What follows belongs to an exercise in optimizing a design on an open flow for small area, a short achievable clock period and few clock cycles; a production flow would make more cautious choices. At most, simulation tests tie the RTL to the original design; equivalence was not proved. Not every run is shown, and edits may drop behaviour that the tests do not exercise. No functional check of the RTL was part of runs 8 to 11.

Fig. 1: run 1, floorplan with the power grid
Pins as bars on the die edge.
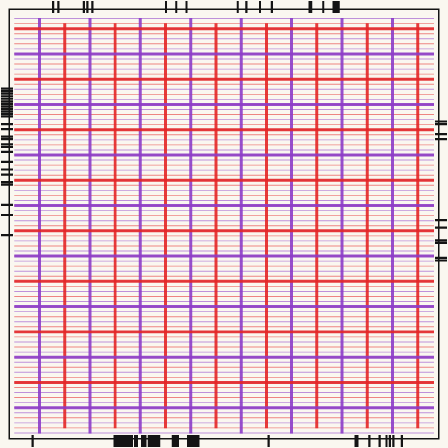
Fig. 2: run 1, clock wires, drivers and flops
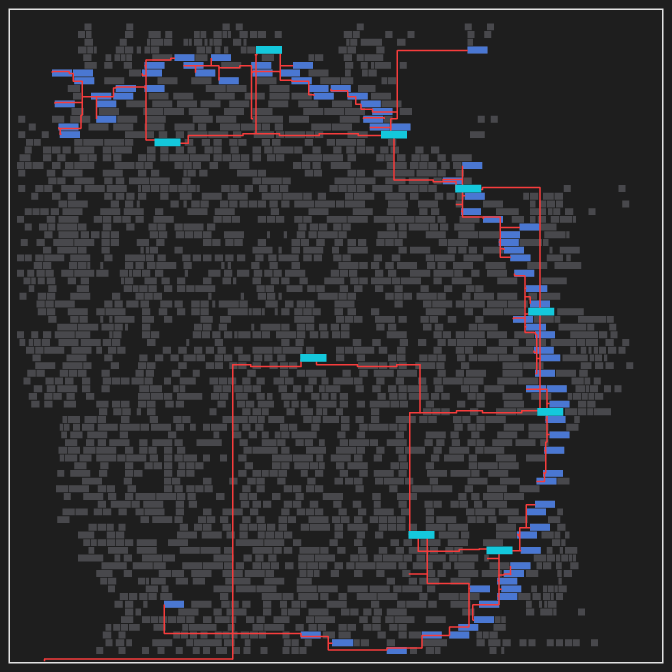
Fig. 3: run 1, layout detail
Scale bar: 10 um. Window x 38 to 78, y 38 to 78 um. Cells in gray, sequential cells in the stronger gray; small squares are vias.
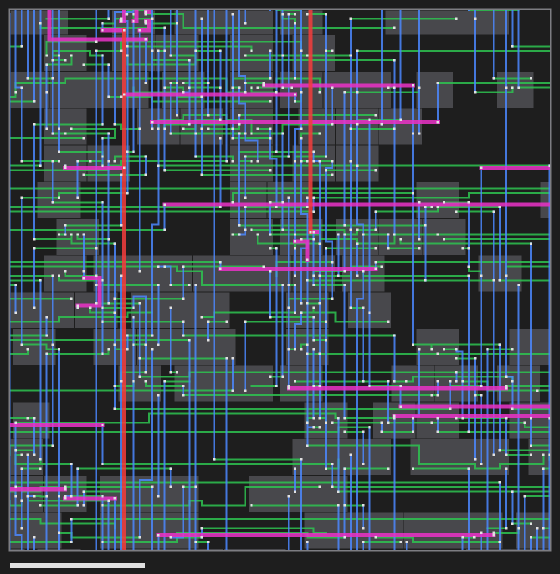
Fig. 4: run 1, cell classes on the final placement
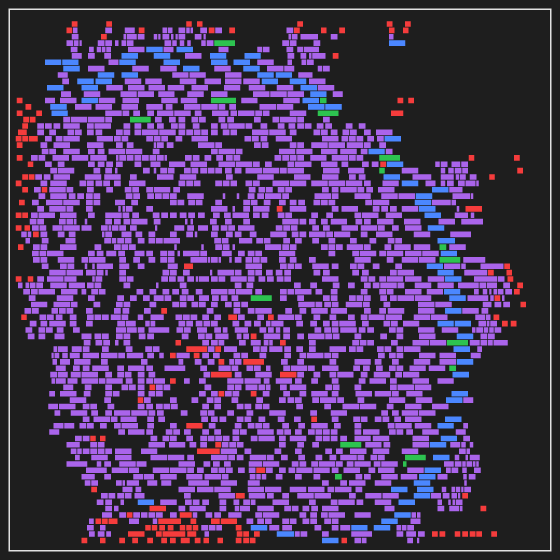
==> flow/design.v, too long to show whole: its modules and the start of the top module <==
// module std_fp_smult_pipe: 3670 lines
// module mul_fa: 4 lines
// module mul_ha: 4 lines
// module mul_xor2: 3 lines
// module mul_and2: 3 lines
// module mul_enc: 4 lines
// module mul_x: 3 lines
// module mul_s: 3 lines
// module mul_sn: 3 lines
module std_fp_smult_pipe #(
    parameter WIDTH = 32,
    parameter INT_WIDTH = 16,
    parameter FRAC_WIDTH = 16
) (
    input  [WIDTH-1:0]              left,
    input  [WIDTH-1:0]              right,
    input  logic                    reset,
    input  logic                    go,
    input  logic                    clk,
    output logic [WIDTH-1:0]        out,
    output logic                    done
);
  // ...
==> flow/flow/run.sh <==
#!/bin/bash
# Layout flow: the standard ORFS flow (standard.sh, unchanged synthesis),
# with extra ORFS variables from flow/extra.env (port buffer cell choice and
# timing-repair options). Each tool's full output is in orfs/logs/...; the
# make output is in standard.log.
set -euo pipefail
here=$(pwd)
set -a
source "$here/flow/extra.env"
set +a
bash "$here/standard.sh" > "$here/standard.log" 2>&1
==> flow/flow/extra.env <==
BUFFER_PORTS_ARGS="-buffer_cell sky130_fd_sc_hd__buf_4"
==> flow/standard.sh <==
#!/bin/bash
# synth_recipe.tcl (not shown) runs the flow's synth.tcl, then flattens the netlist and writes it again
# the make line also repeats each setting of config.mk as NAME=value (left out here)
make -C /OpenROAD-flow-scripts/flow DESIGN_CONFIG=/design/flow/config.mk WORK_HOME=/design/flow/orfs CLKGATE_MAP_FILE= SYNTH_SCRIPT=/design/flow/synth_recipe.tcl "${@:-finish}"
==> flow/config.mk <==
export PLATFORM = sky130hd
export DESIGN_NAME = std_fp_smult_pipe
export DESIGN_NICKNAME = std_fp_smult_pipe
export VERILOG_FILES = /design/flow/design.v
export SDC_FILE = /design/flow/constraint.sdc
export NUM_CORES = 4
export LEC_CHECK = 0
export CAP_MARGIN = 20
export CORE_MARGIN = 2
export CORE_UTILIZATION = 40
export SETUP_SLACK_MARGIN = 2.5
export SLEW_MARGIN = 20
export SYNTH_HIERARCHICAL = 1
==> flow/constraint.sdc <==
create_clock -name core_clock -period 7.5 [get_ports {clk}]
set_input_delay 1.5000 -clock core_clock [delete_from_list [all_inputs] [get_ports {clk}]]
set_output_delay 1.5000 -clock core_clock [all_outputs]
set_load 0.01 [all_outputs]
==> metrics.sh, run 1 <==
WORSTHOLDPATHCELLS=2
WORST_SLEW_MARGIN_REL_PCT=51.74
CLK_ROOT_BUFFER_CELL='clkbuf_16'
CTS_HOLD_BUFFERS=0
CRITICAL_PATH.MAX_FANOUT=36
MET3WIRELENGTH_MM=5.773
FINAL_HOLD_VIOL_COUNT=0
CLOCK_TREE.HTREE_LEVEL_COUNT=3
GLOBALROUTETOTALUTIL_PCT=25.85
INITIAL_UTILIZATION_PCT=40.69
YOSYS_WARNINGS=7
HALF_PERIMETER_WIRE_LENGTH_AFTER_PLACEMENT_MM=50.34
OUTCOME='finished clean'
SYNTH_TOP_CELL_BY_AREA='fa_1'
CLOCK_PATH_BUFFERS=2
SETUP_SLACK_NS=2.537
SYNTH_SEQUENTIAL_AREA_RATIO_PCT=7.912
SYNTH_EDF_COUNT=0
SYN-CELL-AREA_UM2=20500
IOPINCOUNT=100
SLOWEST_STAGE='fa_1'
LAYOUT-DRIVE-GT1-SHARE_PCT=12.43
DR.PASS1.ITERS=5
VIA_COUNT_OF_THE_FIRST_GLOBAL_ROUTING_PASS=17099
FMAX_MHz=201.5
TOTALNEGATIVESETUPSLACK_NS=0
FINAL_SETUP_VIOLATIONS=0
TOTALWIRELENGTH_MM=68.83
SYNTH_TOP_AREA_SHARE_PCT=36.73
CRITICAL_PATH_DEPTH=9
SYNTH_CELLS=1787
RSZ_0062_RAISED_AFTER_GLOBAL_ROUTING='yes'
TIMING.CRITICAL_PATH.FROM_TYPE='primary input'
ITER_0_DRT_VIOLATIONS=1628
WORSTPATHCELLLIST='buf_8 -> ha_2 -> buf_4 -> a22o_1 -> fa_1 -> fa_1 -> fa_1 -> fa_1 -> fa_1'
Testbench counts for the RTL of run 1, summed over its fixed seeds: cycles 4,008.
Back to the opening pictures, Fig. 1:
net	color
VSS	purple
VDD	red
rows	82
met5 straps	16
DIE HEIGHT: 230.4 um
Die X: 230.4 um

Back to the opening pictures, Fig. 2:
[flip-flops] blue | count: 81
[clock drivers] cyan | count: 9
[clock wires] red | length: 1450 um
flops lie	all over the die
routed clock nets	10

Back to the opening pictures, Fig. 3:
layer	color
metal 2	blue
metal 1	green
metal 3	magenta
metal 4	red
sequential cells in the window	0
cells with their middle in the window	80
most frequent	a22o_1 (29), xor2_1 (26), fa_1 (17)

Back to the opening pictures, Fig. 4:
class	color	cells	share of their area
clock drivers and dummy loads	green	16	1.4%
combinational and other logic	purple	1679	85%
other buffers and delay cells	red	146	6.0%
flops	blue	81	7.3%
final design instance area without fill: 23210 um^2
final design utilization: 46.07%

## run 1: layout make-up
cell class,count,area (um^2)
Timing Repair Buffer,146,1336
Inverter,41,153.9
Clock buffer,9,225.2
Tap cell,672,840.8
Multi-Input combinational cell,1638,18950
Clock inverter,7,77.57
Sequential cell,81,1624
Fill cell,4718,27170
## run 1: cells in the mapped netlist (3+ instances only)
cell,n
nand2_1,8
a22oi_2,8
dfxtp_1,81
a21o_1,6
a21oi_1,15
and2_1,31
a21oi_2,5
xor2_1,503
o211ai_2,3
xnor2_1,20
nand3b_1,15
nor2_1,10
ha_1,84
buf_4,32
fa_1,376
nand2b_1,17
nor2b_1,20
nand4_1,3
a22o_1,456
inv_1,41
o21ai_0,17
## run 1: metrics by stage
step	hold WS [ns]	instance area [um^2]	cells
final	1.260	23210	2594
after global placement	1.656	22150	2551
after CTS	1.232	22860	2587
after floorplan	1.572	20590	1787
after global routing	1.244	23210	2594
after detailed placement	1.658	22150	2551
## run 1: logic make-up (layout without fill, tap and decap cells)
kind of cell,Yosys count,in the layout,synth area share (%)
AOI/OAI and AO/OA,534,539,22.51
xor gates and xnor gates,523,523,22.35
adders and majority gates,460,460,41.85
buffers and inverters,73,203,1.923
DFF,81,81,7.912
and+or+nand+nor,116,116,3.449
## run 1: timing repair
action / 4_1_cts / 5_1_grt
gates cloned: 5 / 3
buffers inserted: 15 / 4
pin swaps: 10 / 17
endpoints found under the setup margin: 55 / 31
resized for setup: 43 / 43
## run 1: metal layers
metal,vias to the layer above,track usage [%]
met5,-,0
met4,0,9.395
met3,154,4.595
met2,853,41.73
met1,8488,34.80
li1,6730,-
==> run 2: changes to the inputs <==
--- a/flow/config.mk
+++ b/flow/config.mk
@@ -9,4 +9,5 @@
 export CORE_MARGIN = 2
 export CORE_UTILIZATION = 40
+export PLACE_DENSITY = 0.8
 export SETUP_SLACK_MARGIN = 2.5
 export SLEW_MARGIN = 20
Fig. 5: run 2, clock wires, drivers and flops
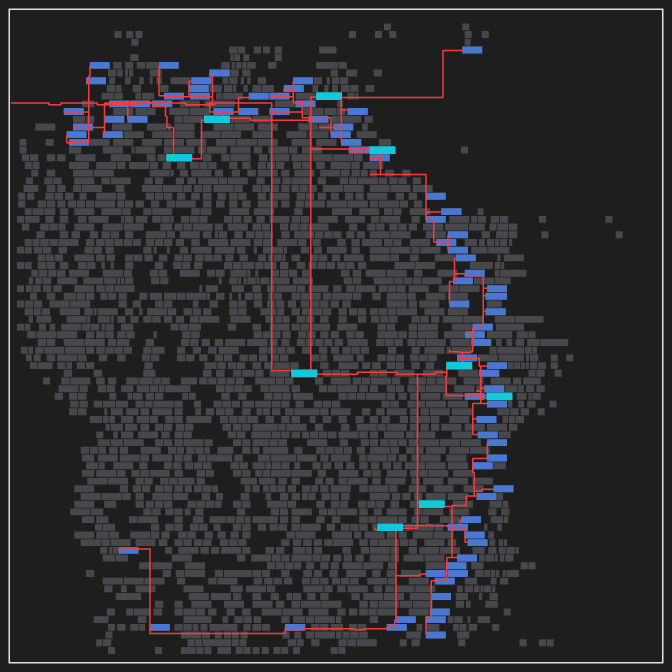
[flip-flops] blue | count: 81
[clock wires] red | length: 1440 um
[clock drivers] cyan | count: 9
routed clock nets	10

Fig. 6: run 2, layout detail
Scale bar: 10 um. Window x 38 to 78, y 38 to 78 um. Cells in gray, sequential cells in the stronger gray; small squares are vias.
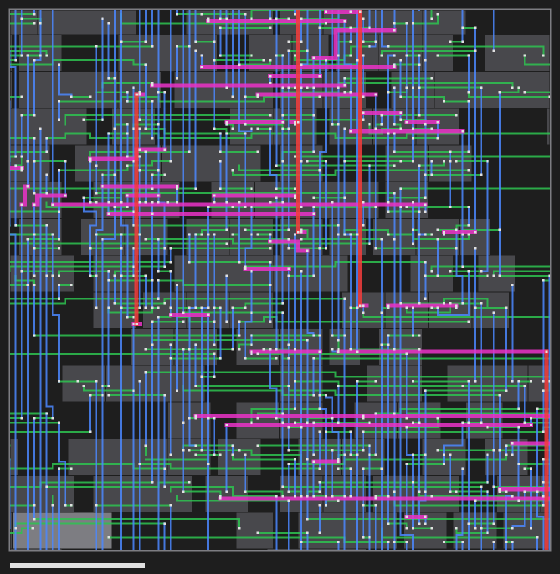
layer	color
metal 3	magenta
metal 4	red
metal 2	blue
metal 1	green
cells with their middle in the window	104
sequential cells in the window	1
most frequent	a22o_1 (38), xor2_1 (36), fa_1 (14)

==> metrics.sh, run 2 <==
OUTCOME='finished clean'  # unchanged
SYNTH_TOP_CELL_BY_AREA='fa_1'  # unchanged
VIA_COUNT_OF_THE_FIRST_GLOBAL_ROUTING_PASS=17745  # was 17099
CRITICALPATHCATEGORY='in -> reg'  # unchanged
SYN-CELL-AREA_UM2=20500  # unchanged
FILLERS=4450  # was 4718
DR.PASS1.ITERS=6  # was 5
COMBINATIONAL_FAMILY_WITH_THE_MOST_AREA_AFTER_SYNTHESIS='adder cells'  # unchanged
HOLDWS_NS=1.280  # was 1.260 ns
DRT.ANTENNA.VIOLATING_NETS=0  # unchanged
FIN_UTIL_PCT=46.06  # was 46.07%
SYNTHARSTFLOPSHARE_PCT=0  # unchanged
TIMING.CRITICAL_PATH.FROM_TYPE='primary input'  # unchanged
TOTALNEGATIVESETUPSLACK_NS=0  # unchanged
CTS_HOLD_BUFFERS=0  # unchanged
SLOWEST_STAGE='fa_1'  # unchanged
FINAL_DESIGN_INSTANCE_AREA_WITHOUT_FILL_UM2=23200  # was 23210 um^2
INITIAL_UTILIZATION_PCT=40.69  # unchanged
SYNTH_CELLS=1787  # unchanged
PLACE_INST=2549  # was 2551
MOST_NUMEROUS_CELL_IN_THE_YOSYS_NETLIST='xor2_1'  # unchanged
LAYOUT-DRIVE-GT1-SHARE_PCT=12.18  # was 12.43%
SYNTH_TOP_AREA_SHARE_PCT=36.73  # unchanged
SYNTH_ADDER_AREA_SHARE_PCT=41.85  # unchanged
ITER_0_DRT_VIOLATIONS=2230  # was 1628
FMAX_MHz=201.0  # was 201.5 MHz
SYNTH_XOR_XNOR_AREA_SHARE_PCT=22.35  # unchanged
POST_DP_CELL_AREA_UM2=22130  # was 22150 um^2
CLOCK_PATH_BUFFERS=2  # unchanged
LIST_OF_MOST_FREQUENT_POST_SYNTHESIS_CELLS='xor2_1 (503), a22o_1 (456), fa_1 (376)'  # unchanged
YOSYS_WARNINGS=7  # unchanged
SYNTH_SEQUENTIAL_AREA_RATIO_PCT=7.912  # unchanged
WORSTPATHCELLLIST='buf_6 -> nand3b_1 -> buf_4 -> o21ai_4 -> buf_4 -> a22o_1 -> fa_1 -> fa_1 -> fa_1 -> fa_1 -> fa_1'  # was buf_8 -> ha_2 -> buf_4 -> a22o_1 -> fa_1 -> fa_1 -> fa_1 -> fa_1 -> fa_1
TOTALWIRELENGTH_MM=66.89  # was 68.83 mm
DIE_HEIGHT_UM=230.4  # unchanged
HALF_PERIMETER_WIRE_LENGTH_AFTER_PLACEMENT_MM=48.94  # was 50.34 mm
RSZ_0062_RAISED_AFTER_GLOBAL_ROUTING='yes'  # unchanged
CRITICAL_PATH_DEPTH=11  # was 9
FINAL_SETUP_VIOLATIONS=0  # unchanged
SYNTH_COMPOUND_AREA_SHARE_PCT=22.51  # unchanged
SINK_COUNT_OF_THE_CLOCK_TREE=81  # unchanged
WORST_SLEW_MARGIN_REL_PCT=48.54  # was 51.74%
SYNTH-SIMPLE-AREA-SHARE_PCT=3.449  # unchanged
CLK_ROOT_BUFFER_CELL='clkbuf_16'  # unchanged
GLOBALROUTETOTALUTIL_PCT=24.98  # was 25.85%
MULTI_INPUT_AREA_UM2=18920  # was 18950 um^2
IOPINCOUNT=100  # unchanged
SYNTH.MUX.AREA_FRACTION_PCT=0  # unchanged
WORSTHOLDPATHCELLS=2  # unchanged
CLOCK_TREE.HTREE_LEVEL_COUNT=3  # unchanged
SETUP_SLACK_NS=2.526  # was 2.537 ns
CRITICAL_PATH.MAX_FANOUT=33  # was 36
AREA.SEQUENTIAL_UM2=1623  # was 1624 um^2
DIE_X_UM=230.4  # unchanged
Fig. 7: run 2, placed standard cells
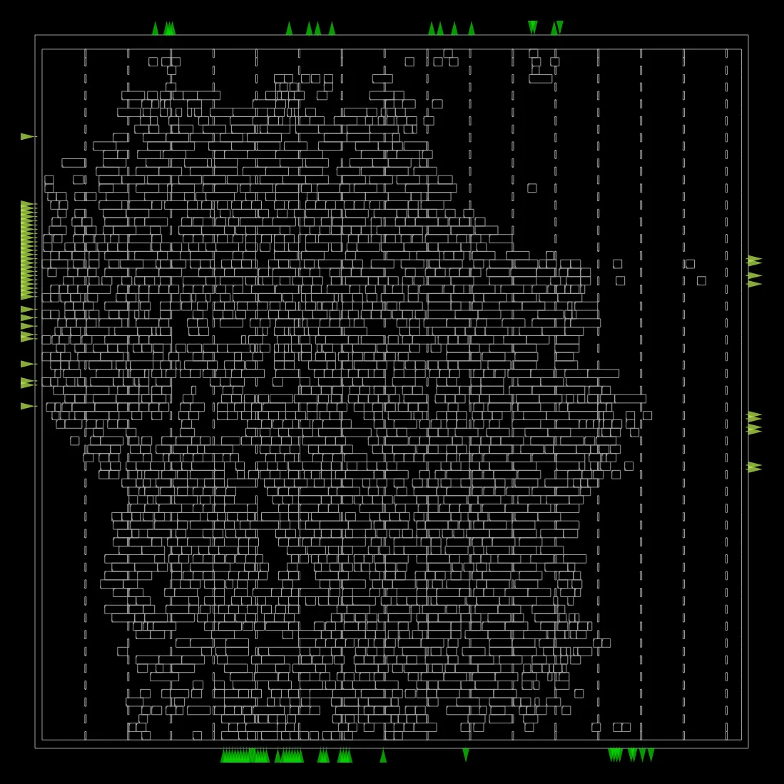
final std cells w/o fill: 2593
core region area: 50380 um^2

## run 2: layout make-up
type | instances | area share [%]
repair buffers | 146 | 5.910
clock inverters | 5 | 0.2373
inverters | 41 | 0.6633
multi-input cells | 1637 | 81.53
clock buffers | 11 | 1.046
flip-flops and latches | 81 | 6.994
well taps | 672 | 3.624
## run 2: cells by family (layout without fill, tap and decap cells)
family,after synthesis,after routing
AO/OA/AOI/OAI,534,538
adder cells (fa/ha/maj),460,460
AND/OR/NAND/NOR,116,116
flip-flops,81,81
XOR/XNOR,523,523
buffers and inverters,73,203
## run 2: repair_timing
item	in CTS	in global routing
buffers inserted	8	13
hold endpoints to repair	0	0
cloned	4	3
endpoints found under the setup margin	70	33
pin swaps	7	19
gates resized for setup	41	47
## run 2: layer usage
metal  global-route usage [%]  up-vias  part of all wire [%]
li1                         -     6743                     -
met1                    30.44     8375                    37
met2                    40.90     1266                    46
met3                    6.435      314                    11
met4                    12.72        0                   5.7
met5                        0        -                     0
==> run 3: changes to the inputs <==
--- a/flow/config.mk
+++ b/flow/config.mk
@@ -9,5 +9,5 @@
 export CORE_MARGIN = 2
 export CORE_UTILIZATION = 40
-export PLACE_DENSITY = 0.8
+export GPL_TIMING_DRIVEN = 0
 export SETUP_SLACK_MARGIN = 2.5
 export SLEW_MARGIN = 20
Fig. 8: run 3, layout detail
Scale bar: 10 um. Window x 38 to 78, y 38 to 78 um. Cells in gray, sequential cells in the stronger gray; small squares are vias.
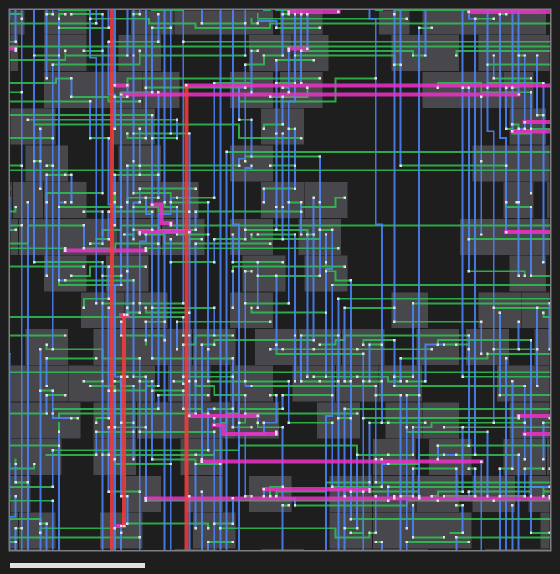
layer	color
metal 2	blue
metal 1	green
metal 3	magenta
metal 4	red
cells with their middle in the window	93
sequential cells in the window	0
most frequent	xor2_1 (33), a22o_1 (30), fa_1 (9)

Fig. 9: run 3, placed standard cells
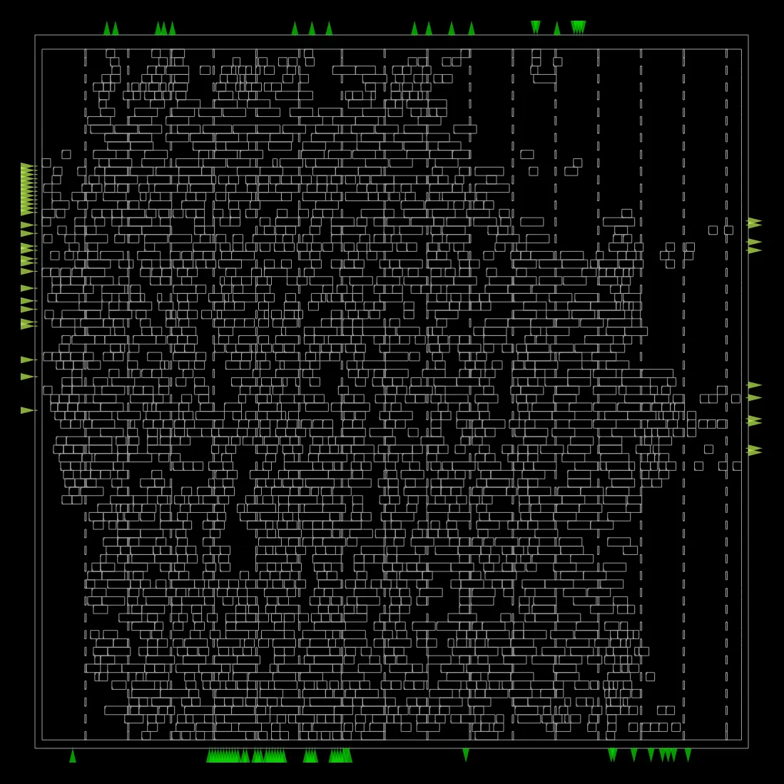
final std cells w/o fill: 2640
number of sequential storage elements: 81
share of the final layout cell area in sequential cells: 6.810%
filler cell count in the final layout: 4650
number of placement rows: 82

==> metrics.sh, run 3 <==
OUTCOME='finished clean'  # unchanged
SYNTH_TOP_CELL_BY_AREA='fa_1'  # unchanged
YOSYS_WARNINGS=7  # unchanged
POST_DP_CELL_AREA_UM2=22480  # was 22130 um^2
IOPINCOUNT=100  # unchanged
TOTALWIRELENGTH_MM=69.89  # was 66.89 mm
VIA_COUNT_OF_THE_FIRST_GLOBAL_ROUTING_PASS=17395  # was 17745
GLOBALROUTETOTALUTIL_PCT=26.26  # was 24.98%
WORST_SLEW_MARGIN_REL_PCT=43.42  # was 48.54%
DR.PASS1.ITERS=6  # unchanged
CLOCK_TREE.HTREE_LEVEL_COUNT=3  # unchanged
LIST_OF_MOST_FREQUENT_POST_SYNTHESIS_CELLS='xor2_1 (503), a22o_1 (456), fa_1 (376)'  # unchanged
FINAL_HOLD_VIOL_COUNT=0  # unchanged
LAYOUT-DRIVE-GT1-SHARE_PCT=15.04  # was 12.18%
WORSTPATHCELLLIST='buf_6 -> nand3b_1 -> o21ai_2 -> buf_4 -> a22o_1 -> fa_1 -> fa_1 -> fa_1 -> fa_1 -> fa_1'  # was buf_6 -> nand3b_1 -> buf_4 -> o21ai_4 -> buf_4 -> a22o_1 -> fa_1 -> fa_1 -> fa_1 -> fa_1 -> fa_1
PLACEABLECOREAREA_UM2=50380  # unchanged
HALF_PERIMETER_WIRE_LENGTH_AFTER_PLACEMENT_MM=49.45  # was 48.94 mm
ITER_0_DRT_VIOLATIONS=1855  # was 2230
DIE_X_UM=230.4  # unchanged
FINAL_SETUP_VIOLATIONS=0  # unchanged
DIE_HEIGHT_UM=230.4  # unchanged
TIMING.CRITICAL_PATH.FROM_TYPE='primary input'  # unchanged
CLOCK_PATH_BUFFERS=2  # unchanged
CRITICAL_PATH.MAX_FANOUT=29  # was 33
DRT.ANTENNA.VIOLATING_NETS=0  # unchanged
SYNTHARSTFLOPSHARE_PCT=0  # unchanged
SYNTH_SEQUENTIAL_AREA_RATIO_PCT=7.912  # unchanged
WORSTHOLDPATHCELLS=2  # unchanged
CRITICALPATHCATEGORY='in -> reg'  # unchanged
SINK_COUNT_OF_THE_CLOCK_TREE=81  # unchanged
SYNTH_TOP_AREA_SHARE_PCT=36.73  # unchanged
INITIAL_UTILIZATION_PCT=40.69  # unchanged
CLK_ROOT_BUFFER_CELL='clkbuf_16'  # unchanged
HOLDWS_NS=1.269  # was 1.280 ns
SYNTH_EDF_COUNT=0  # unchanged
SETUP_SLACK_NS=2.541  # was 2.526 ns
CRITICAL_PATH_DEPTH=10  # was 11
MOST_NUMEROUS_CELL_IN_THE_YOSYS_NETLIST='xor2_1'  # unchanged
SLOWEST_STAGE='fa_1'  # unchanged
Fig. 10: run 3, cell classes on the final placement
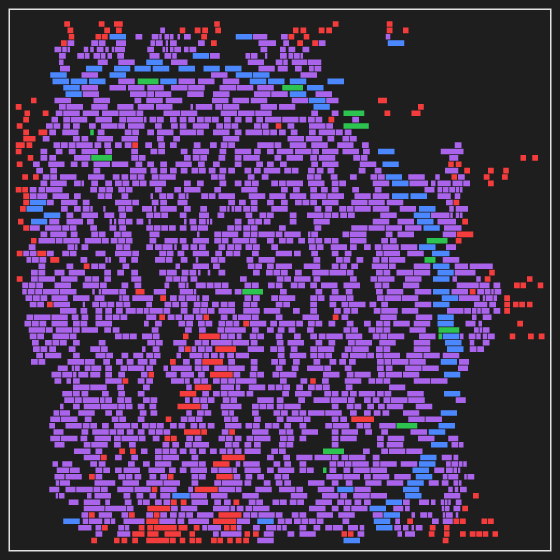
class	color	cells	share of their area
combinational and other logic	purple	1682	84%
flops	blue	81	7.1%
clock drivers and dummy loads	green	14	1.2%
other buffers and delay cells	red	191	8.0%
final design utilization: 47.34%
final design instance area without fill: 23850 um^2

[run 3: cell count changes in the layout (fill, tap and decap cells not counted), sizes merged]
cell	change
buf	+45
clkbuf	-1
clkinv	+1
clkinvlp	-2
nor2b	+1
o21ai	+3
[run 3: layout make-up]
class | instances | area [um^2]
fill | 4650 | 26530
tap | 672 | 840.8
multi-input combinational | 1641 | 19110
inverter | 41 | 153.9
timing repair buffer | 159 | 1597
sequential | 81 | 1624
buffer | 32 | 240.2
clock inverter | 4 | 45.04
clock buffer | 10 | 239.0
[run 3: cell families after synthesis]
family                     share of synthesized area, %
adders and majority gates                         41.85
DFF                                               7.912
buffers and inverters                             1.923
AOI/OAI and AO/OA                                 22.51
xor gates and xnor gates                          22.35
and+or+nand+nor                                   3.449
[run 3: metal layers]
| metal | track usage [%] | vias to the layer above | wire length, um |
|---|---|---|---|
| met5 | 0 | - | 0 |
| met1 | 34.48 | 8468 | 28620 |
| met2 | 42.00 | 961 | 31960 |
| li1 | - | 6842 | - |
| met4 | 10.69 | 0 | 2780 |
| met3 | 5.830 | 187 | 6523 |
[run 3: timing repair]
item                       in CTS  in global routing
hold buffers                    0                  0
pin swaps                      24                 19
gates resized for setup        58                 33
setup endpoints to repair      63                 35
gates cloned                    7                  4
buffers inserted               40                  8
hold endpoints to repair        0                  0
[run 3: metrics by stage]
stage	utilization [%]	cells
finish	47.34	2640
global route	47.34	2640
CTS	46.73	2628
detailed placement	44.63	2567
global placement	44.01	2558
floorplan	-	1787
==> run 4: changes to the inputs <==
--- a/flow/config.mk
+++ b/flow/config.mk
@@ -9,6 +9,5 @@
 export CORE_MARGIN = 2
 export CORE_UTILIZATION = 40
-export GPL_TIMING_DRIVEN = 0
-export SETUP_SLACK_MARGIN = 2.5
+export SETUP_SLACK_MARGIN = 2.75
 export SLEW_MARGIN = 20
 export SYNTH_HIERARCHICAL = 1
Fig. 11: run 4, cell classes on the final placement
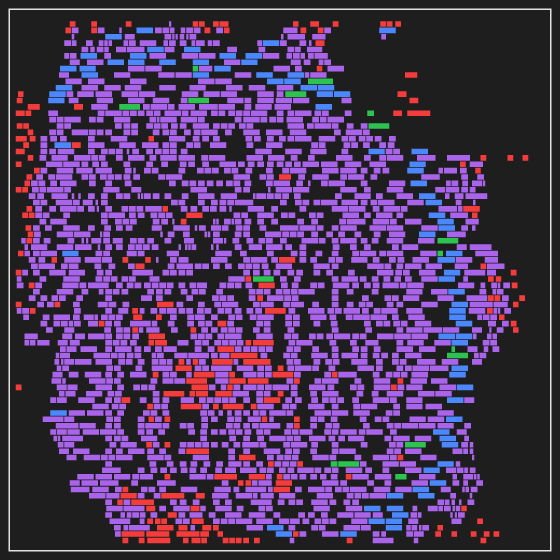
class	color	cells	share of their area
combinational and other logic	purple	1686	82%
flops	blue	81	6.8%
other buffers and delay cells	red	205	9.7%
clock drivers and dummy loads	green	16	1.3%
share of the final layout cell area in sequential cells: 6.602%
final design instance area without fill: 24580 um^2
final design utilization: 48.80%

Fig. 12: run 4, floorplan with the power grid
Pins as bars on the die edge.
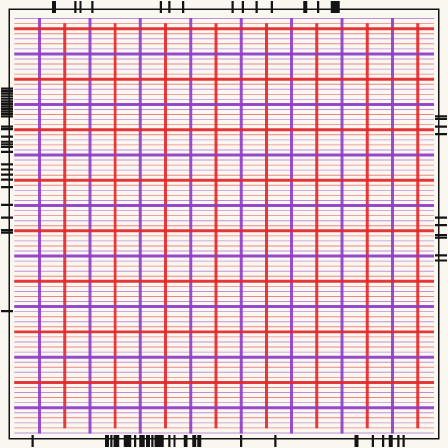
net	color
VDD	red
VSS	purple
met4 straps	16
met5 straps	16
met1 rails	83
rows	82

==> metrics.sh, run 4 <==
OUTCOME='finished clean'  # unchanged
GLOBALROUTETOTALUTIL_PCT=27.33  # was 26.26%
LIST_OF_MOST_FREQUENT_POST_SYNTHESIS_CELLS='xor2_1 (503), a22o_1 (456), fa_1 (376)'  # unchanged
RSZ_0062_RAISED_AFTER_GLOBAL_ROUTING='yes'  # unchanged
SLOWEST_STAGE='fa_1'  # unchanged
CLOCK_PATH_BUFFERS=2  # unchanged
SYN-CELL-AREA_UM2=20500  # unchanged
YOSYS_WARNINGS=7  # unchanged
SYNTH_SEQUENTIAL_AREA_RATIO_PCT=7.912  # unchanged
TOTALWIRELENGTH_MM=75.38  # was 69.89 mm
WORSTPATHCELLLIST='fa_1 -> ha_4 -> xor2_4 -> nand3_4 -> o211ai_4 -> a221oi_4 -> o211ai_4 -> buf_12 -> nand3_4 -> o211ai_2 -> a31oi_1 -> xnor2_1 -> buf_4'  # was buf_6 -> nand3b_1 -> o21ai_2 -> buf_4 -> a22o_1 -> fa_1 -> fa_1 -> fa_1 -> fa_1 -> fa_1
HALF_PERIMETER_WIRE_LENGTH_AFTER_PLACEMENT_MM=50.79  # was 49.45 mm
IOPINCOUNT=100  # unchanged
POST_DP_CELL_AREA_UM2=22190  # was 22480 um^2
WORSTHOLDPATHCELLS=2  # unchanged
SINK_COUNT_OF_THE_CLOCK_TREE=81  # unchanged
SYNTHARSTFLOPSHARE_PCT=0  # unchanged
LAYOUT-DRIVE-GT1-SHARE_PCT=17.30  # was 15.04%
SYNTH_EDF_COUNT=0  # unchanged
VIA_COUNT_OF_THE_FIRST_GLOBAL_ROUTING_PASS=17616  # was 17395
WORST_SLEW_MARGIN_REL_PCT=47.77  # was 43.42%
FINAL_SETUP_VIOLATIONS=0  # unchanged
CRITICAL_PATH_DEPTH=13  # was 10
FINAL_HOLD_VIOL_COUNT=0  # unchanged
PLACEABLECOREAREA_UM2=50380  # unchanged
DIE_X_UM=230.4  # unchanged
CTS_HOLD_BUFFERS=0  # unchanged
FMAX_MHz=203.0  # was 201.7 MHz
SYNTH_CELLS=1787  # unchanged
CRITICALPATHCATEGORY='reg -> out'  # was in -> reg
SYNTH_TOP_AREA_SHARE_PCT=36.73  # unchanged
Fig. 13: run 4, critical path on the layout
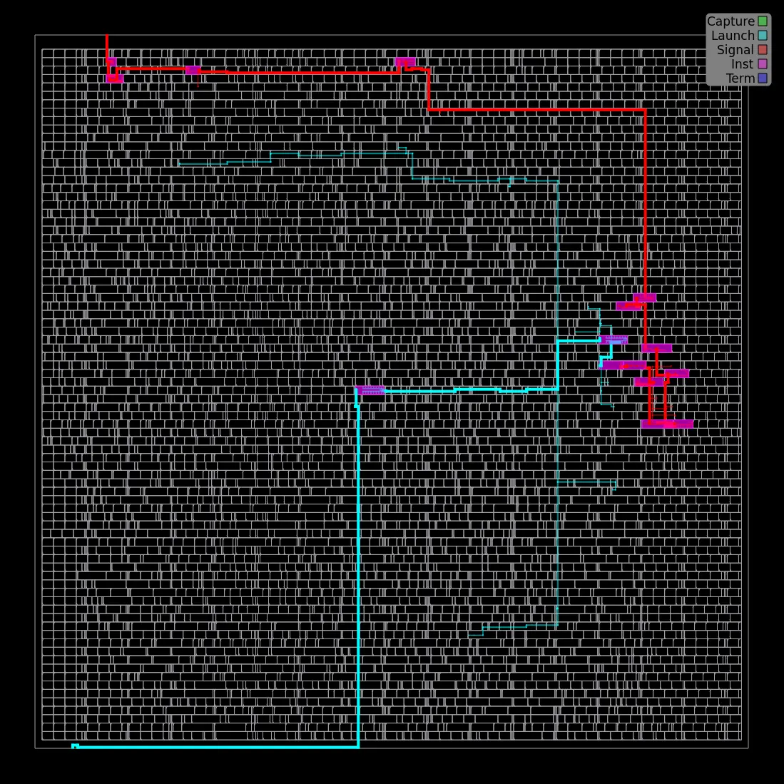
final std cells w/o fill: 2660
final worst slack: 2.573 ns
final period demand of the worst path: 4.927 ns
final setup TNS: 0 ns

==> run 4: cell counts after synthesis <==
No cell type changed its count.
==> run 4: what timing repair did <==
item / 4_1_cts / 5_1_grt
pin swaps: 30 / 32
endpoints found under the setup margin: 82 / 42
buffers inserted: 42 / 34
cloned: 13 / 11
resized for setup: 87 / 71
==> run 4: final cells by class <==
class,instances,area [um^2]
clock buffer,10,239.0
sequential,81,1623
timing repair buffer,205,2303
fill,4561,25790
multi-input combinational,1645,19350
clock inverter,6,67.56
tap,672,840.8
inverter,41,153.9
==> run 4: per-stage QoR <==
step	std cells	hold WS, ns	util (%)	worst slack, ns
global route	2660	1.264	48.80	2.400
floorplan	1787	1.572	-	2.553
global placement	2544	1.656	44.06	1.685
finish	2660	1.269	48.80	2.573
detailed placement	2544	1.661	44.06	1.644
CTS	2615	1.253	46.96	2.572
==> run 4: cell families after synthesis <==
| family | Yosys count | synth area share, % |
|---|---|---|
| adders and majority gates | 460 | 41.85 |
| buffers and inverters | 73 | 1.923 |
| xor gates and xnor gates | 523 | 22.35 |
| AOI/OAI and AO/OA | 534 | 22.51 |
| and+or+nand+nor | 116 | 3.449 |
| DFF | 81 | 7.912 |
==> run 4: metal layers <==
layer | GRT usage, % | routed length, um
met1 | 35.90 | 29710
met5 | 0 | 0
met3 | 6.052 | 7854
met4 | 9.677 | 3338
met2 | 44.39 | 34480
==> run 5: changes to the inputs <==
==> flow/flow/extra.env (replaced) <==
BUFFER_PORTS_ARGS="-buffer_cell sky130_fd_sc_hd__buf_4"
SETUP_MOVE_SEQUENCE="unbuffer,sizeup,swap,vt_swap"
--- a/flow/config.mk
+++ b/flow/config.mk
@@ -9,5 +9,5 @@
 export CORE_MARGIN = 2
 export CORE_UTILIZATION = 40
-export SETUP_SLACK_MARGIN = 2.75
+export SETUP_SLACK_MARGIN = 3.0
 export SLEW_MARGIN = 20
 export SYNTH_HIERARCHICAL = 1
Fig. 14: run 5, cell classes on the final placement
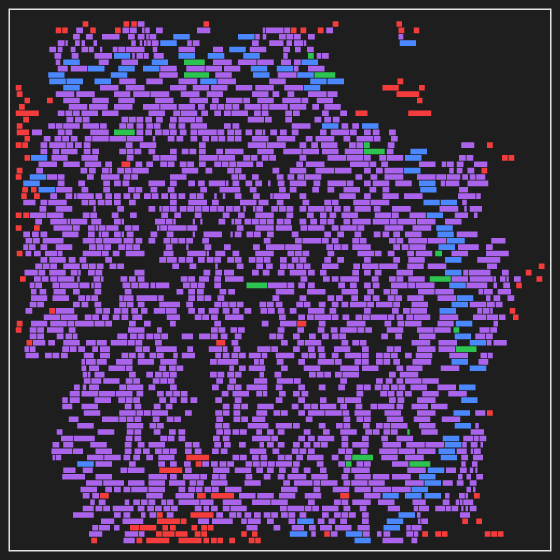
class	color	cells	share of their area
clock drivers and dummy loads	green	16	1.3%
combinational and other logic	purple	1674	87%
flops	blue	81	7.1%
other buffers and delay cells	red	110	4.9%
final design instance area without fill: 23610 um^2
share of the final layout cell area in sequential cells: 6.878%
final design utilization: 46.88%

Fig. 15: run 5, floorplan with the power grid
Pins as bars on the die edge.
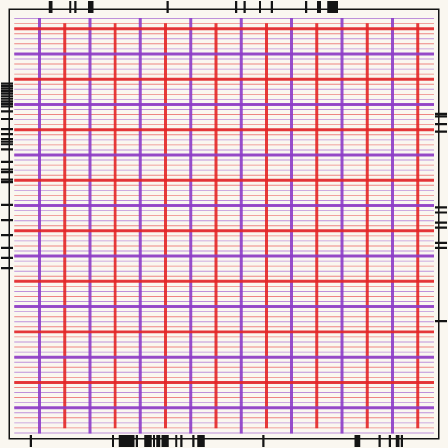
net	color
VDD	red
VSS	purple
met4 straps	16
met1 rails	83
met5 straps	16
rows	82
signal pins	100

==> metrics.sh, run 5 <==
OUTCOME='finished clean'  # unchanged
RSZ_0062_RAISED_AFTER_GLOBAL_ROUTING='yes'  # unchanged
ITER_0_DRT_VIOLATIONS=1587  # was 2002
CLOCK_TREE.HTREE_LEVEL_COUNT=3  # unchanged
CRITICALPATHCATEGORY='in -> reg'  # was reg -> out
INITIAL_UTILIZATION_PCT=40.69  # unchanged
SYNTH_EDF_COUNT=0  # unchanged
SYNTH_TOP_CELL_BY_AREA='fa_1'  # unchanged
PLACE_INST=2537  # was 2544
CLK_ROOT_BUFFER_CELL='clkbuf_16'  # unchanged
CRITICAL_PATH.MAX_FANOUT=40  # was 4
MOST_NUMEROUS_CELL_IN_THE_YOSYS_NETLIST='xor2_1'  # unchanged
SYNTH_SEQUENTIAL_AREA_RATIO_PCT=7.912  # unchanged
DIE_X_UM=230.4  # unchanged
DR.PASS1.ITERS=5  # was 6
SYNTH-SIMPLE-AREA-SHARE_PCT=3.449  # unchanged
SYNTHARSTFLOPSHARE_PCT=0  # unchanged
SYN-CELL-AREA_UM2=20500  # unchanged
PLACEABLECOREAREA_UM2=50380  # unchanged
FILLERS=4628  # was 4561
SLOWEST_STAGE='o21ai_4'  # was fa_1
TIMING.CRITICAL_PATH.FROM_TYPE='primary input'  # was register
GLOBALROUTETOTALUTIL_PCT=25.45  # was 27.33%
WORSTPATHCELLLIST='buf_16 -> nand2b_4 -> o21ai_4 -> a22o_1 -> fa_1 -> fa_2 -> fa_1 -> fa_1 -> ha_4 -> ha_2 -> a2111oi_4 -> a21oi_2'  # was fa_1 -> ha_4 -> xor2_4 -> nand3_4 -> o211ai_4 -> a221oi_4 -> o211ai_4 -> buf_12 -> nand3_4 -> o211ai_2 -> a31oi_1 -> xnor2_1 -> buf_4
FINAL_SETUP_VIOLATIONS=0  # unchanged
WORST_SLEW_MARGIN_REL_PCT=24.25  # was 47.77%
YOSYS_WARNINGS=7  # unchanged
WORSTHOLDPATHCELLS=2  # unchanged
IOPINCOUNT=100  # unchanged
SYNTH_CELLS=1787  # unchanged
SYNTH.MUX.AREA_FRACTION_PCT=0  # unchanged
CRITICAL_PATH_DEPTH=12  # was 13
LAYOUT-DRIVE-GT1-SHARE_PCT=19.88  # was 17.30%
SYNTH_TOP_AREA_SHARE_PCT=36.73  # unchanged
CLOCK_PATH_BUFFERS=2  # unchanged
Fig. 16: run 5, critical path on the layout
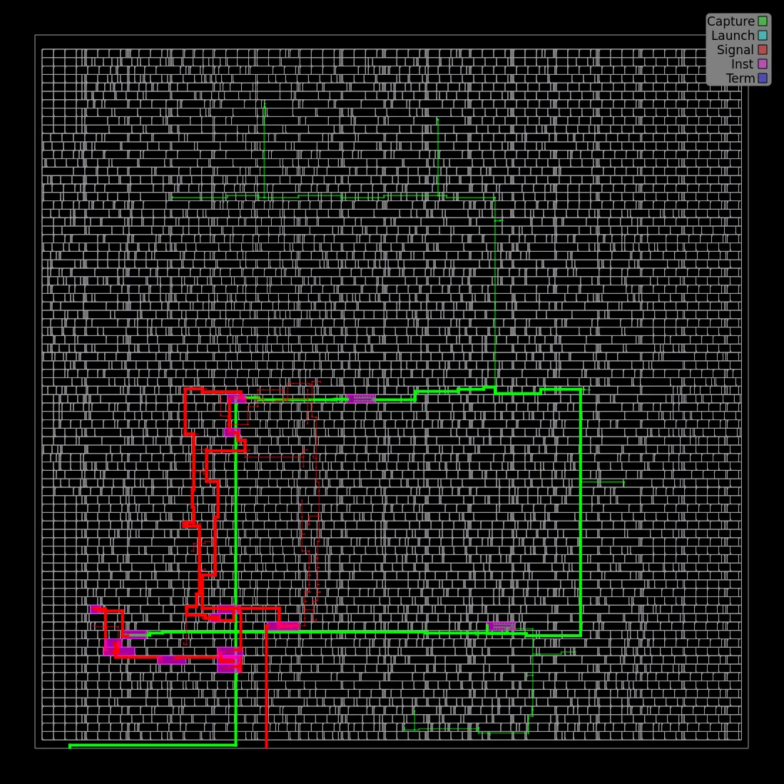
final worst slack: 2.383 ns
final std cells w/o fill: 2553
final period demand of the worst path: 5.117 ns

-- run 5: per-stage QoR --
step	hold WS (ns)	util, %
final	1.268	46.88
after global routing	1.258	46.88
after CTS	1.245	46.39
after detailed placement	1.658	44.50
after global placement	1.656	44.50
after floorplan	1.572	-
-- run 5: what timing repair did --
action	in CTS	in global routing
hold endpoints to repair	0	0
endpoints found under the setup margin	102	85
pin swaps	126	106
hold buffers	0	0
gates resized for setup	151	65
-- run 5: kinds of logic (layout without fill, tap and decap cells) --
group / Yosys count / in the layout
AO/OA/AOI/OAI: 534 / 534
XOR/XNOR: 523 / 523
adder cells (fa/ha/maj): 460 / 460
buffers and inverters: 73 / 167
flip-flops: 81 / 81
AND/OR/NAND/NOR: 116 / 116
-- run 5: layer usage --
| metal | track usage, % | vias up | share of wire [%] | routed length, um |
|---|---|---|---|---|
| li1 | - | 6647 | - | - |
| met1 | 33.81 | 8294 | 42 | 28120 |
| met2 | 41.40 | 774 | 47 | 31260 |
| met5 | 0 | - | 0 | 0 |
| met4 | 9.516 | 0 | 3.4 | 2251 |
| met3 | 4.681 | 140 | 7.8 | 5185 |
-- run 5: layout make-up --
type | instances | area (um^2) | area share [%]
Multi-Input combinational cell | 1633 | 19590 | 82.96
Sequential cell | 81 | 1624 | 6.878
Timing Repair Buffer | 110 | 1107 | 4.689
Tap cell | 672 | 840.8 | 3.561
Clock buffer | 10 | 229.0 | 0.9696
Inverter | 41 | 153.9 | 0.6517
Clock inverter | 6 | 68.82 | 0.2914
==> run 6: changes to the inputs <==
==> flow/flow/extra.env (replaced) <==
BUFFER_PORTS_ARGS="-buffer_cell sky130_fd_sc_hd__buf_4"
--- a/flow/config.mk
+++ b/flow/config.mk
@@ -9,5 +9,7 @@
 export CORE_MARGIN = 2
 export CORE_UTILIZATION = 40
-export SETUP_SLACK_MARGIN = 3.0
+export CTS_BUF_LIST = sky130_fd_sc_hd__clkbuf_8
+export CTS_CLUSTER_SIZE = 30
+export SETUP_SLACK_MARGIN = 2.5
 export SLEW_MARGIN = 20
 export SYNTH_HIERARCHICAL = 1
Fig. 17: run 6, layout detail
Scale bar: 10 um. Window x 38 to 78, y 38 to 78 um. Cells in gray, sequential cells in the stronger gray; small squares are vias.
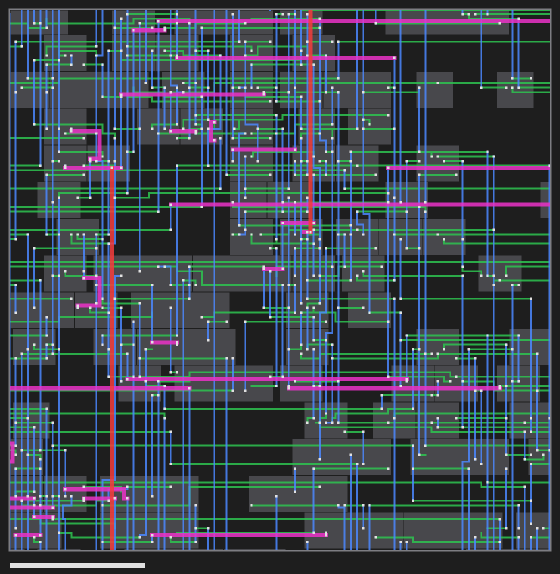
layer	color
metal 1	green
metal 3	magenta
metal 4	red
metal 2	blue
sequential cells in the window	0
cells with their middle in the window	81
most frequent	a22o_1 (29), xor2_1 (26), fa_1 (17)

Fig. 18: run 6, critical path on the layout
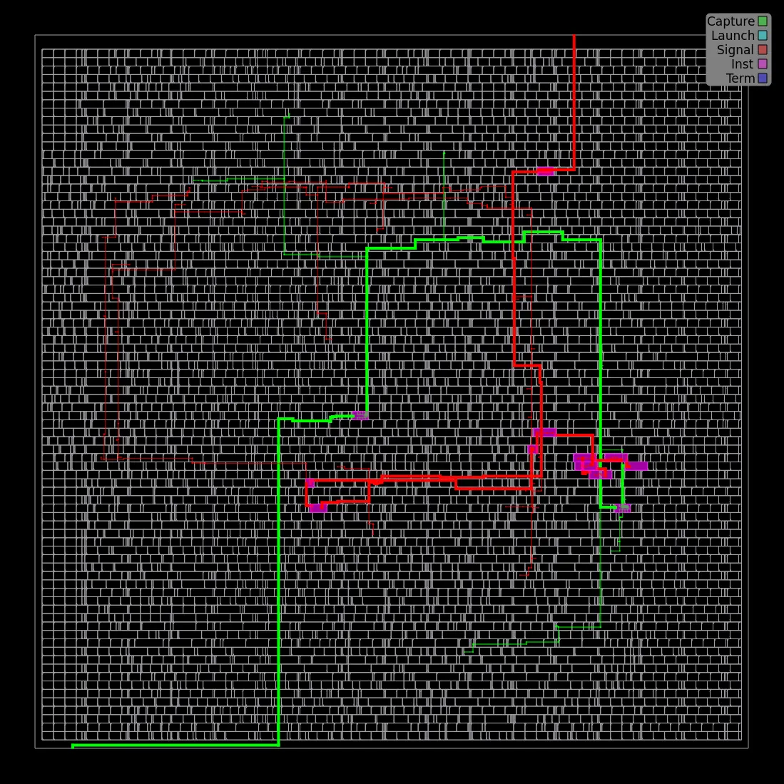
final std cells w/o fill: 2596
final period demand of the worst path: 4.985 ns
final design utilization: 45.73%
final worst slack: 2.515 ns

==> metrics.sh, run 6 <==
HOLDWS_NS=1.211  # was 1.268 ns
POST_DP_CELL_AREA_UM2=22150  # was 22420 um^2
YOSYS_WARNINGS=7  # unchanged
OUTCOME='finished clean'  # unchanged
SYNTH_TOP_AREA_SHARE_PCT=36.73  # unchanged
GLOBALROUTETOTALUTIL_PCT=25.80  # was 25.45%
HALF_PERIMETER_WIRE_LENGTH_AFTER_PLACEMENT_MM=50.34  # was 50.19 mm
WORSTHOLDPATHCELLS=2  # unchanged
LIST_OF_MOST_FREQUENT_POST_SYNTHESIS_CELLS='xor2_1 (503), a22o_1 (456), fa_1 (376)'  # unchanged
CLOCK_TREE.HTREE_LEVEL_COUNT=3  # unchanged
CRITICALPATHCATEGORY='in -> reg'  # unchanged
SYN-CELL-AREA_UM2=20500  # unchanged
CTS_MADE_BUFFERS=9  # unchanged
TOTALNEGATIVESETUPSLACK_NS=0  # unchanged
MOST_NUMEROUS_CELL_IN_THE_YOSYS_NETLIST='xor2_1'  # unchanged
FINAL_DESIGN_INSTANCE_AREA_WITHOUT_FILL_UM2=23040  # was 23610 um^2
PLACEABLECOREAREA_UM2=50380  # unchanged
SYNTHARSTFLOPSHARE_PCT=0  # unchanged
SYNTH_TOP_CELL_BY_AREA='fa_1'  # unchanged
TOTALWIRELENGTH_MM=68.19  # was 66.81 mm
CLOCK_PATH_BUFFERS=2  # unchanged
FMAX_MHz=200.6  # was 195.4 MHz
FINAL_SETUP_VIOLATIONS=0  # unchanged
DIE_X_UM=230.4  # unchanged
PLACE_INST=2551  # was 2537
RSZ_0062_RAISED_AFTER_GLOBAL_ROUTING='yes'  # unchanged
CLK_ROOT_BUFFER_CELL='clkbuf_8'  # was clkbuf_16
SYNTH_FLOP_CELL='dfxtp_1'  # unchanged
VIA_COUNT_OF_THE_FIRST_GLOBAL_ROUTING_PASS=17064  # was 16850
WORST_SLEW_MARGIN_REL_PCT=51.00  # was 24.25%
CTS_HOLD_BUFFERS=0  # unchanged
PLACE_WS_NS=1.440  # was 1.642 ns
IOPINCOUNT=100  # unchanged
FINAL_HOLD_VIOL_COUNT=0  # unchanged
LAYOUT-DRIVE-GT1-SHARE_PCT=12.73  # was 19.88%
TIMING.CRITICAL_PATH.FROM_TYPE='primary input'  # unchanged
DR.PASS1.ITERS=5  # unchanged
SYNTH_EDF_COUNT=0  # unchanged
DIE_HEIGHT_UM=230.4  # unchanged
CP_DATA_ARRIVAL_TIME_NS=5.29  # was 5.41 ns
ROW_COUNT=82  # unchanged
INITIAL_UTILIZATION_PCT=40.69  # unchanged
AVG_INST_SIZE_SYNTH_UM2=11.47  # unchanged
NET_COUNT_OF_THE_FINISHED_LAYOUT=2446  # was 2403
DRT.ANTENNA.VIOLATING_NETS=0  # unchanged
CRITICAL_PATH.MAX_FANOUT=37  # was 40
Fig. 19: run 6, clock wires, drivers and flops
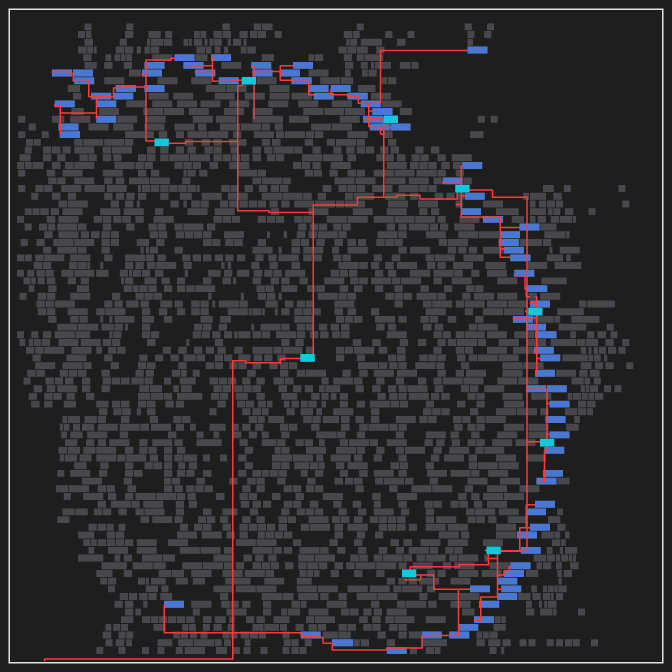
[flip-flops] blue | count: 81
[clock wires] red | length: 1430 um
[clock drivers] cyan | count: 9
routed clock nets	10
flops lie	all over the die

## run 6: final cells by class
class,count,area [um^2]
Fill cell,4732,27340
Multi-Input combinational cell,1639,18950
Sequential cell,81,1625
Timing Repair Buffer,147,1264
Tap cell,672,840.8
Inverter,41,153.9
Clock buffer,9,123.9
Clock inverter,7,77.57
## run 6: critical path, stage by stage
cell,delay (ns)
clkbuf_8,0.39
ha_2,0.47
buf_4,0.27
a22o_1,0.26
fa_1,0.58
fa_1,0.43
fa_1,0.40
fa_1,0.54
fa_1,0.40
## run 6: cells by family (layout without fill, tap and decap cells)
family                   count (synthesis)  after routing  synth area share, %
AO/OA/AOI/OAI                          534            540                22.51
XOR/XNOR                               523            523                22.35
adder cells (fa/ha/maj)                460            460                41.85
AND/OR/NAND/NOR                        116            116                3.449
flip-flops                              81             81                7.912
buffers and inverters                   73            204                1.923
## run 6: metrics by stage
step	utilization [%]
floorplan	-
global placement	43.97
detailed placement	43.97
CTS	45.21
global route	45.73
finish	45.73
## run 6: metal layers
layer | GRT usage (%) | wire (um)
met2 | 41.80 | 31700
met5 | 0 | 0
met3 | 4.237 | 5576
met1 | 34.85 | 28730
met4 | 9.355 | 2180
## run 6: repair_timing
item                                   in CTS  in global routing
gates cloned                                4                  2
pin swaps                                  14                 20
endpoints found under the hold margin       0                  0
setup buffers                              15                  8
resized for setup                          41                 46
setup endpoints to repair                  44                 37
==> run 7: changes to the inputs <==
==> flow/flow/run.sh (replaced) <==
#!/bin/bash
# Layout flow: the standard ORFS flow (standard.sh, unchanged synthesis),
# run stage by stage with extra ORFS variables from flow/extra.env: the port
# buffer cell and the setup-repair margin of each stage (MARGIN_FP for the
# floorplan sizing, MARGIN_CTS after clock-tree synthesis, MARGIN_GRT after
# global routing). Each tool's full output is in orfs/logs/...; the make output
# of each stage is in standard_<stage>.log.
set -euo pipefail
here=$(pwd)
set -a
source "$here/flow/extra.env"
set +a
SETUP_SLACK_MARGIN=$MARGIN_FP bash "$here/standard.sh" synth > "$here/standard_synth.log" 2>&1
SETUP_SLACK_MARGIN=$MARGIN_FP bash "$here/standard.sh" floorplan > "$here/standard_floorplan.log" 2>&1
SETUP_SLACK_MARGIN=$MARGIN_CTS bash "$here/standard.sh" place > "$here/standard_place.log" 2>&1
SETUP_SLACK_MARGIN=$MARGIN_CTS bash "$here/standard.sh" cts > "$here/standard_cts.log" 2>&1
SETUP_SLACK_MARGIN=$MARGIN_GRT bash "$here/standard.sh" finish > "$here/standard_finish.log" 2>&1
==> flow/flow/extra.env (replaced) <==
BUFFER_PORTS_ARGS="-buffer_cell sky130_fd_sc_hd__buf_2"
MARGIN_FP=3.5
MARGIN_CTS=2.5
MARGIN_GRT=2.5
--- a/flow/config.mk
+++ b/flow/config.mk
@@ -9,7 +9,4 @@
 export CORE_MARGIN = 2
 export CORE_UTILIZATION = 40
-export CTS_BUF_LIST = sky130_fd_sc_hd__clkbuf_8
-export CTS_CLUSTER_SIZE = 30
-export SETUP_SLACK_MARGIN = 2.5
 export SLEW_MARGIN = 20
 export SYNTH_HIERARCHICAL = 1
Fig. 20: run 7, critical path on the layout
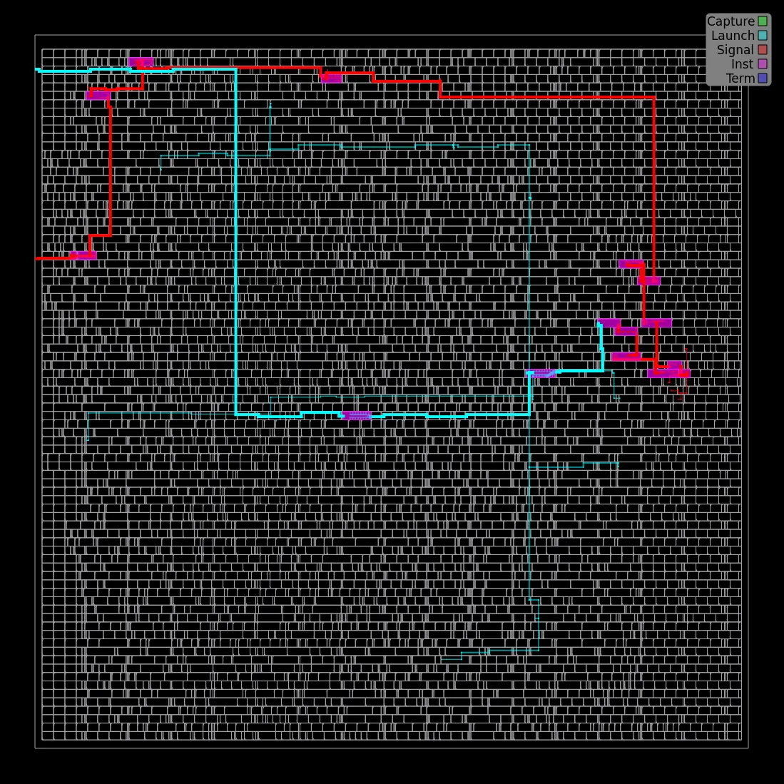
final period demand of the worst path: 4.955 ns
final worst slack: 2.545 ns
final design utilization: 46.96%

Fig. 21: run 7, layout detail
Scale bar: 10 um. Window x 38 to 78, y 38 to 78 um. Cells in gray, sequential cells in the stronger gray; small squares are vias.
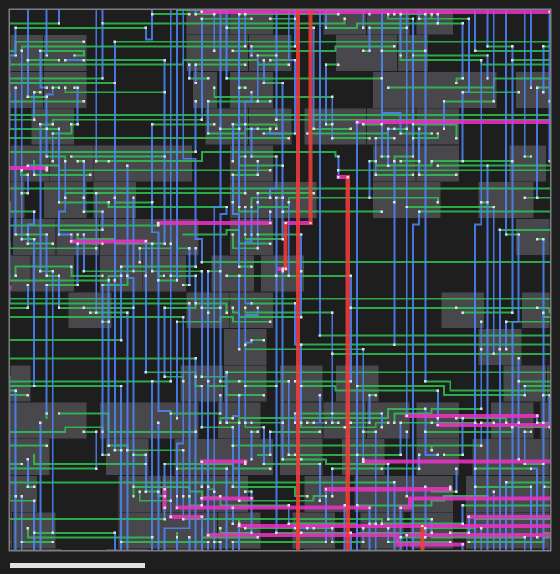
layer	color
metal 1	green
metal 2	blue
metal 4	red
metal 3	magenta
sequential cells in the window	0
most frequent	xor2_1 (32), a22o_1 (30), fa_1 (8)
cells with their middle in the window	85

==> metrics.sh, run 7 <==
SYNTH_TOP_CELL_BY_AREA='fa_1'  # unchanged
WORSTPATHCELLLIST='fa_1 -> ha_4 -> xor2_4 -> nand3_2 -> o211ai_2 -> a221oi_4 -> o211ai_4 -> buf_12 -> nand3_4 -> o211ai_4 -> a31oi_4 -> xnor2_2 -> buf_2'  # was clkbuf_8 -> ha_2 -> buf_4 -> a22o_1 -> fa_1 -> fa_1 -> fa_1 -> fa_1 -> fa_1
TIMING.CRITICAL_PATH.FROM_TYPE='register'  # was primary input
DR.PASS1.ITERS=5  # unchanged
CLOCK_TREE.HTREE_LEVEL_COUNT=3  # unchanged
SYNTHARSTFLOPSHARE_PCT=0  # unchanged
SYNTH_CELLS=1787  # unchanged
LARGEST_STAGE_DELAY_ON_THE_CRITICAL_PATH_NS=0.51  # was 0.58 ns
CLOCK_PATH_BUFFERS=2  # unchanged
SYNTH_SEQUENTIAL_AREA_RATIO_PCT=7.912  # unchanged
TOTALWIRELENGTH_MM=73.15  # was 68.19 mm
CRITICAL_PATH_DEPTH=13  # was 9
CTS_MADE_BUFFERS=9  # unchanged
GLOBALROUTETOTALUTIL_PCT=27.12  # was 25.80%
OUTCOME='finished clean'  # unchanged
ITER_0_DRT_VIOLATIONS=1851  # was 1809
SINK_COUNT_OF_THE_CLOCK_TREE=81  # unchanged
CRIT_PATH_FREQUENT_CELL='o211ai_4'  # was fa_1
HOLDWS_NS=1.265  # was 1.211 ns
FINAL_SETUP_VIOLATIONS=0  # unchanged
LIST_OF_MOST_FREQUENT_POST_SYNTHESIS_CELLS='xor2_1 (503), a22o_1 (456), fa_1 (376)'  # unchanged
FMAX_MHz=201.8  # was 200.6 MHz
CP_DATA_ARRIVAL_TIME_NS=3.46  # was 5.29 ns
WORST_SLEW_MARGIN_REL_PCT=34.83  # was 51.00%
CRIT_FAMILY='compound AO/OA/AOI/OAI gates'  # was adder cells
HALF_PERIMETER_WIRE_LENGTH_AFTER_PLACEMENT_MM=52.43  # was 50.34 mm
MOST_NUMEROUS_CELL_IN_THE_YOSYS_NETLIST='xor2_1'  # unchanged
CP.BUFFERS_INVERTERS=2  # unchanged
AVG_INST_SIZE_SYNTH_UM2=11.47  # unchanged
YOSYS_WARNINGS=7  # unchanged
INITIAL_UTILIZATION_PCT=40.69  # unchanged
CRITICAL_PATH.MAX_FANOUT=5  # was 37
CRITICALPATHCATEGORY='reg -> out'  # was in -> reg
DIE_HEIGHT_UM=230.4  # unchanged
LAYOUT-DRIVE-GT1-SHARE_PCT=20.58  # was 12.73%
RSZ_0062_RAISED_AFTER_GLOBAL_ROUTING='yes'  # unchanged
SYN-CELL-AREA_UM2=20500  # unchanged
DIE_X_UM=230.4  # unchanged
FINAL_HOLD_VIOL_COUNT=0  # unchanged
SLOWEST_STAGE='fa_1'  # unchanged
ROW_COUNT=82  # unchanged
SYNTH_EDF_COUNT=0  # unchanged
Fig. 22: run 7, cell classes on the final placement
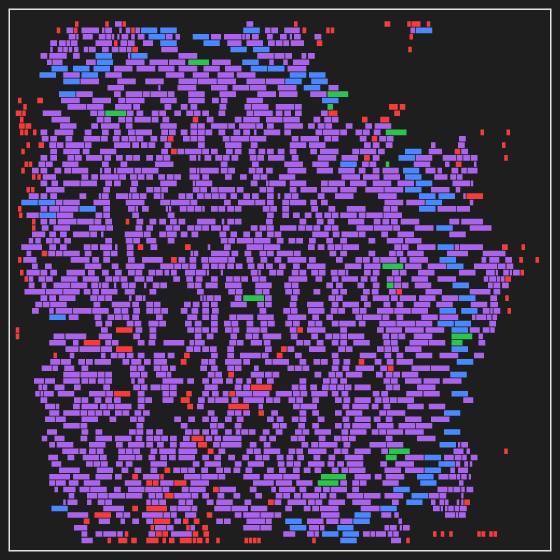
class	color	cells	share of their area
flops	blue	81	7.1%
other buffers and delay cells	red	155	5.2%
combinational and other logic	purple	1683	86%
clock drivers and dummy loads	green	15	1.3%
share of the final layout cell area in sequential cells: 6.854%
final design instance area without fill: 23660 um^2

run 7: per-layer routing:
metal / share of wire, % / vias to the layer above / global-route usage (%)
met5: 0.018 / - / 0
met4: 3.5 / 2 / 9.516
met3: 8.9 / 168 / 5.126
met2: 46 / 978 / 44.20
met1: 41 / 8582 / 36.10
li1: - / 6773 / -
run 7: cell families after synthesis:
logic type      synth area share (%)
compound gates                 22.51
xor+xnor                       22.35
fa+ha+maj                      41.85
simple gates                   3.449
flops                          7.912
buf+inv                        1.923
run 7: cell type report:
| type | instances | area [um^2] |
|---|---|---|
| fill | 4624 | 26720 |
| multi-input combinational | 1642 | 19560 |
| sequential | 81 | 1622 |
| timing repair buffer | 155 | 1176 |
| tap | 672 | 840.8 |
| clock buffer | 11 | 252.7 |
| inverter | 41 | 153.9 |
| clock inverter | 4 | 51.30 |
run 7: per-stage QoR:
stage	area (um^2)	instances	setup WS [ns]
after CTS	23260	2587	2.477
after detailed placement	22670	2552	1.761
final	23660	2606	2.545
after global placement	22670	2552	1.759
after global routing	23660	2606	2.404
after floorplan	21370	1787	2.597
run 7: timing repair:
item,in CTS,in global routing
gates cloned,6,5
gates resized for setup,29,42
buffers inserted,14,14
pin swaps,18,15
setup endpoints to repair,34,17
==> run 8: changes to the inputs <==
--- a/flow/design.v
+++ b/flow/design.v
@@ -1839,16 +1839,18 @@
   logic r32_0;
   logic r32_1;
+  logic r32_2;
+  logic r32_3;
   logic r33_0;
   logic r33_1;
-  logic r33_2;
-  logic r33_3;
   logic r34_0;
   logic r34_1;
+  logic r34_2;
+  logic r34_3;
+  logic r34_4;
   logic r35_0;
   logic r35_1;
-  logic r35_2;
-  logic r35_3;
   logic r36_0;
   logic r36_1;
+  logic r36_2;
   logic r37_0;
   logic r37_1;
@@ -3092,19 +3094,19 @@
   mul_fa us469 (.a(s463), .b(c438), .c(c440), .s(s469), .co(c470));
   mul_fa us471 (.a(s465), .b(c442), .c(s467), .s(s471), .co(c472));
-  mul_fa us473 (.a(c444), .b(s469), .c(s471), .s(s473), .co(c474));
-  assign s475 = ~(pp1_31 ^ pp2_29);
-  assign c476 = pp1_31 | pp2_29;
-  mul_fa us477 (.a(pp3_27), .b(pp4_25), .c(pp5_23), .s(s477), .co(c478));
-  mul_fa us479 (.a(pp6_21), .b(pp7_19), .c(pp8_17), .s(s479), .co(c480));
-  mul_fa us481 (.a(pp9_15), .b(pp10_13), .c(pp11_11), .s(s481), .co(c482));
-  mul_fa us483 (.a(pp12_9), .b(pp13_7), .c(pp14_5), .s(s483), .co(c484));
-  mul_fa us485 (.a(pp15_3), .b(c448), .c(c450), .s(s485), .co(c486));
-  mul_fa us487 (.a(c452), .b(c454), .c(c456), .s(s487), .co(c488));
-  mul_fa us489 (.a(s475), .b(s477), .c(s479), .s(s489), .co(c490));
-  mul_fa us491 (.a(s481), .b(s483), .c(c458), .s(s491), .co(c492));
-  mul_fa us493 (.a(c460), .b(s485), .c(s487), .s(s493), .co(c494));
-  mul_fa us495 (.a(c462), .b(c464), .c(s489), .s(s495), .co(c496));
-  mul_fa us497 (.a(c466), .b(s491), .c(s493), .s(s497), .co(c498));
-  mul_fa us499 (.a(c468), .b(s495), .c(c470), .s(s499), .co(c500));
+  assign s473 = ~(pp1_31 ^ pp2_29);
+  assign c474 = pp1_31 | pp2_29;
+  mul_fa us475 (.a(pp3_27), .b(pp4_25), .c(pp5_23), .s(s475), .co(c476));
+  mul_fa us477 (.a(pp6_21), .b(pp7_19), .c(pp8_17), .s(s477), .co(c478));
+  mul_fa us479 (.a(pp9_15), .b(pp10_13), .c(pp11_11), .s(s479), .co(c480));
+  mul_fa us481 (.a(pp12_9), .b(pp13_7), .c(pp14_5), .s(s481), .co(c482));
+  mul_fa us483 (.a(pp15_3), .b(c448), .c(c450), .s(s483), .co(c484));
+  mul_fa us485 (.a(c452), .b(c454), .c(c456), .s(s485), .co(c486));
+  mul_fa us487 (.a(s473), .b(s475), .c(s477), .s(s487), .co(c488));
+  mul_fa us489 (.a(s479), .b(s481), .c(c458), .s(s489), .co(c490));
+  mul_fa us491 (.a(c460), .b(s483), .c(s485), .s(s491), .co(c492));
+  mul_fa us493 (.a(c462), .b(c464), .c(s487), .s(s493), .co(c494));
+  mul_fa us495 (.a(c466), .b(s489), .c(s491), .s(s495), .co(c496));
+  mul_fa us497 (.a(c468), .b(s493), .c(c470), .s(s497), .co(c498));
+  mul_ha us499 (.a(s495), .b(c472), .s(s499), .co(c500));
   mul_fa us501 (.a(pp1_32), .b(pp2_30), .c(pp3_28), .s(s501), .co(c502));
   mul_fa us503 (.a(pp4_26), .b(pp5_24), .c(pp6_22), .s(s503), .co(c504));
@@ -3112,37 +3114,37 @@
   mul_fa us507 (.a(pp10_14), .b(pp11_12), .c(pp12_10), .s(s507), .co(c508));
   mul_fa us509 (.a(pp13_8), .b(pp14_6), .c(pp15_4), .s(s509), .co(c510));
-  mul_fa us511 (.a(c476), .b(c478), .c(c480), .s(s511), .co(c512));
-  mul_fa us513 (.a(c482), .b(c484), .c(s501), .s(s513), .co(c514));
+  mul_fa us511 (.a(c474), .b(c476), .c(c478), .s(s511), .co(c512));
+  mul_fa us513 (.a(c480), .b(c482), .c(s501), .s(s513), .co(c514));
   mul_fa us515 (.a(s503), .b(s505), .c(s507), .s(s515), .co(c516));
-  mul_fa us517 (.a(s509), .b(c486), .c(c488), .s(s517), .co(c518));
-  mul_fa us519 (.a(s511), .b(c490), .c(s513), .s(s519), .co(c520));
-  mul_fa us521 (.a(s515), .b(c492), .c(c494), .s(s521), .co(c522));
-  mul_fa us523 (.a(s517), .b(c496), .c(s519), .s(s523), .co(c524));
-  mul_fa us525 (.a(c498), .b(s521), .c(s523), .s(s525), .co(c526));
-  assign s527 = ~(pp2_31 ^ pp3_29);
-  assign c528 = pp2_31 | pp3_29;
-  mul_fa us529 (.a(pp4_27), .b(pp5_25), .c(pp6_23), .s(s529), .co(c530));
-  mul_fa us531 (.a(pp7_21), .b(pp8_19), .c(pp9_17), .s(s531), .co(c532));
-  mul_fa us533 (.a(pp10_15), .b(pp11_13), .c(pp12_11), .s(s533), .co(c534));
-  mul_fa us535 (.a(pp13_9), .b(pp14_7), .c(pp15_5), .s(s535), .co(c536));
-  mul_fa us537 (.a(c502), .b(c504), .c(c506), .s(s537), .co(c538));
-  mul_fa us539 (.a(c508), .b(c510), .c(s527), .s(s539), .co(c540));
-  mul_fa us541 (.a(s529), .b(s531), .c(s533), .s(s541), .co(c542));
-  mul_fa us543 (.a(s535), .b(c512), .c(s537), .s(s543), .co(c544));
-  mul_fa us545 (.a(c514), .b(c516), .c(s539), .s(s545), .co(c546));
-  mul_fa us547 (.a(s541), .b(c518), .c(s543), .s(s547), .co(c548));
-  mul_fa us549 (.a(c520), .b(s545), .c(c522), .s(s549), .co(c550));
+  mul_fa us517 (.a(s509), .b(c484), .c(c486), .s(s517), .co(c518));
+  mul_fa us519 (.a(s511), .b(c488), .c(s513), .s(s519), .co(c520));
+  mul_fa us521 (.a(s515), .b(c490), .c(c492), .s(s521), .co(c522));
+  mul_fa us523 (.a(s517), .b(c494), .c(s519), .s(s523), .co(c524));
+  assign s525 = ~(pp2_31 ^ pp3_29);
+  assign c526 = pp2_31 | pp3_29;
+  mul_fa us527 (.a(pp4_27), .b(pp5_25), .c(pp6_23), .s(s527), .co(c528));
+  mul_fa us529 (.a(pp7_21), .b(pp8_19), .c(pp9_17), .s(s529), .co(c530));
+  mul_fa us531 (.a(pp10_15), .b(pp11_13), .c(pp12_11), .s(s531), .co(c532));
+  mul_fa us533 (.a(pp13_9), .b(pp14_7), .c(pp15_5), .s(s533), .co(c534));
+  mul_fa us535 (.a(c502), .b(c504), .c(c506), .s(s535), .co(c536));
+  mul_fa us537 (.a(c508), .b(c510), .c(s525), .s(s537), .co(c538));
+  mul_fa us539 (.a(s527), .b(s529), .c(s531), .s(s539), .co(c540));
+  mul_fa us541 (.a(s533), .b(c512), .c(s535), .s(s541), .co(c542));
+  mul_fa us543 (.a(c514), .b(c516), .c(s537), .s(s543), .co(c544));
+  mul_fa us545 (.a(s539), .b(c518), .c(s541), .s(s545), .co(c546));
+  mul_fa us547 (.a(c520), .b(s543), .c(c522), .s(s547), .co(c548));
+  mul_ha us549 (.a(s545), .b(c524), .s(s549), .co(c550));
   mul_fa us551 (.a(pp2_32), .b(pp3_30), .c(pp4_28), .s(s551), .co(c552));
   mul_fa us553 (.a(pp5_26), .b(pp6_24), .c(pp7_22), .s(s553), .co(c554));
   mul_fa us555 (.a(pp8_20), .b(pp9_18), .c(pp10_16), .s(s555), .co(c556));
   mul_fa us557 (.a(pp11_14), .b(pp12_12), .c(pp13_10), .s(s557), .co(c558));
-  mul_fa us559 (.a(pp14_8), .b(pp15_6), .c(c528), .s(s559), .co(c560));
-  mul_fa us561 (.a(c530), .b(c532), .c(c534), .s(s561), .co(c562));
-  mul_fa us563 (.a(c536), .b(s551), .c(s553), .s(s563), .co(c564));
-  mul_fa us565 (.a(s555), .b(s557), .c(c538), .s(s565), .co(c566));
-  mul_fa us567 (.a(s559), .b(s561), .c(c540), .s(s567), .co(c568));
-  mul_fa us569 (.a(c542), .b(s563), .c(c544), .s(s569), .co(c570));
-  mul_fa us571 (.a(s565), .b(c546), .c(s567), .s(s571), .co(c572));
-  mul_fa us573 (.a(c548), .b(s569), .c(s571), .s(s573), .co(c574));
+  mul_fa us559 (.a(pp14_8), .b(pp15_6), .c(c526), .s(s559), .co(c560));
+  mul_fa us561 (.a(c528), .b(c530), .c(c532), .s(s561), .co(c562));
+  mul_fa us563 (.a(c534), .b(s551), .c(s553), .s(s563), .co(c564));
+  mul_fa us565 (.a(s555), .b(s557), .c(c536), .s(s565), .co(c566));
+  mul_fa us567 (.a(s559), .b(s561), .c(c538), .s(s567), .co(c568));
+  mul_fa us569 (.a(c540), .b(s563), .c(c542), .s(s569), .co(c570));
+  mul_fa us571 (.a(s565), .b(c544), .c(s567), .s(s571), .co(c572));
+  mul_fa us573 (.a(c546), .b(s569), .c(s571), .s(s573), .co(c574));
   assign s575 = ~(pp3_31 ^ pp4_29);
   assign c576 = pp3_31 | pp4_29;
@@ -3297,18 +3299,20 @@
     r31_1 <= c420;
     r31_2 <= s445;
-    r32_0 <= c446;
-    r32_1 <= s473;
-    r33_0 <= s497;
-    r33_1 <= c472;
-    r33_2 <= s499;
-    r33_3 <= c474;
-    r34_0 <= c500;
-    r34_1 <= s525;
-    r35_0 <= s547;
-    r35_1 <= c524;
-    r35_2 <= s549;
-    r35_3 <= c526;
+    r32_0 <= c444;
+    r32_1 <= s469;
+    r32_2 <= s471;
+    r32_3 <= c446;
+    r33_0 <= s499;
+    r33_1 <= s497;
+    r34_0 <= c496;
+    r34_1 <= s521;
+    r34_2 <= s523;
+    r34_3 <= c500;
+    r34_4 <= c498;
+    r35_0 <= s549;
+    r35_1 <= s547;
     r36_0 <= c550;
-    r36_1 <= s573;
+    r36_1 <= c548;
+    r36_2 <= s573;
     r37_0 <= s593;
     r37_1 <= c572;
@@ -3357,13 +3361,13 @@
   mul_fa us811 (.a(r31_0), .b(r31_1), .c(r31_2), .s(s811), .co(c812));
   mul_ha us813 (.a(c808), .b(s811), .s(s813), .co(c814));
-  mul_fa us815 (.a(r32_0), .b(r32_1), .c(c812), .s(s815), .co(c816));
-  mul_fa us817 (.a(r33_0), .b(r33_1), .c(r33_2), .s(s817), .co(c818));
-  mul_ha us819 (.a(r33_3), .b(s817), .s(s819), .co(c820));
-  mul_fa us821 (.a(r34_0), .b(r34_1), .c(c818), .s(s821), .co(c822));
-  mul_fa us823 (.a(r35_0), .b(r35_1), .c(r35_2), .s(s823), .co(c824));
-  mul_ha us825 (.a(r35_3), .b(s823), .s(s825), .co(c826));
-  mul_fa us827 (.a(r36_0), .b(r36_1), .c(c824), .s(s827), .co(c828));
+  mul_fa us815 (.a(r32_0), .b(r32_1), .c(r32_2), .s(s815), .co(c816));
+  mul_fa us817 (.a(r32_3), .b(c812), .c(s815), .s(s817), .co(c818));
+  mul_fa us819 (.a(r33_0), .b(r33_1), .c(c816), .s(s819), .co(c820));
+  mul_fa us821 (.a(r34_0), .b(r34_1), .c(r34_2), .s(s821), .co(c822));
+  mul_fa us823 (.a(r34_3), .b(r34_4), .c(s821), .s(s823), .co(c824));
+  mul_fa us825 (.a(r35_0), .b(r35_1), .c(c822), .s(s825), .co(c826));
+  mul_fa us827 (.a(r36_0), .b(r36_1), .c(r36_2), .s(s827), .co(c828));
   mul_fa us829 (.a(r37_0), .b(r37_1), .c(r37_2), .s(s829), .co(c830));
-  mul_ha us831 (.a(r37_3), .b(s829), .s(s831), .co(c832));
+  mul_ha us831 (.a(r37_3), .b(c828), .s(s831), .co(c832));
   mul_fa us833 (.a(r38_0), .b(r38_1), .c(c830), .s(s833), .co(c834));
   mul_ha us835 (.a(r39_0), .b(r39_1), .s(s835), .co(c836));
@@ -3376,6 +3380,6 @@
   mul_ha us849 (.a(r46_0), .b(r46_1), .s(s849), .co(c850));
   mul_ha us851 (.a(r47_0), .b(r47_1), .s(s851), .co(c852));
-  wire [31:0] fa_row = {c850, c848, s847, c844, s843, c840, s839, c836, s835, c832, s831, c826, s825, c820, s819, c814, c810, c806, c802, s799, c796, c794, c792, c790, c788, c786, c784, c782, r19_2, r18_0, r17_0, r16_0};
-  wire [31:0] fb_row = {s851, s849, c846, s845, c842, s841, c838, s837, c834, s833, c828, s827, c822, s821, c816, s815, s813, s809, s805, s801, s797, s795, s793, s791, s789, s787, s785, s783, s781, r18_1, r17_1, r16_1};
+  wire [31:0] fa_row = {c850, c848, s847, c844, s843, c840, s839, c836, s835, c832, s829, s827, c824, c820, c818, c814, c810, c806, c802, s799, c796, c794, c792, c790, c788, c786, c784, c782, r19_2, r18_0, r17_0, r16_0};
+  wire [31:0] fb_row = {s851, s849, c846, s845, c842, s841, c838, s837, c834, s833, s831, c826, s825, s823, s819, s817, s813, s809, s805, s801, s797, s795, s793, s791, s789, s787, s785, s783, s781, r18_1, r17_1, r16_1};
   wire fp0, fg0;
   mul_xor2 ufp0 (.a(r16_0), .b(r16_1), .y(fp0));
@@ -3427,21 +3431,21 @@
   mul_and2 ufg15 (.a(c810), .b(s813), .y(fg15));
   wire fp16, fg16;
-  mul_xor2 ufp16 (.a(c814), .b(s815), .y(fp16));
-  mul_and2 ufg16 (.a(c814), .b(s815), .y(fg16));
+  mul_xor2 ufp16 (.a(c814), .b(s817), .y(fp16));
+  mul_and2 ufg16 (.a(c814), .b(s817), .y(fg16));
   wire fp17, fg17;
-  mul_xor2 ufp17 (.a(s819), .b(c816), .y(fp17));
-  mul_and2 ufg17 (.a(s819), .b(c816), .y(fg17));
+  mul_xor2 ufp17 (.a(c818), .b(s819), .y(fp17));
+  mul_and2 ufg17 (.a(c818), .b(s819), .y(fg17));
   wire fp18, fg18;
-  mul_xor2 ufp18 (.a(c820), .b(s821), .y(fp18));
-  mul_and2 ufg18 (.a(c820), .b(s821), .y(fg18));
+  mul_xor2 ufp18 (.a(c820), .b(s823), .y(fp18));
+  mul_and2 ufg18 (.a(c820), .b(s823), .y(fg18));
   wire fp19, fg19;
-  mul_xor2 ufp19 (.a(s825), .b(c822), .y(fp19));
-  mul_and2 ufg19 (.a(s825), .b(c822), .y(fg19));
+  mul_xor2 ufp19 (.a(c824), .b(s825), .y(fp19));
+  mul_and2 ufg19 (.a(c824), .b(s825), .y(fg19));
   wire fp20, fg20;
-  mul_xor2 ufp20 (.a(c826), .b(s827), .y(fp20));
-  mul_and2 ufg20 (.a(c826), .b(s827), .y(fg20));
+  mul_xor2 ufp20 (.a(s827), .b(c826), .y(fp20));
+  mul_and2 ufg20 (.a(s827), .b(c826), .y(fg20));
   wire fp21, fg21;
-  mul_xor2 ufp21 (.a(s831), .b(c828), .y(fp21));
-  mul_and2 ufg21 (.a(s831), .b(c828), .y(fg21));
+  mul_xor2 ufp21 (.a(s829), .b(s831), .y(fp21));
+  mul_and2 ufg21 (.a(s829), .b(s831), .y(fg21));
   wire fp22, fg22;
   mul_xor2 ufp22 (.a(c832), .b(s833), .y(fp22));
@@ -3683,4 +3687,15 @@
   assign y = a & b;
 endmodule
+module mul_enc3 (input b2, input b1, input b0, output one, output onen, output t);
+  assign one = b1 ^ b0;
+  assign onen = ~(b1 ^ b0);
+  assign t = b2 ^ b1;
+endmodule
+module mul_s3 (input a, input b, input p, input pn, input t, output y);
+  assign y = (a & p) | (b & pn & t);
+endmodule
+module mul_s3n (input a, input b, input p, input pn, input t, output y);
+  assign y = ~((a & p) | (b & pn & t));
+endmodule
 module mul_enc (input b2, input b1, input b0, output one, output two);
   assign one = b1 ^ b0;
==> flow/flow/run.sh (replaced) <==
#!/bin/bash
# Layout flow: the standard ORFS flow (standard.sh, unchanged synthesis),
# with extra ORFS variables from flow/extra.env (port buffer cell choice and
# timing-repair options). Each tool's full output is in orfs/logs/...; the
# make output is in standard.log.
set -euo pipefail
here=$(pwd)
set -a
source "$here/flow/extra.env"
set +a
bash "$here/standard.sh" > "$here/standard.log" 2>&1
==> flow/flow/extra.env (replaced) <==
BUFFER_PORTS_ARGS="-buffer_cell sky130_fd_sc_hd__buf_4"
--- a/flow/config.mk
+++ b/flow/config.mk
@@ -9,4 +9,5 @@
 export CORE_MARGIN = 2
 export CORE_UTILIZATION = 40
+export SETUP_SLACK_MARGIN = 2.5
 export SLEW_MARGIN = 20
 export SYNTH_HIERARCHICAL = 1
Fig. 23: run 8, cell classes on the final placement
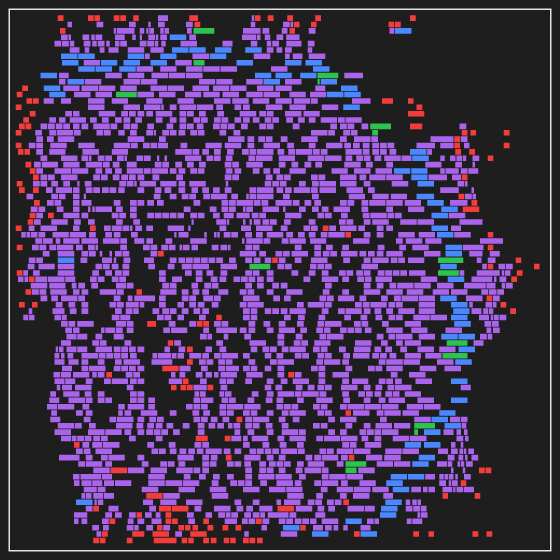
class	color	cells	share of their area
clock drivers and dummy loads	green	16	1.5%
other buffers and delay cells	red	154	5.9%
flops	blue	83	7.4%
combinational and other logic	purple	1678	85%
share of the final layout cell area in sequential cells: 7.151%
final design instance area without fill: 23250 um^2
final design utilization: 45.60%

Fig. 24: run 8, floorplan with the power grid
Pins as bars on the die edge.
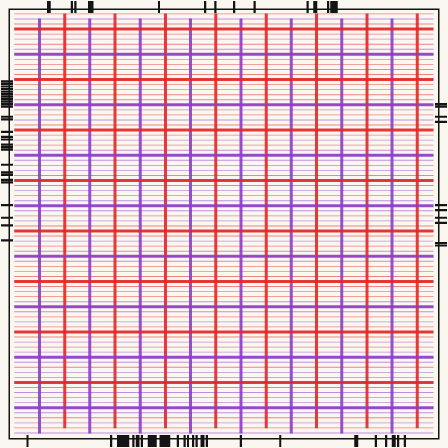
net	color
VSS	purple
VDD	red
met1 rails	84
rows	83
met5 straps	16
met4 straps	16
DIE HEIGHT: 230.6 um
core region area: 50990 um^2

==> metrics.sh, run 8 <==
LAYOUT-DRIVE-GT1-SHARE_PCT=12.79  # was 20.58%
USE_MET3_PCT=5.459  # was 5.126%
CLK_ROOT_BUFFER_CELL='clkbuf_16'  # unchanged
NET_COUNT_OF_THE_FINISHED_LAYOUT=2453  # was 2457
SYNTH_EDF_COUNT=0  # unchanged
OUTCOME='finished clean'  # unchanged
GRT.BUSIEST_LAYER='met2'  # unchanged
HALF_PERIMETER_WIRE_LENGTH_AFTER_PLACEMENT_MM=50.51  # was 52.43 mm
FMAX_MHz=200.0  # was 201.8 MHz
CRITICALPATHCATEGORY='in -> reg'  # was reg -> out
SLOWEST_STAGE='fa_1'  # unchanged
POST_DP_CELL_AREA_UM2=22190  # was 22670 um^2
FINAL_PERIOD_MINUS_WORST_SETUP_SLACK_NS=4.999  # was 4.955 ns
CRITICAL_PATH.MAX_FANOUT=40  # was 5
SYNTH_FLOP_CELL='dfxtp_1'  # unchanged
DRT.ANTENNA.VIOLATING_NETS=0  # unchanged
GRT.MET2_USAGE_PCT=41.32  # was 44.20%
VIA_COUNT_OF_THE_FIRST_GLOBAL_ROUTING_PASS=17321  # was 17585
SYNTH_TOP_CELL_BY_AREA='fa_1'  # unchanged
RSZ_0062_RAISED_AFTER_GLOBAL_ROUTING='yes'  # unchanged
SINK_COUNT_OF_THE_CLOCK_TREE=83  # was 81
DIE_X_UM=230.6  # was 230.4 um
FINAL_SETUP_VIOLATIONS=0  # unchanged
CRITICAL_PATH_DEPTH=12  # was 13
CP_DATA_ARRIVAL_TIME_NS=5.27  # was 3.46 ns
DR.PASS1.ITERS=5  # unchanged
Fig. 25: run 8, clock wires, drivers and flops
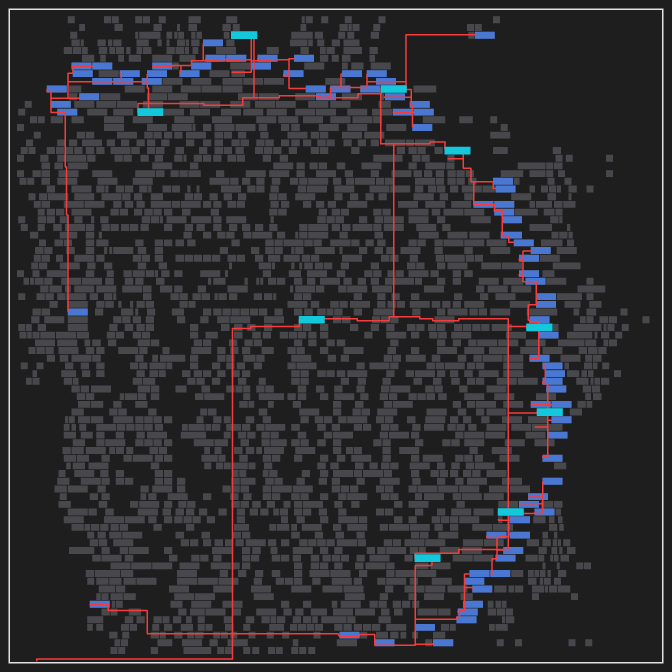
[flip-flops] blue | count: 83
[clock wires] red | length: 1520 um
[clock drivers] cyan | count: 9
routed clock nets	10

run 8: cell type report:
cell class              instances  area [um^2]  area share (%)
flip-flops and latches         83         1663           7.151
multi-input cells            1637        18920           81.38
repair buffers                154         1333           5.731
inverters                      41        153.9          0.6619
clock inverters                 4        72.57          0.3121
well taps                     680        850.8           3.659
clock buffers                  12        256.5           1.103
run 8: cells by family (layout without fill, tap and decap cells):
kind of cell | count (synthesis) | after routing | share of synthesized area [%]
and+or+nand+nor | 116 | 116 | 3.442
adders and majority gates | 460 | 460 | 41.77
xor gates and xnor gates | 523 | 523 | 22.31
AOI/OAI and AO/OA | 534 | 538 | 22.47
buffers and inverters | 73 | 211 | 1.919
DFF | 83 | 83 | 8.091
run 8: timing repair:
action / 4_1_cts / 5_1_grt
hold endpoints to repair: 0 / 0
cloned: 3 / 1
hold buffers: 0 / 0
endpoints found under the setup margin: 61 / 33
pin swaps: 21 / 22
gates resized for setup: 48 / 34
buffers inserted: 20 / 9
run 8: routing by layer:
metal,share of wire [%],vias to the layer above
li1,-,6757
met1,42,8307
met2,46,826
met3,8.7,153
met4,3.0,0
met5,0,-
## Run 9: large edit since run 8, in outline
flow/design.v: 3712 -> 3795 lines; modules unchanged: 8
  std_fp_smult_pipe: edited, 3674 -> 3768 lines
  removed: mul_enc3, mul_s3, mul_s3n
==> flow/flow/extra.env (replaced) <==
BUFFER_PORTS_ARGS="-buffer_cell sky130_fd_sc_hd__buf_2"
Fig. 26: run 9, placed standard cells
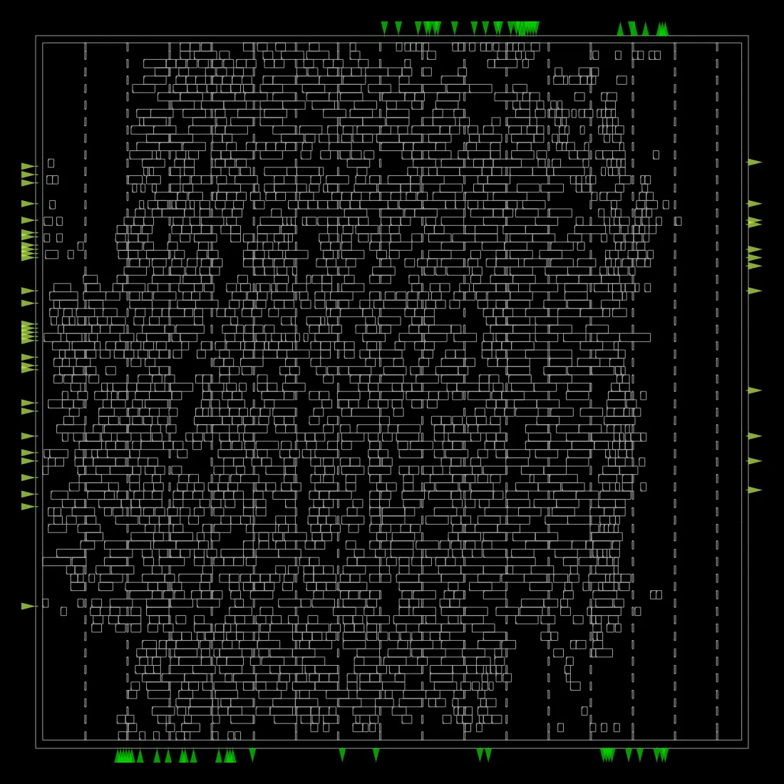
share of the final layout cell area in sequential cells: 6.851%
final design utilization: 45.22%
final std cells w/o fill: 2736
filler cell count in the final layout: 4968

Fig. 27: run 9, cell classes on the final placement
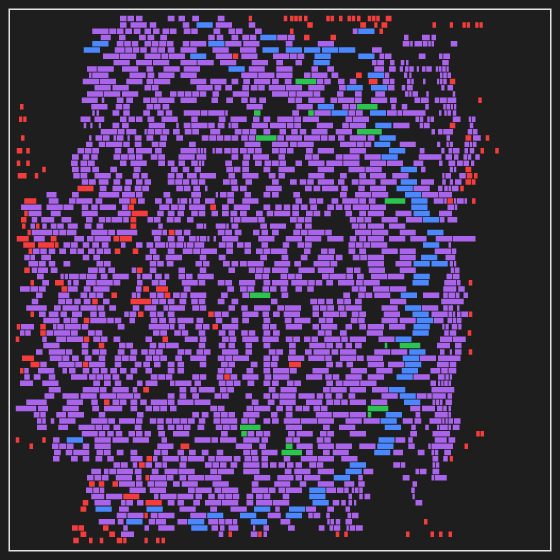
class	color	cells	share of their area
other buffers and delay cells	red	159	5.0%
clock drivers and dummy loads	green	16	1.3%
flops	blue	81	7.1%
combinational and other logic	purple	1792	87%
core region area: 52340 um^2
final design instance area without fill: 23670 um^2
number of placement rows: 84

==> metrics.sh, run 9 <==
AVG_INST_SIZE_SYNTH_UM2=11.04  # was 11.48 um^2
OUTCOME='finished clean'  # unchanged
YOSYS_WARNINGS=7  # unchanged
CP_DATA_ARRIVAL_TIME_NS=5.21  # was 5.27 ns
WORSTHOLDPATHCELLS=2  # unchanged
SYNTH_EDF_COUNT=0  # unchanged
SYN-CELL-AREA_UM2=21080  # was 20540 um^2
HOLDWS_NS=1.276  # was 1.274 ns
SYNTH_CELLS=1909  # was 1789
MULTI_INPUT_AREA_UM2=19590  # was 18920 um^2
GLOBALROUTETOTALUTIL_PCT=26.58  # was 25.63%
AREA.SEQUENTIAL_UM2=1622  # was 1663 um^2
SYNTH_TOP_AREA_SHARE_PCT=35.71  # was 36.65%
LIST_OF_MOST_FREQUENT_POST_SYNTHESIS_CELLS='xor2_1 (506), a22o_1 (456), fa_1 (376)'  # was xor2_1 (503), a22o_1 (456), fa_1 (376)
LAYOUT-DRIVE-GT1-SHARE_PCT=12.84  # was 12.79%
PLACE_INST=2690  # was 2562
FINAL_PERIOD_MINUS_WORST_SETUP_SLACK_NS=4.961  # was 4.999 ns
CTS_MADE_BUFFERS=9  # unchanged
FINAL_HOLD_VIOL_COUNT=0  # unchanged
CRITICALPATHCATEGORY='in -> reg'  # unchanged
HALF_PERIMETER_WIRE_LENGTH_AFTER_PLACEMENT_MM=55.53  # was 50.51 mm
FMAX_MHz=201.6  # was 200.0 MHz
NET_COUNT_OF_THE_FINISHED_LAYOUT=2566  # was 2453
FINAL_SETUP_VIOLATIONS=0  # unchanged
Fig. 28: run 9, floorplan with the power grid
Pins as bars on the die edge.
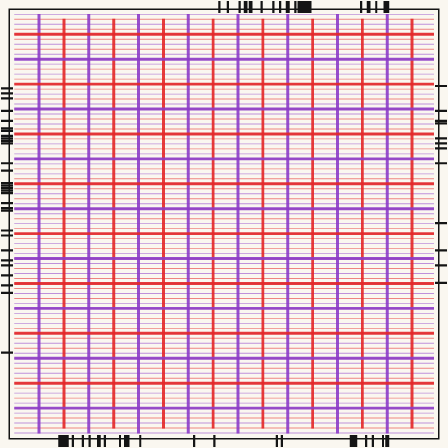
net	color
VSS	purple
VDD	red
met1 rails	85
met4 straps	16
Die X: 233.6 um
DIE HEIGHT: 233.6 um

[run 9: layout make-up]
type / count / area share (%)
inverter: 40 / 0.6344
multi-input combinational: 1752 / 82.79
sequential: 81 / 6.851
clock inverter: 6 / 0.2855
tap: 688 / 3.637
clock buffer: 10 / 0.9674
timing repair buffer: 159 / 4.837
[run 9: timing repair]
item,4_1_cts,5_1_grt
resized for setup,49,63
setup buffers,7,19
hold endpoints to repair,0,0
cloned,2,2
setup endpoints to repair,82,34
pin swaps,5,13
hold buffers,0,0
[run 9: cells by family after synthesis]
| group | synth area share, % |
|---|---|
| fa+ha+maj | 40.46 |
| xor+xnor | 21.73 |
| buf+inv | 2.089 |
| compound gates | 23.35 |
| flops | 7.693 |
| mux | 0.09498 |
| simple gates | 4.589 |
[run 9: critical path: stages]
cell and delay (ns):
buf_2 0.38, ha_2 0.56, a22o_1 0.32, fa_1 0.44, fa_1 0.58, fa_1 0.46
fa_1 0.52, fa_1 0.40
[run 9: layer usage]
| layer | vias up | GRT usage [%] | share of wire, % |
|---|---|---|---|
| li1 | 7196 | - | - |
| met3 | 157 | 5.005 | 8.0 |
| met5 | - | 0 | 0 |
| met1 | 8826 | 35.79 | 42 |
| met4 | 0 | 8.999 | 3.5 |
| met2 | 946 | 42.84 | 46 |
--- run 10: outline of the changes from run 9 ---
flow/design.v: 3795 -> 3704 lines; modules unchanged: 8
  std_fp_smult_pipe: edited, 3768 -> 3677 lines
Fig. 29: run 10, placed standard cells
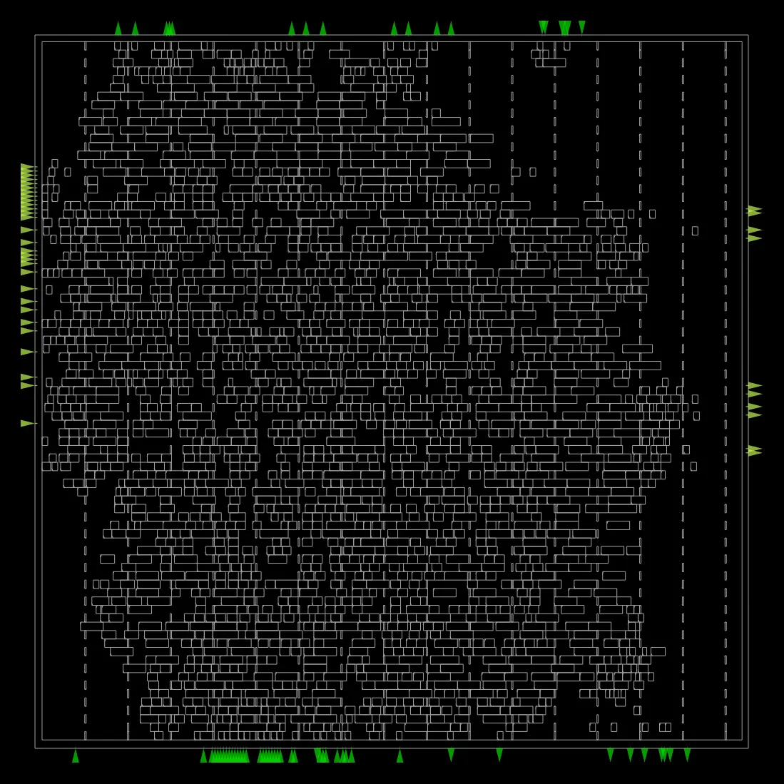
final design utilization: 45.83%
share of the final layout cell area in sequential cells: 7.101%
number of sequential storage elements: 83
core region area: 51090 um^2

Fig. 30: run 10, critical path on the layout
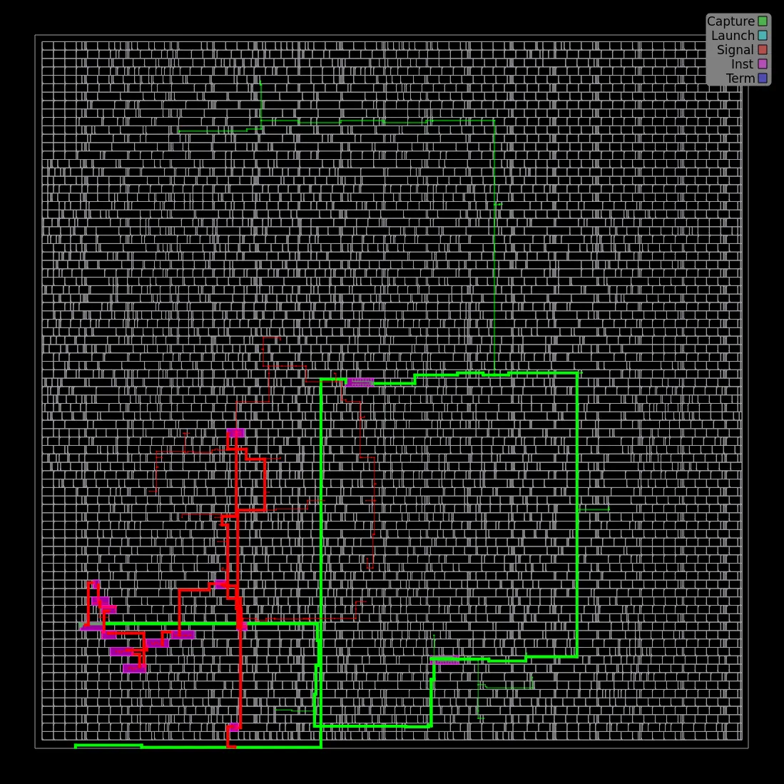
final std cells w/o fill: 2644
final period demand of the worst path: 5.064 ns
final worst slack: 2.436 ns

==> metrics.sh, run 10 <==
OUTCOME='finished clean'  # unchanged
ITER_0_DRT_VIOLATIONS=1777  # was 1727
DR.PASS1.ITERS=5  # was 6
SYNTHARSTFLOPSHARE_PCT=0  # unchanged
AVG_INST_SIZE_SYNTH_UM2=11.48  # was 11.04 um^2
CRIT_PATH_FREQUENT_CELL='fa_1'  # unchanged
CP.BUFFERS_INVERTERS=2  # was 1
TIMING.CRITICAL_PATH.FROM_TYPE='primary input'  # unchanged
SYNTH_SEQUENTIAL_AREA_RATIO_PCT=8.086  # was 7.693%
FINAL-MAX-SLEW-VIOLATION-COUNT=0  # unchanged
CLOCK_TREE.HTREE_LEVEL_COUNT=3  # unchanged
FILLERS=4856  # was 4968
RSZ_0062_RAISED_AFTER_GLOBAL_ROUTING='yes'  # unchanged
SYNTH-SEQ-CELLS=83  # was 81
INITIAL_UTILIZATION_PCT=40.22  # was 40.27%
MOST_NUMEROUS_CELL_IN_THE_YOSYS_NETLIST='xor2_1'  # unchanged
CTS_MADE_BUFFERS=9  # unchanged
DRT.ANTENNA.VIOLATING_NETS=0  # unchanged
FINAL_HOLD_VIOL_COUNT=0  # unchanged
MULTI_INPUT_AREA_UM2=18960  # was 19590 um^2
SYNTH_FLOP_CELL='dfxtp_1'  # unchanged
LIST_OF_MOST_FREQUENT_POST_SYNTHESIS_CELLS='xor2_1 (503), a22o_1 (456), fa_1 (376)'  # was xor2_1 (506), a22o_1 (456), fa_1 (376)
SYN-CELL-AREA_UM2=20550  # was 21080 um^2
SYNTH_TOP_AREA_SHARE_PCT=36.63  # was 35.71%
CRITICAL_PATH.MAX_FANOUT=30  # was 22
CTS_HOLD_BUFFERS=0  # unchanged
CLK_ROOT_BUFFER_CELL='clkbuf_16'  # unchanged
WORSTPATHCELLLIST='clkbuf_4 -> buf_8 -> xor2_1 -> a22o_1 -> fa_1 -> fa_1 -> fa_1 -> fa_1 -> ha_1 -> ha_1 -> a2111oi_2 -> a21oi_1'  # was buf_2 -> ha_2 -> a22o_1 -> fa_1 -> fa_1 -> fa_1 -> fa_1 -> fa_1
DIE_HEIGHT_UM=230.7  # was 233.6 um
FMAX_MHz=197.5  # was 201.6 MHz
TOTALWIRELENGTH_MM=73.05  # was 73.08 mm
AREA.SEQUENTIAL_UM2=1663  # was 1622 um^2
LARGEST_STAGE_DELAY_ON_THE_CRITICAL_PATH_NS=0.51  # was 0.58 ns
CP_DATA_ARRIVAL_TIME_NS=5.35  # was 5.21 ns
IOPINCOUNT=100  # unchanged
SINK_COUNT_OF_THE_CLOCK_TREE=83  # was 81
HALF_PERIMETER_WIRE_LENGTH_AFTER_PLACEMENT_MM=51.76  # was 55.53 mm
CLOCK_PATH_BUFFERS=2  # unchanged
SYNTH_EDF_COUNT=0  # unchanged
VIA_COUNT_OF_THE_FIRST_GLOBAL_ROUTING_PASS=17603  # was 17653
WORST_SLEW_MARGIN_REL_PCT=41.70  # was 40.08%
LAYOUT-DRIVE-GT1-SHARE_PCT=14.05  # was 12.84%
NET_COUNT_OF_THE_FINISHED_LAYOUT=2487  # was 2566
GLOBALROUTETOTALUTIL_PCT=27.05  # was 26.58%
FINAL_SETUP_VIOLATIONS=0  # unchanged
CRITICALPATHCATEGORY='in -> reg'  # unchanged
WORSTHOLDPATHCELLS=2  # unchanged
PLACE_WS_NS=1.385  # was 1.265 ns
SLOWEST_STAGE='fa_1'  # unchanged
SYNTH_CELLS=1790  # was 1909
Fig. 31: run 10, cell classes on the final placement
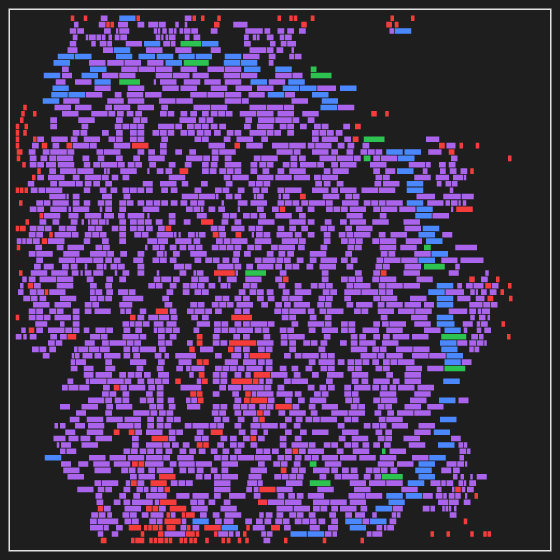
class	color	cells	share of their area
other buffers and delay cells	red	182	6.5%
clock drivers and dummy loads	green	16	1.4%
flops	blue	83	7.4%
combinational and other logic	purple	1683	85%
number of placement rows: 83
final design instance area without fill: 23420 um^2

==> run 10: cell types whose count changed after synthesis, sizes merged, moves of 4 or more <==
cell     previous run  this run
a21oi              47        20
nand2              35         8
o21ai              38        20
nor2               22        11
nor3               10         2
nand3              11         4
ha                 80        85
nand4               8         3
buf                36        32
o2111ai             5         1
==> run 10: per-layer routing <==
layer  up-vias  routed length [um]  global-route usage (%)
met5         -                  12                       0
met3       219                6833                   6.077
met2      1028               33760                   43.72
met1      8540               28770                   34.21
met4         2                3679                   13.31
li1       6850                   -                       -
==> run 10: cell type report <==
cell class | instances | area share [%]
Multi-Input combinational cell | 1642 | 80.97
Sequential cell | 83 | 7.101
Timing Repair Buffer | 182 | 6.252
Tap cell | 680 | 3.633
Clock buffer | 9 | 0.9618
Inverter | 41 | 0.6572
Clock inverter | 7 | 0.4221
==> run 10: cell families (layout without fill, tap and decap cells) <==
family                     count (synthesis)  in the layout  synth area share (%)
xor gates and xnor gates                 523            523                 22.29
AOI/OAI and AO/OA                        534            542                 22.46
and+or+nand+nor                          116            116                 3.440
adders and majority gates                461            461                 41.81
buffers and inverters                     73            239                 1.918
DFF                                       83             83                 8.086
==> run 10: per-stage QoR <==
stage	cells	util [%]	instance area (um^2)
after CTS	2619	44.99	22990
after global routing	2644	45.83	23420
after detailed placement	2571	43.16	22050
final	2644	45.83	23420
after floorplan	1790	-	20660
after global placement	2571	43.16	22050
==> run 10: repair_timing <==
| action | in CTS | in global routing |
|---|---|---|
| setup endpoints to repair | 78 | 42 |
| buffers inserted | 24 | 20 |
| cloned | 8 | 5 |
| gates resized for setup | 53 | 32 |
| pin swaps | 19 | 20 |
## Run 11: large edit since run 10, in outline
flow/design.v: 3704 -> 3715 lines; modules unchanged: 8
  std_fp_smult_pipe: edited, 3677 -> 3688 lines
Fig. 32: run 11, clock wires, drivers and flops
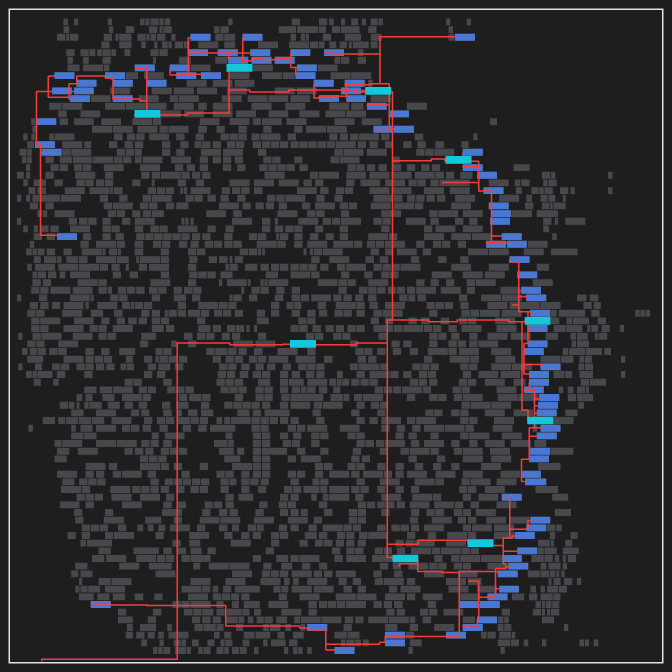
[clock drivers] cyan | count: 9
[flip-flops] blue | count: 90
[clock wires] red | length: 1550 um
routed clock nets	10
flops lie	all over the die

Fig. 33: run 11, critical path on the layout
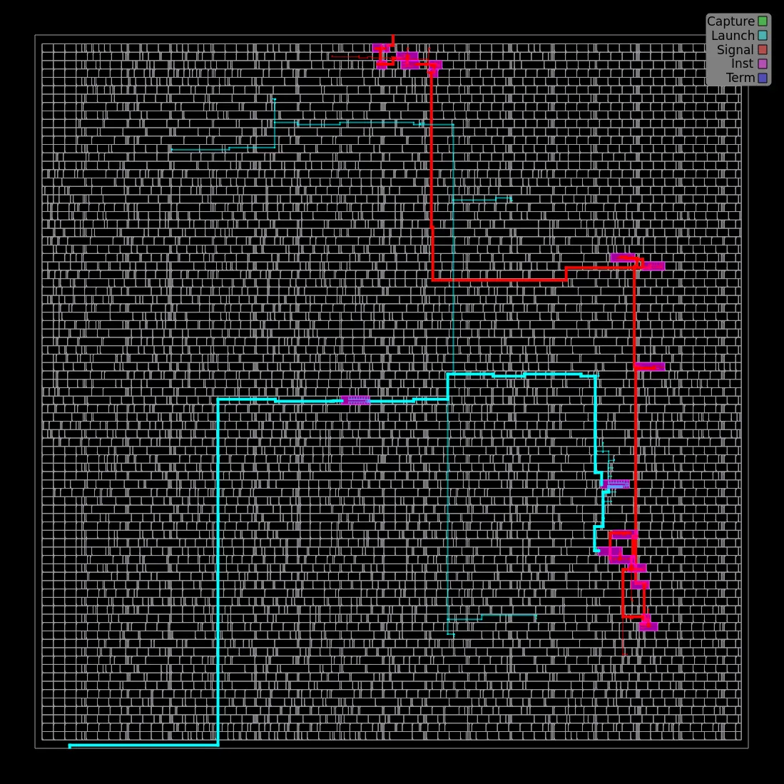
final design utilization: 45.44%
final worst slack: 2.318 ns
final period demand of the worst path: 5.182 ns
final std cells w/o fill: 2626

==> metrics.sh, run 11 <==
FINAL-MAX-SLEW-VIOLATION-COUNT=0  # unchanged
VIA_COUNT_OF_THE_FIRST_GLOBAL_ROUTING_PASS=17240  # was 17603
DRT.ANTENNA.VIOLATING_NETS=0  # unchanged
TOTALNEGATIVESETUPSLACK_NS=0  # unchanged
FILLERS=4852  # was 4856
OUTCOME='finished clean'  # unchanged
SLOWEST_STAGE='fa_2'  # was fa_1
FINAL_HOLD_VIOL_COUNT=0  # unchanged
HOLDWS_NS=1.263  # was 1.274 ns
GLOBALROUTETOTALUTIL_PCT=26.14  # was 27.05%
LARGEST_STAGE_DELAY_ON_THE_CRITICAL_PATH_NS=0.57  # was 0.51 ns
CTS_MADE_BUFFERS=9  # unchanged
SYNTH_SEQUENTIAL_AREA_RATIO_PCT=8.714  # was 8.086%
SYNTH_FLOP_CELL='dfxtp_1'  # unchanged
TIMING.CRITICAL_PATH.FROM_TYPE='register'  # was primary input
WORSTPATHCELLLIST='fa_2 -> fa_2 -> xor2_2 -> buf_4 -> a21oi_4 -> o21ai_4 -> a221oi_4 -> o211ai_4 -> buf_12 -> buf_4 -> buf_6 -> a21oi_4 -> o21bai_4 -> a21oi_2 -> xnor2_1 -> buf_2'  # was clkbuf_4 -> buf_8 -> xor2_1 -> a22o_1 -> fa_1 -> fa_1 -> fa_1 -> fa_1 -> ha_1 -> ha_1 -> a2111oi_2 -> a21oi_1
INITIAL_UTILIZATION_PCT=40.38  # was 40.22%
PLACE_INST=2582  # was 2571
FINAL_SETUP_VIOLATIONS=0  # unchanged
CLOCK_PATH_BUFFERS=2  # unchanged
CLK_ROOT_BUFFER_CELL='clkbuf_16'  # unchanged
AVG_INST_SIZE_SYNTH_UM2=11.51  # was 11.48 um^2
ROW_COUNT=83  # unchanged
PLACEABLECOREAREA_UM2=51200  # was 51090 um^2
WORSTHOLDPATHCELLS=2  # unchanged
CP_DATA_ARRIVAL_TIME_NS=3.68  # was 5.35 ns
DIE_HEIGHT_UM=231.4  # was 230.7 um
HALF_PERIMETER_WIRE_LENGTH_AFTER_PLACEMENT_MM=52.14  # was 51.76 mm
MULTI_INPUT_AREA_UM2=18850  # was 18960 um^2
SYNTHARSTFLOPSHARE_PCT=0  # unchanged
MOST_NUMEROUS_CELL_IN_THE_YOSYS_NETLIST='xor2_1'  # unchanged
DR.PASS1.ITERS=5  # unchanged
PLACE_WS_NS=1.660  # was 1.385 ns
FMAX_MHz=193.0  # was 197.5 MHz
SINK_COUNT_OF_THE_CLOCK_TREE=90  # was 83
Fig. 34: run 11, layout detail
Scale bar: 10 um. Window x 38 to 78, y 38 to 78 um. Cells in gray, sequential cells in the stronger gray; small squares are vias.
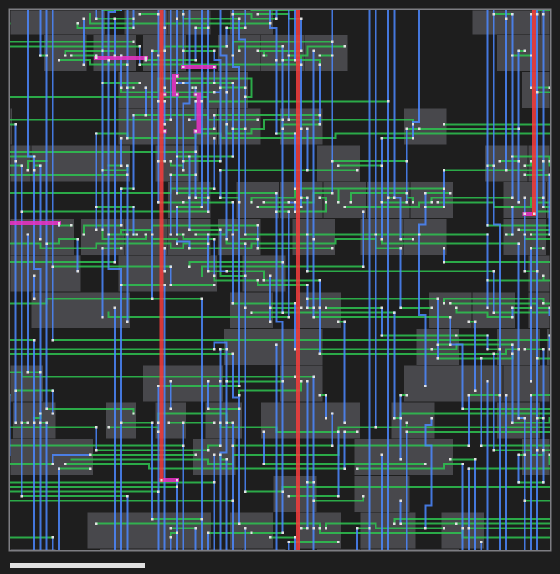
layer	color
metal 3	magenta
metal 1	green
metal 4	red
metal 2	blue
most frequent	a22o_1 (27), xor2_1 (26), fa_1 (11)
cells with their middle in the window	74
sequential cells in the window	0

[run 11: final cells by class]
type                            count  area share, %
Clock buffer                       10          1.027
Clock inverter                      5         0.3388
Inverter                           41         0.6615
Multi-Input combinational cell   1636          81.04
Sequential cell                    90          7.750
Tap cell                          680          3.657
Timing Repair Buffer              164          5.524
[run 11: cell families after synthesis]
kind of cell / Yosys count / share of synthesized area [%]
AOI/OAI and AO/OA: 534 / 22.32
xor gates and xnor gates: 523 / 22.15
adders and majority gates: 460 / 41.49
buffers and inverters: 73 / 1.906
DFF: 90 / 8.714
and+or+nand+nor: 116 / 3.419
[run 11: per-stage QoR]
stage / util [%] / instance area (um^2)
2_1_floorplan: - / 20760
3_3_place_gp: 43.33 / 22180
3_5_place_dp: 43.33 / 22180
4_1_cts: 44.89 / 22980
5_1_grt: 45.44 / 23260
6_report: 45.44 / 23260
[run 11: repair_timing]
action / in CTS / in global routing
resized for setup: 57 / 47
endpoints found under the hold margin: 0 / 0
gates cloned: 4 / 2
setup endpoints to repair: 51 / 29
pin swaps: 19 / 16
setup buffers: 17 / 6
[run 11: per-layer routing]
layer	part of all wire [%]	up-vias	global-route usage, %	routed length (um)
met5	0	-	0	0
met4	3.9	0	10.75	2684
met3	7.6	151	4.429	5217
met2	47	853	43.20	32500
met1	41	8417	33.94	28220
li1	-	6774	-	-
[run 11: worst max-delay path: cells and delay by family (launching register included)]
kind            cells  cell delay [ns]
flops               1             0.32
compound gates      7             1.10
xor+xnor            2             0.22
fa+ha+maj           2             0.95
buf+inv             5             0.70

## what the ideal ports hide
Ports are ideal in the flow. The routed layouts listed here were re-timed in OpenROAD.
Step 1 (the two cells are an assumption about what drives the block):
set clk [get_ports {clk}]
set_driving_cell -lib_cell sky130_fd_sc_hd__clkbuf_16 $clk
set_driving_cell -lib_cell sky130_fd_sc_hd__buf_2 [delete_from_list [all_inputs] $clk]
Step 2 moves the port delays by t, midway between the first and last clock arrival at a register: inputs arrive t later, outputs are due t later. That takes back most of the time a late clock gives input paths.
Three values: ideal ports, drivers, drivers and shift; two values: the first two.
run | t (ns) | slack for setup (ns) | worst slew at a driven data input, ns | cell pins on the clock port's net
run 1 | 0.441 | 2.537 / 2.516 / 2.075 | 0.20 | 1
run 2 | 0.423 | 2.526 / 2.420 / 1.997 | 0.19 | 1
run 3 | 0.438 | 2.541 / 2.441 / 2.003 | 0.20 | 1
run 4 | 0.441 | 2.573 / 2.518 / 2.203 | 0.26 | 1
run 5 | 0.443 | 2.383 / 2.336 / 1.893 | 0.10 | 1
run 6 | 0.490 | 2.515 / 2.482 / 2.015 | 0.09 | 1
run 7 | 0.446 | 2.545 / 2.483 / 2.158 | 0.07 | 1
run 8 | 0.435 | 2.501 / 2.462 / 2.045 | 0.09 | 1
run 9 | 0.439 | 2.539 / 2.500 / 2.143 | 0.08 | 1
run 10 | 0.437 | 2.436 / 2.463 / 2.026 | 0.08 | 1
run 11 | 0.440 | 2.318 / 2.261 / 2.151 | 0.09 | 1
After both steps setup and hold are still met in every run listed. The setup slack of run 3, which loses most, moves by -0.100 ns with the drivers and by -0.538 ns with both steps.
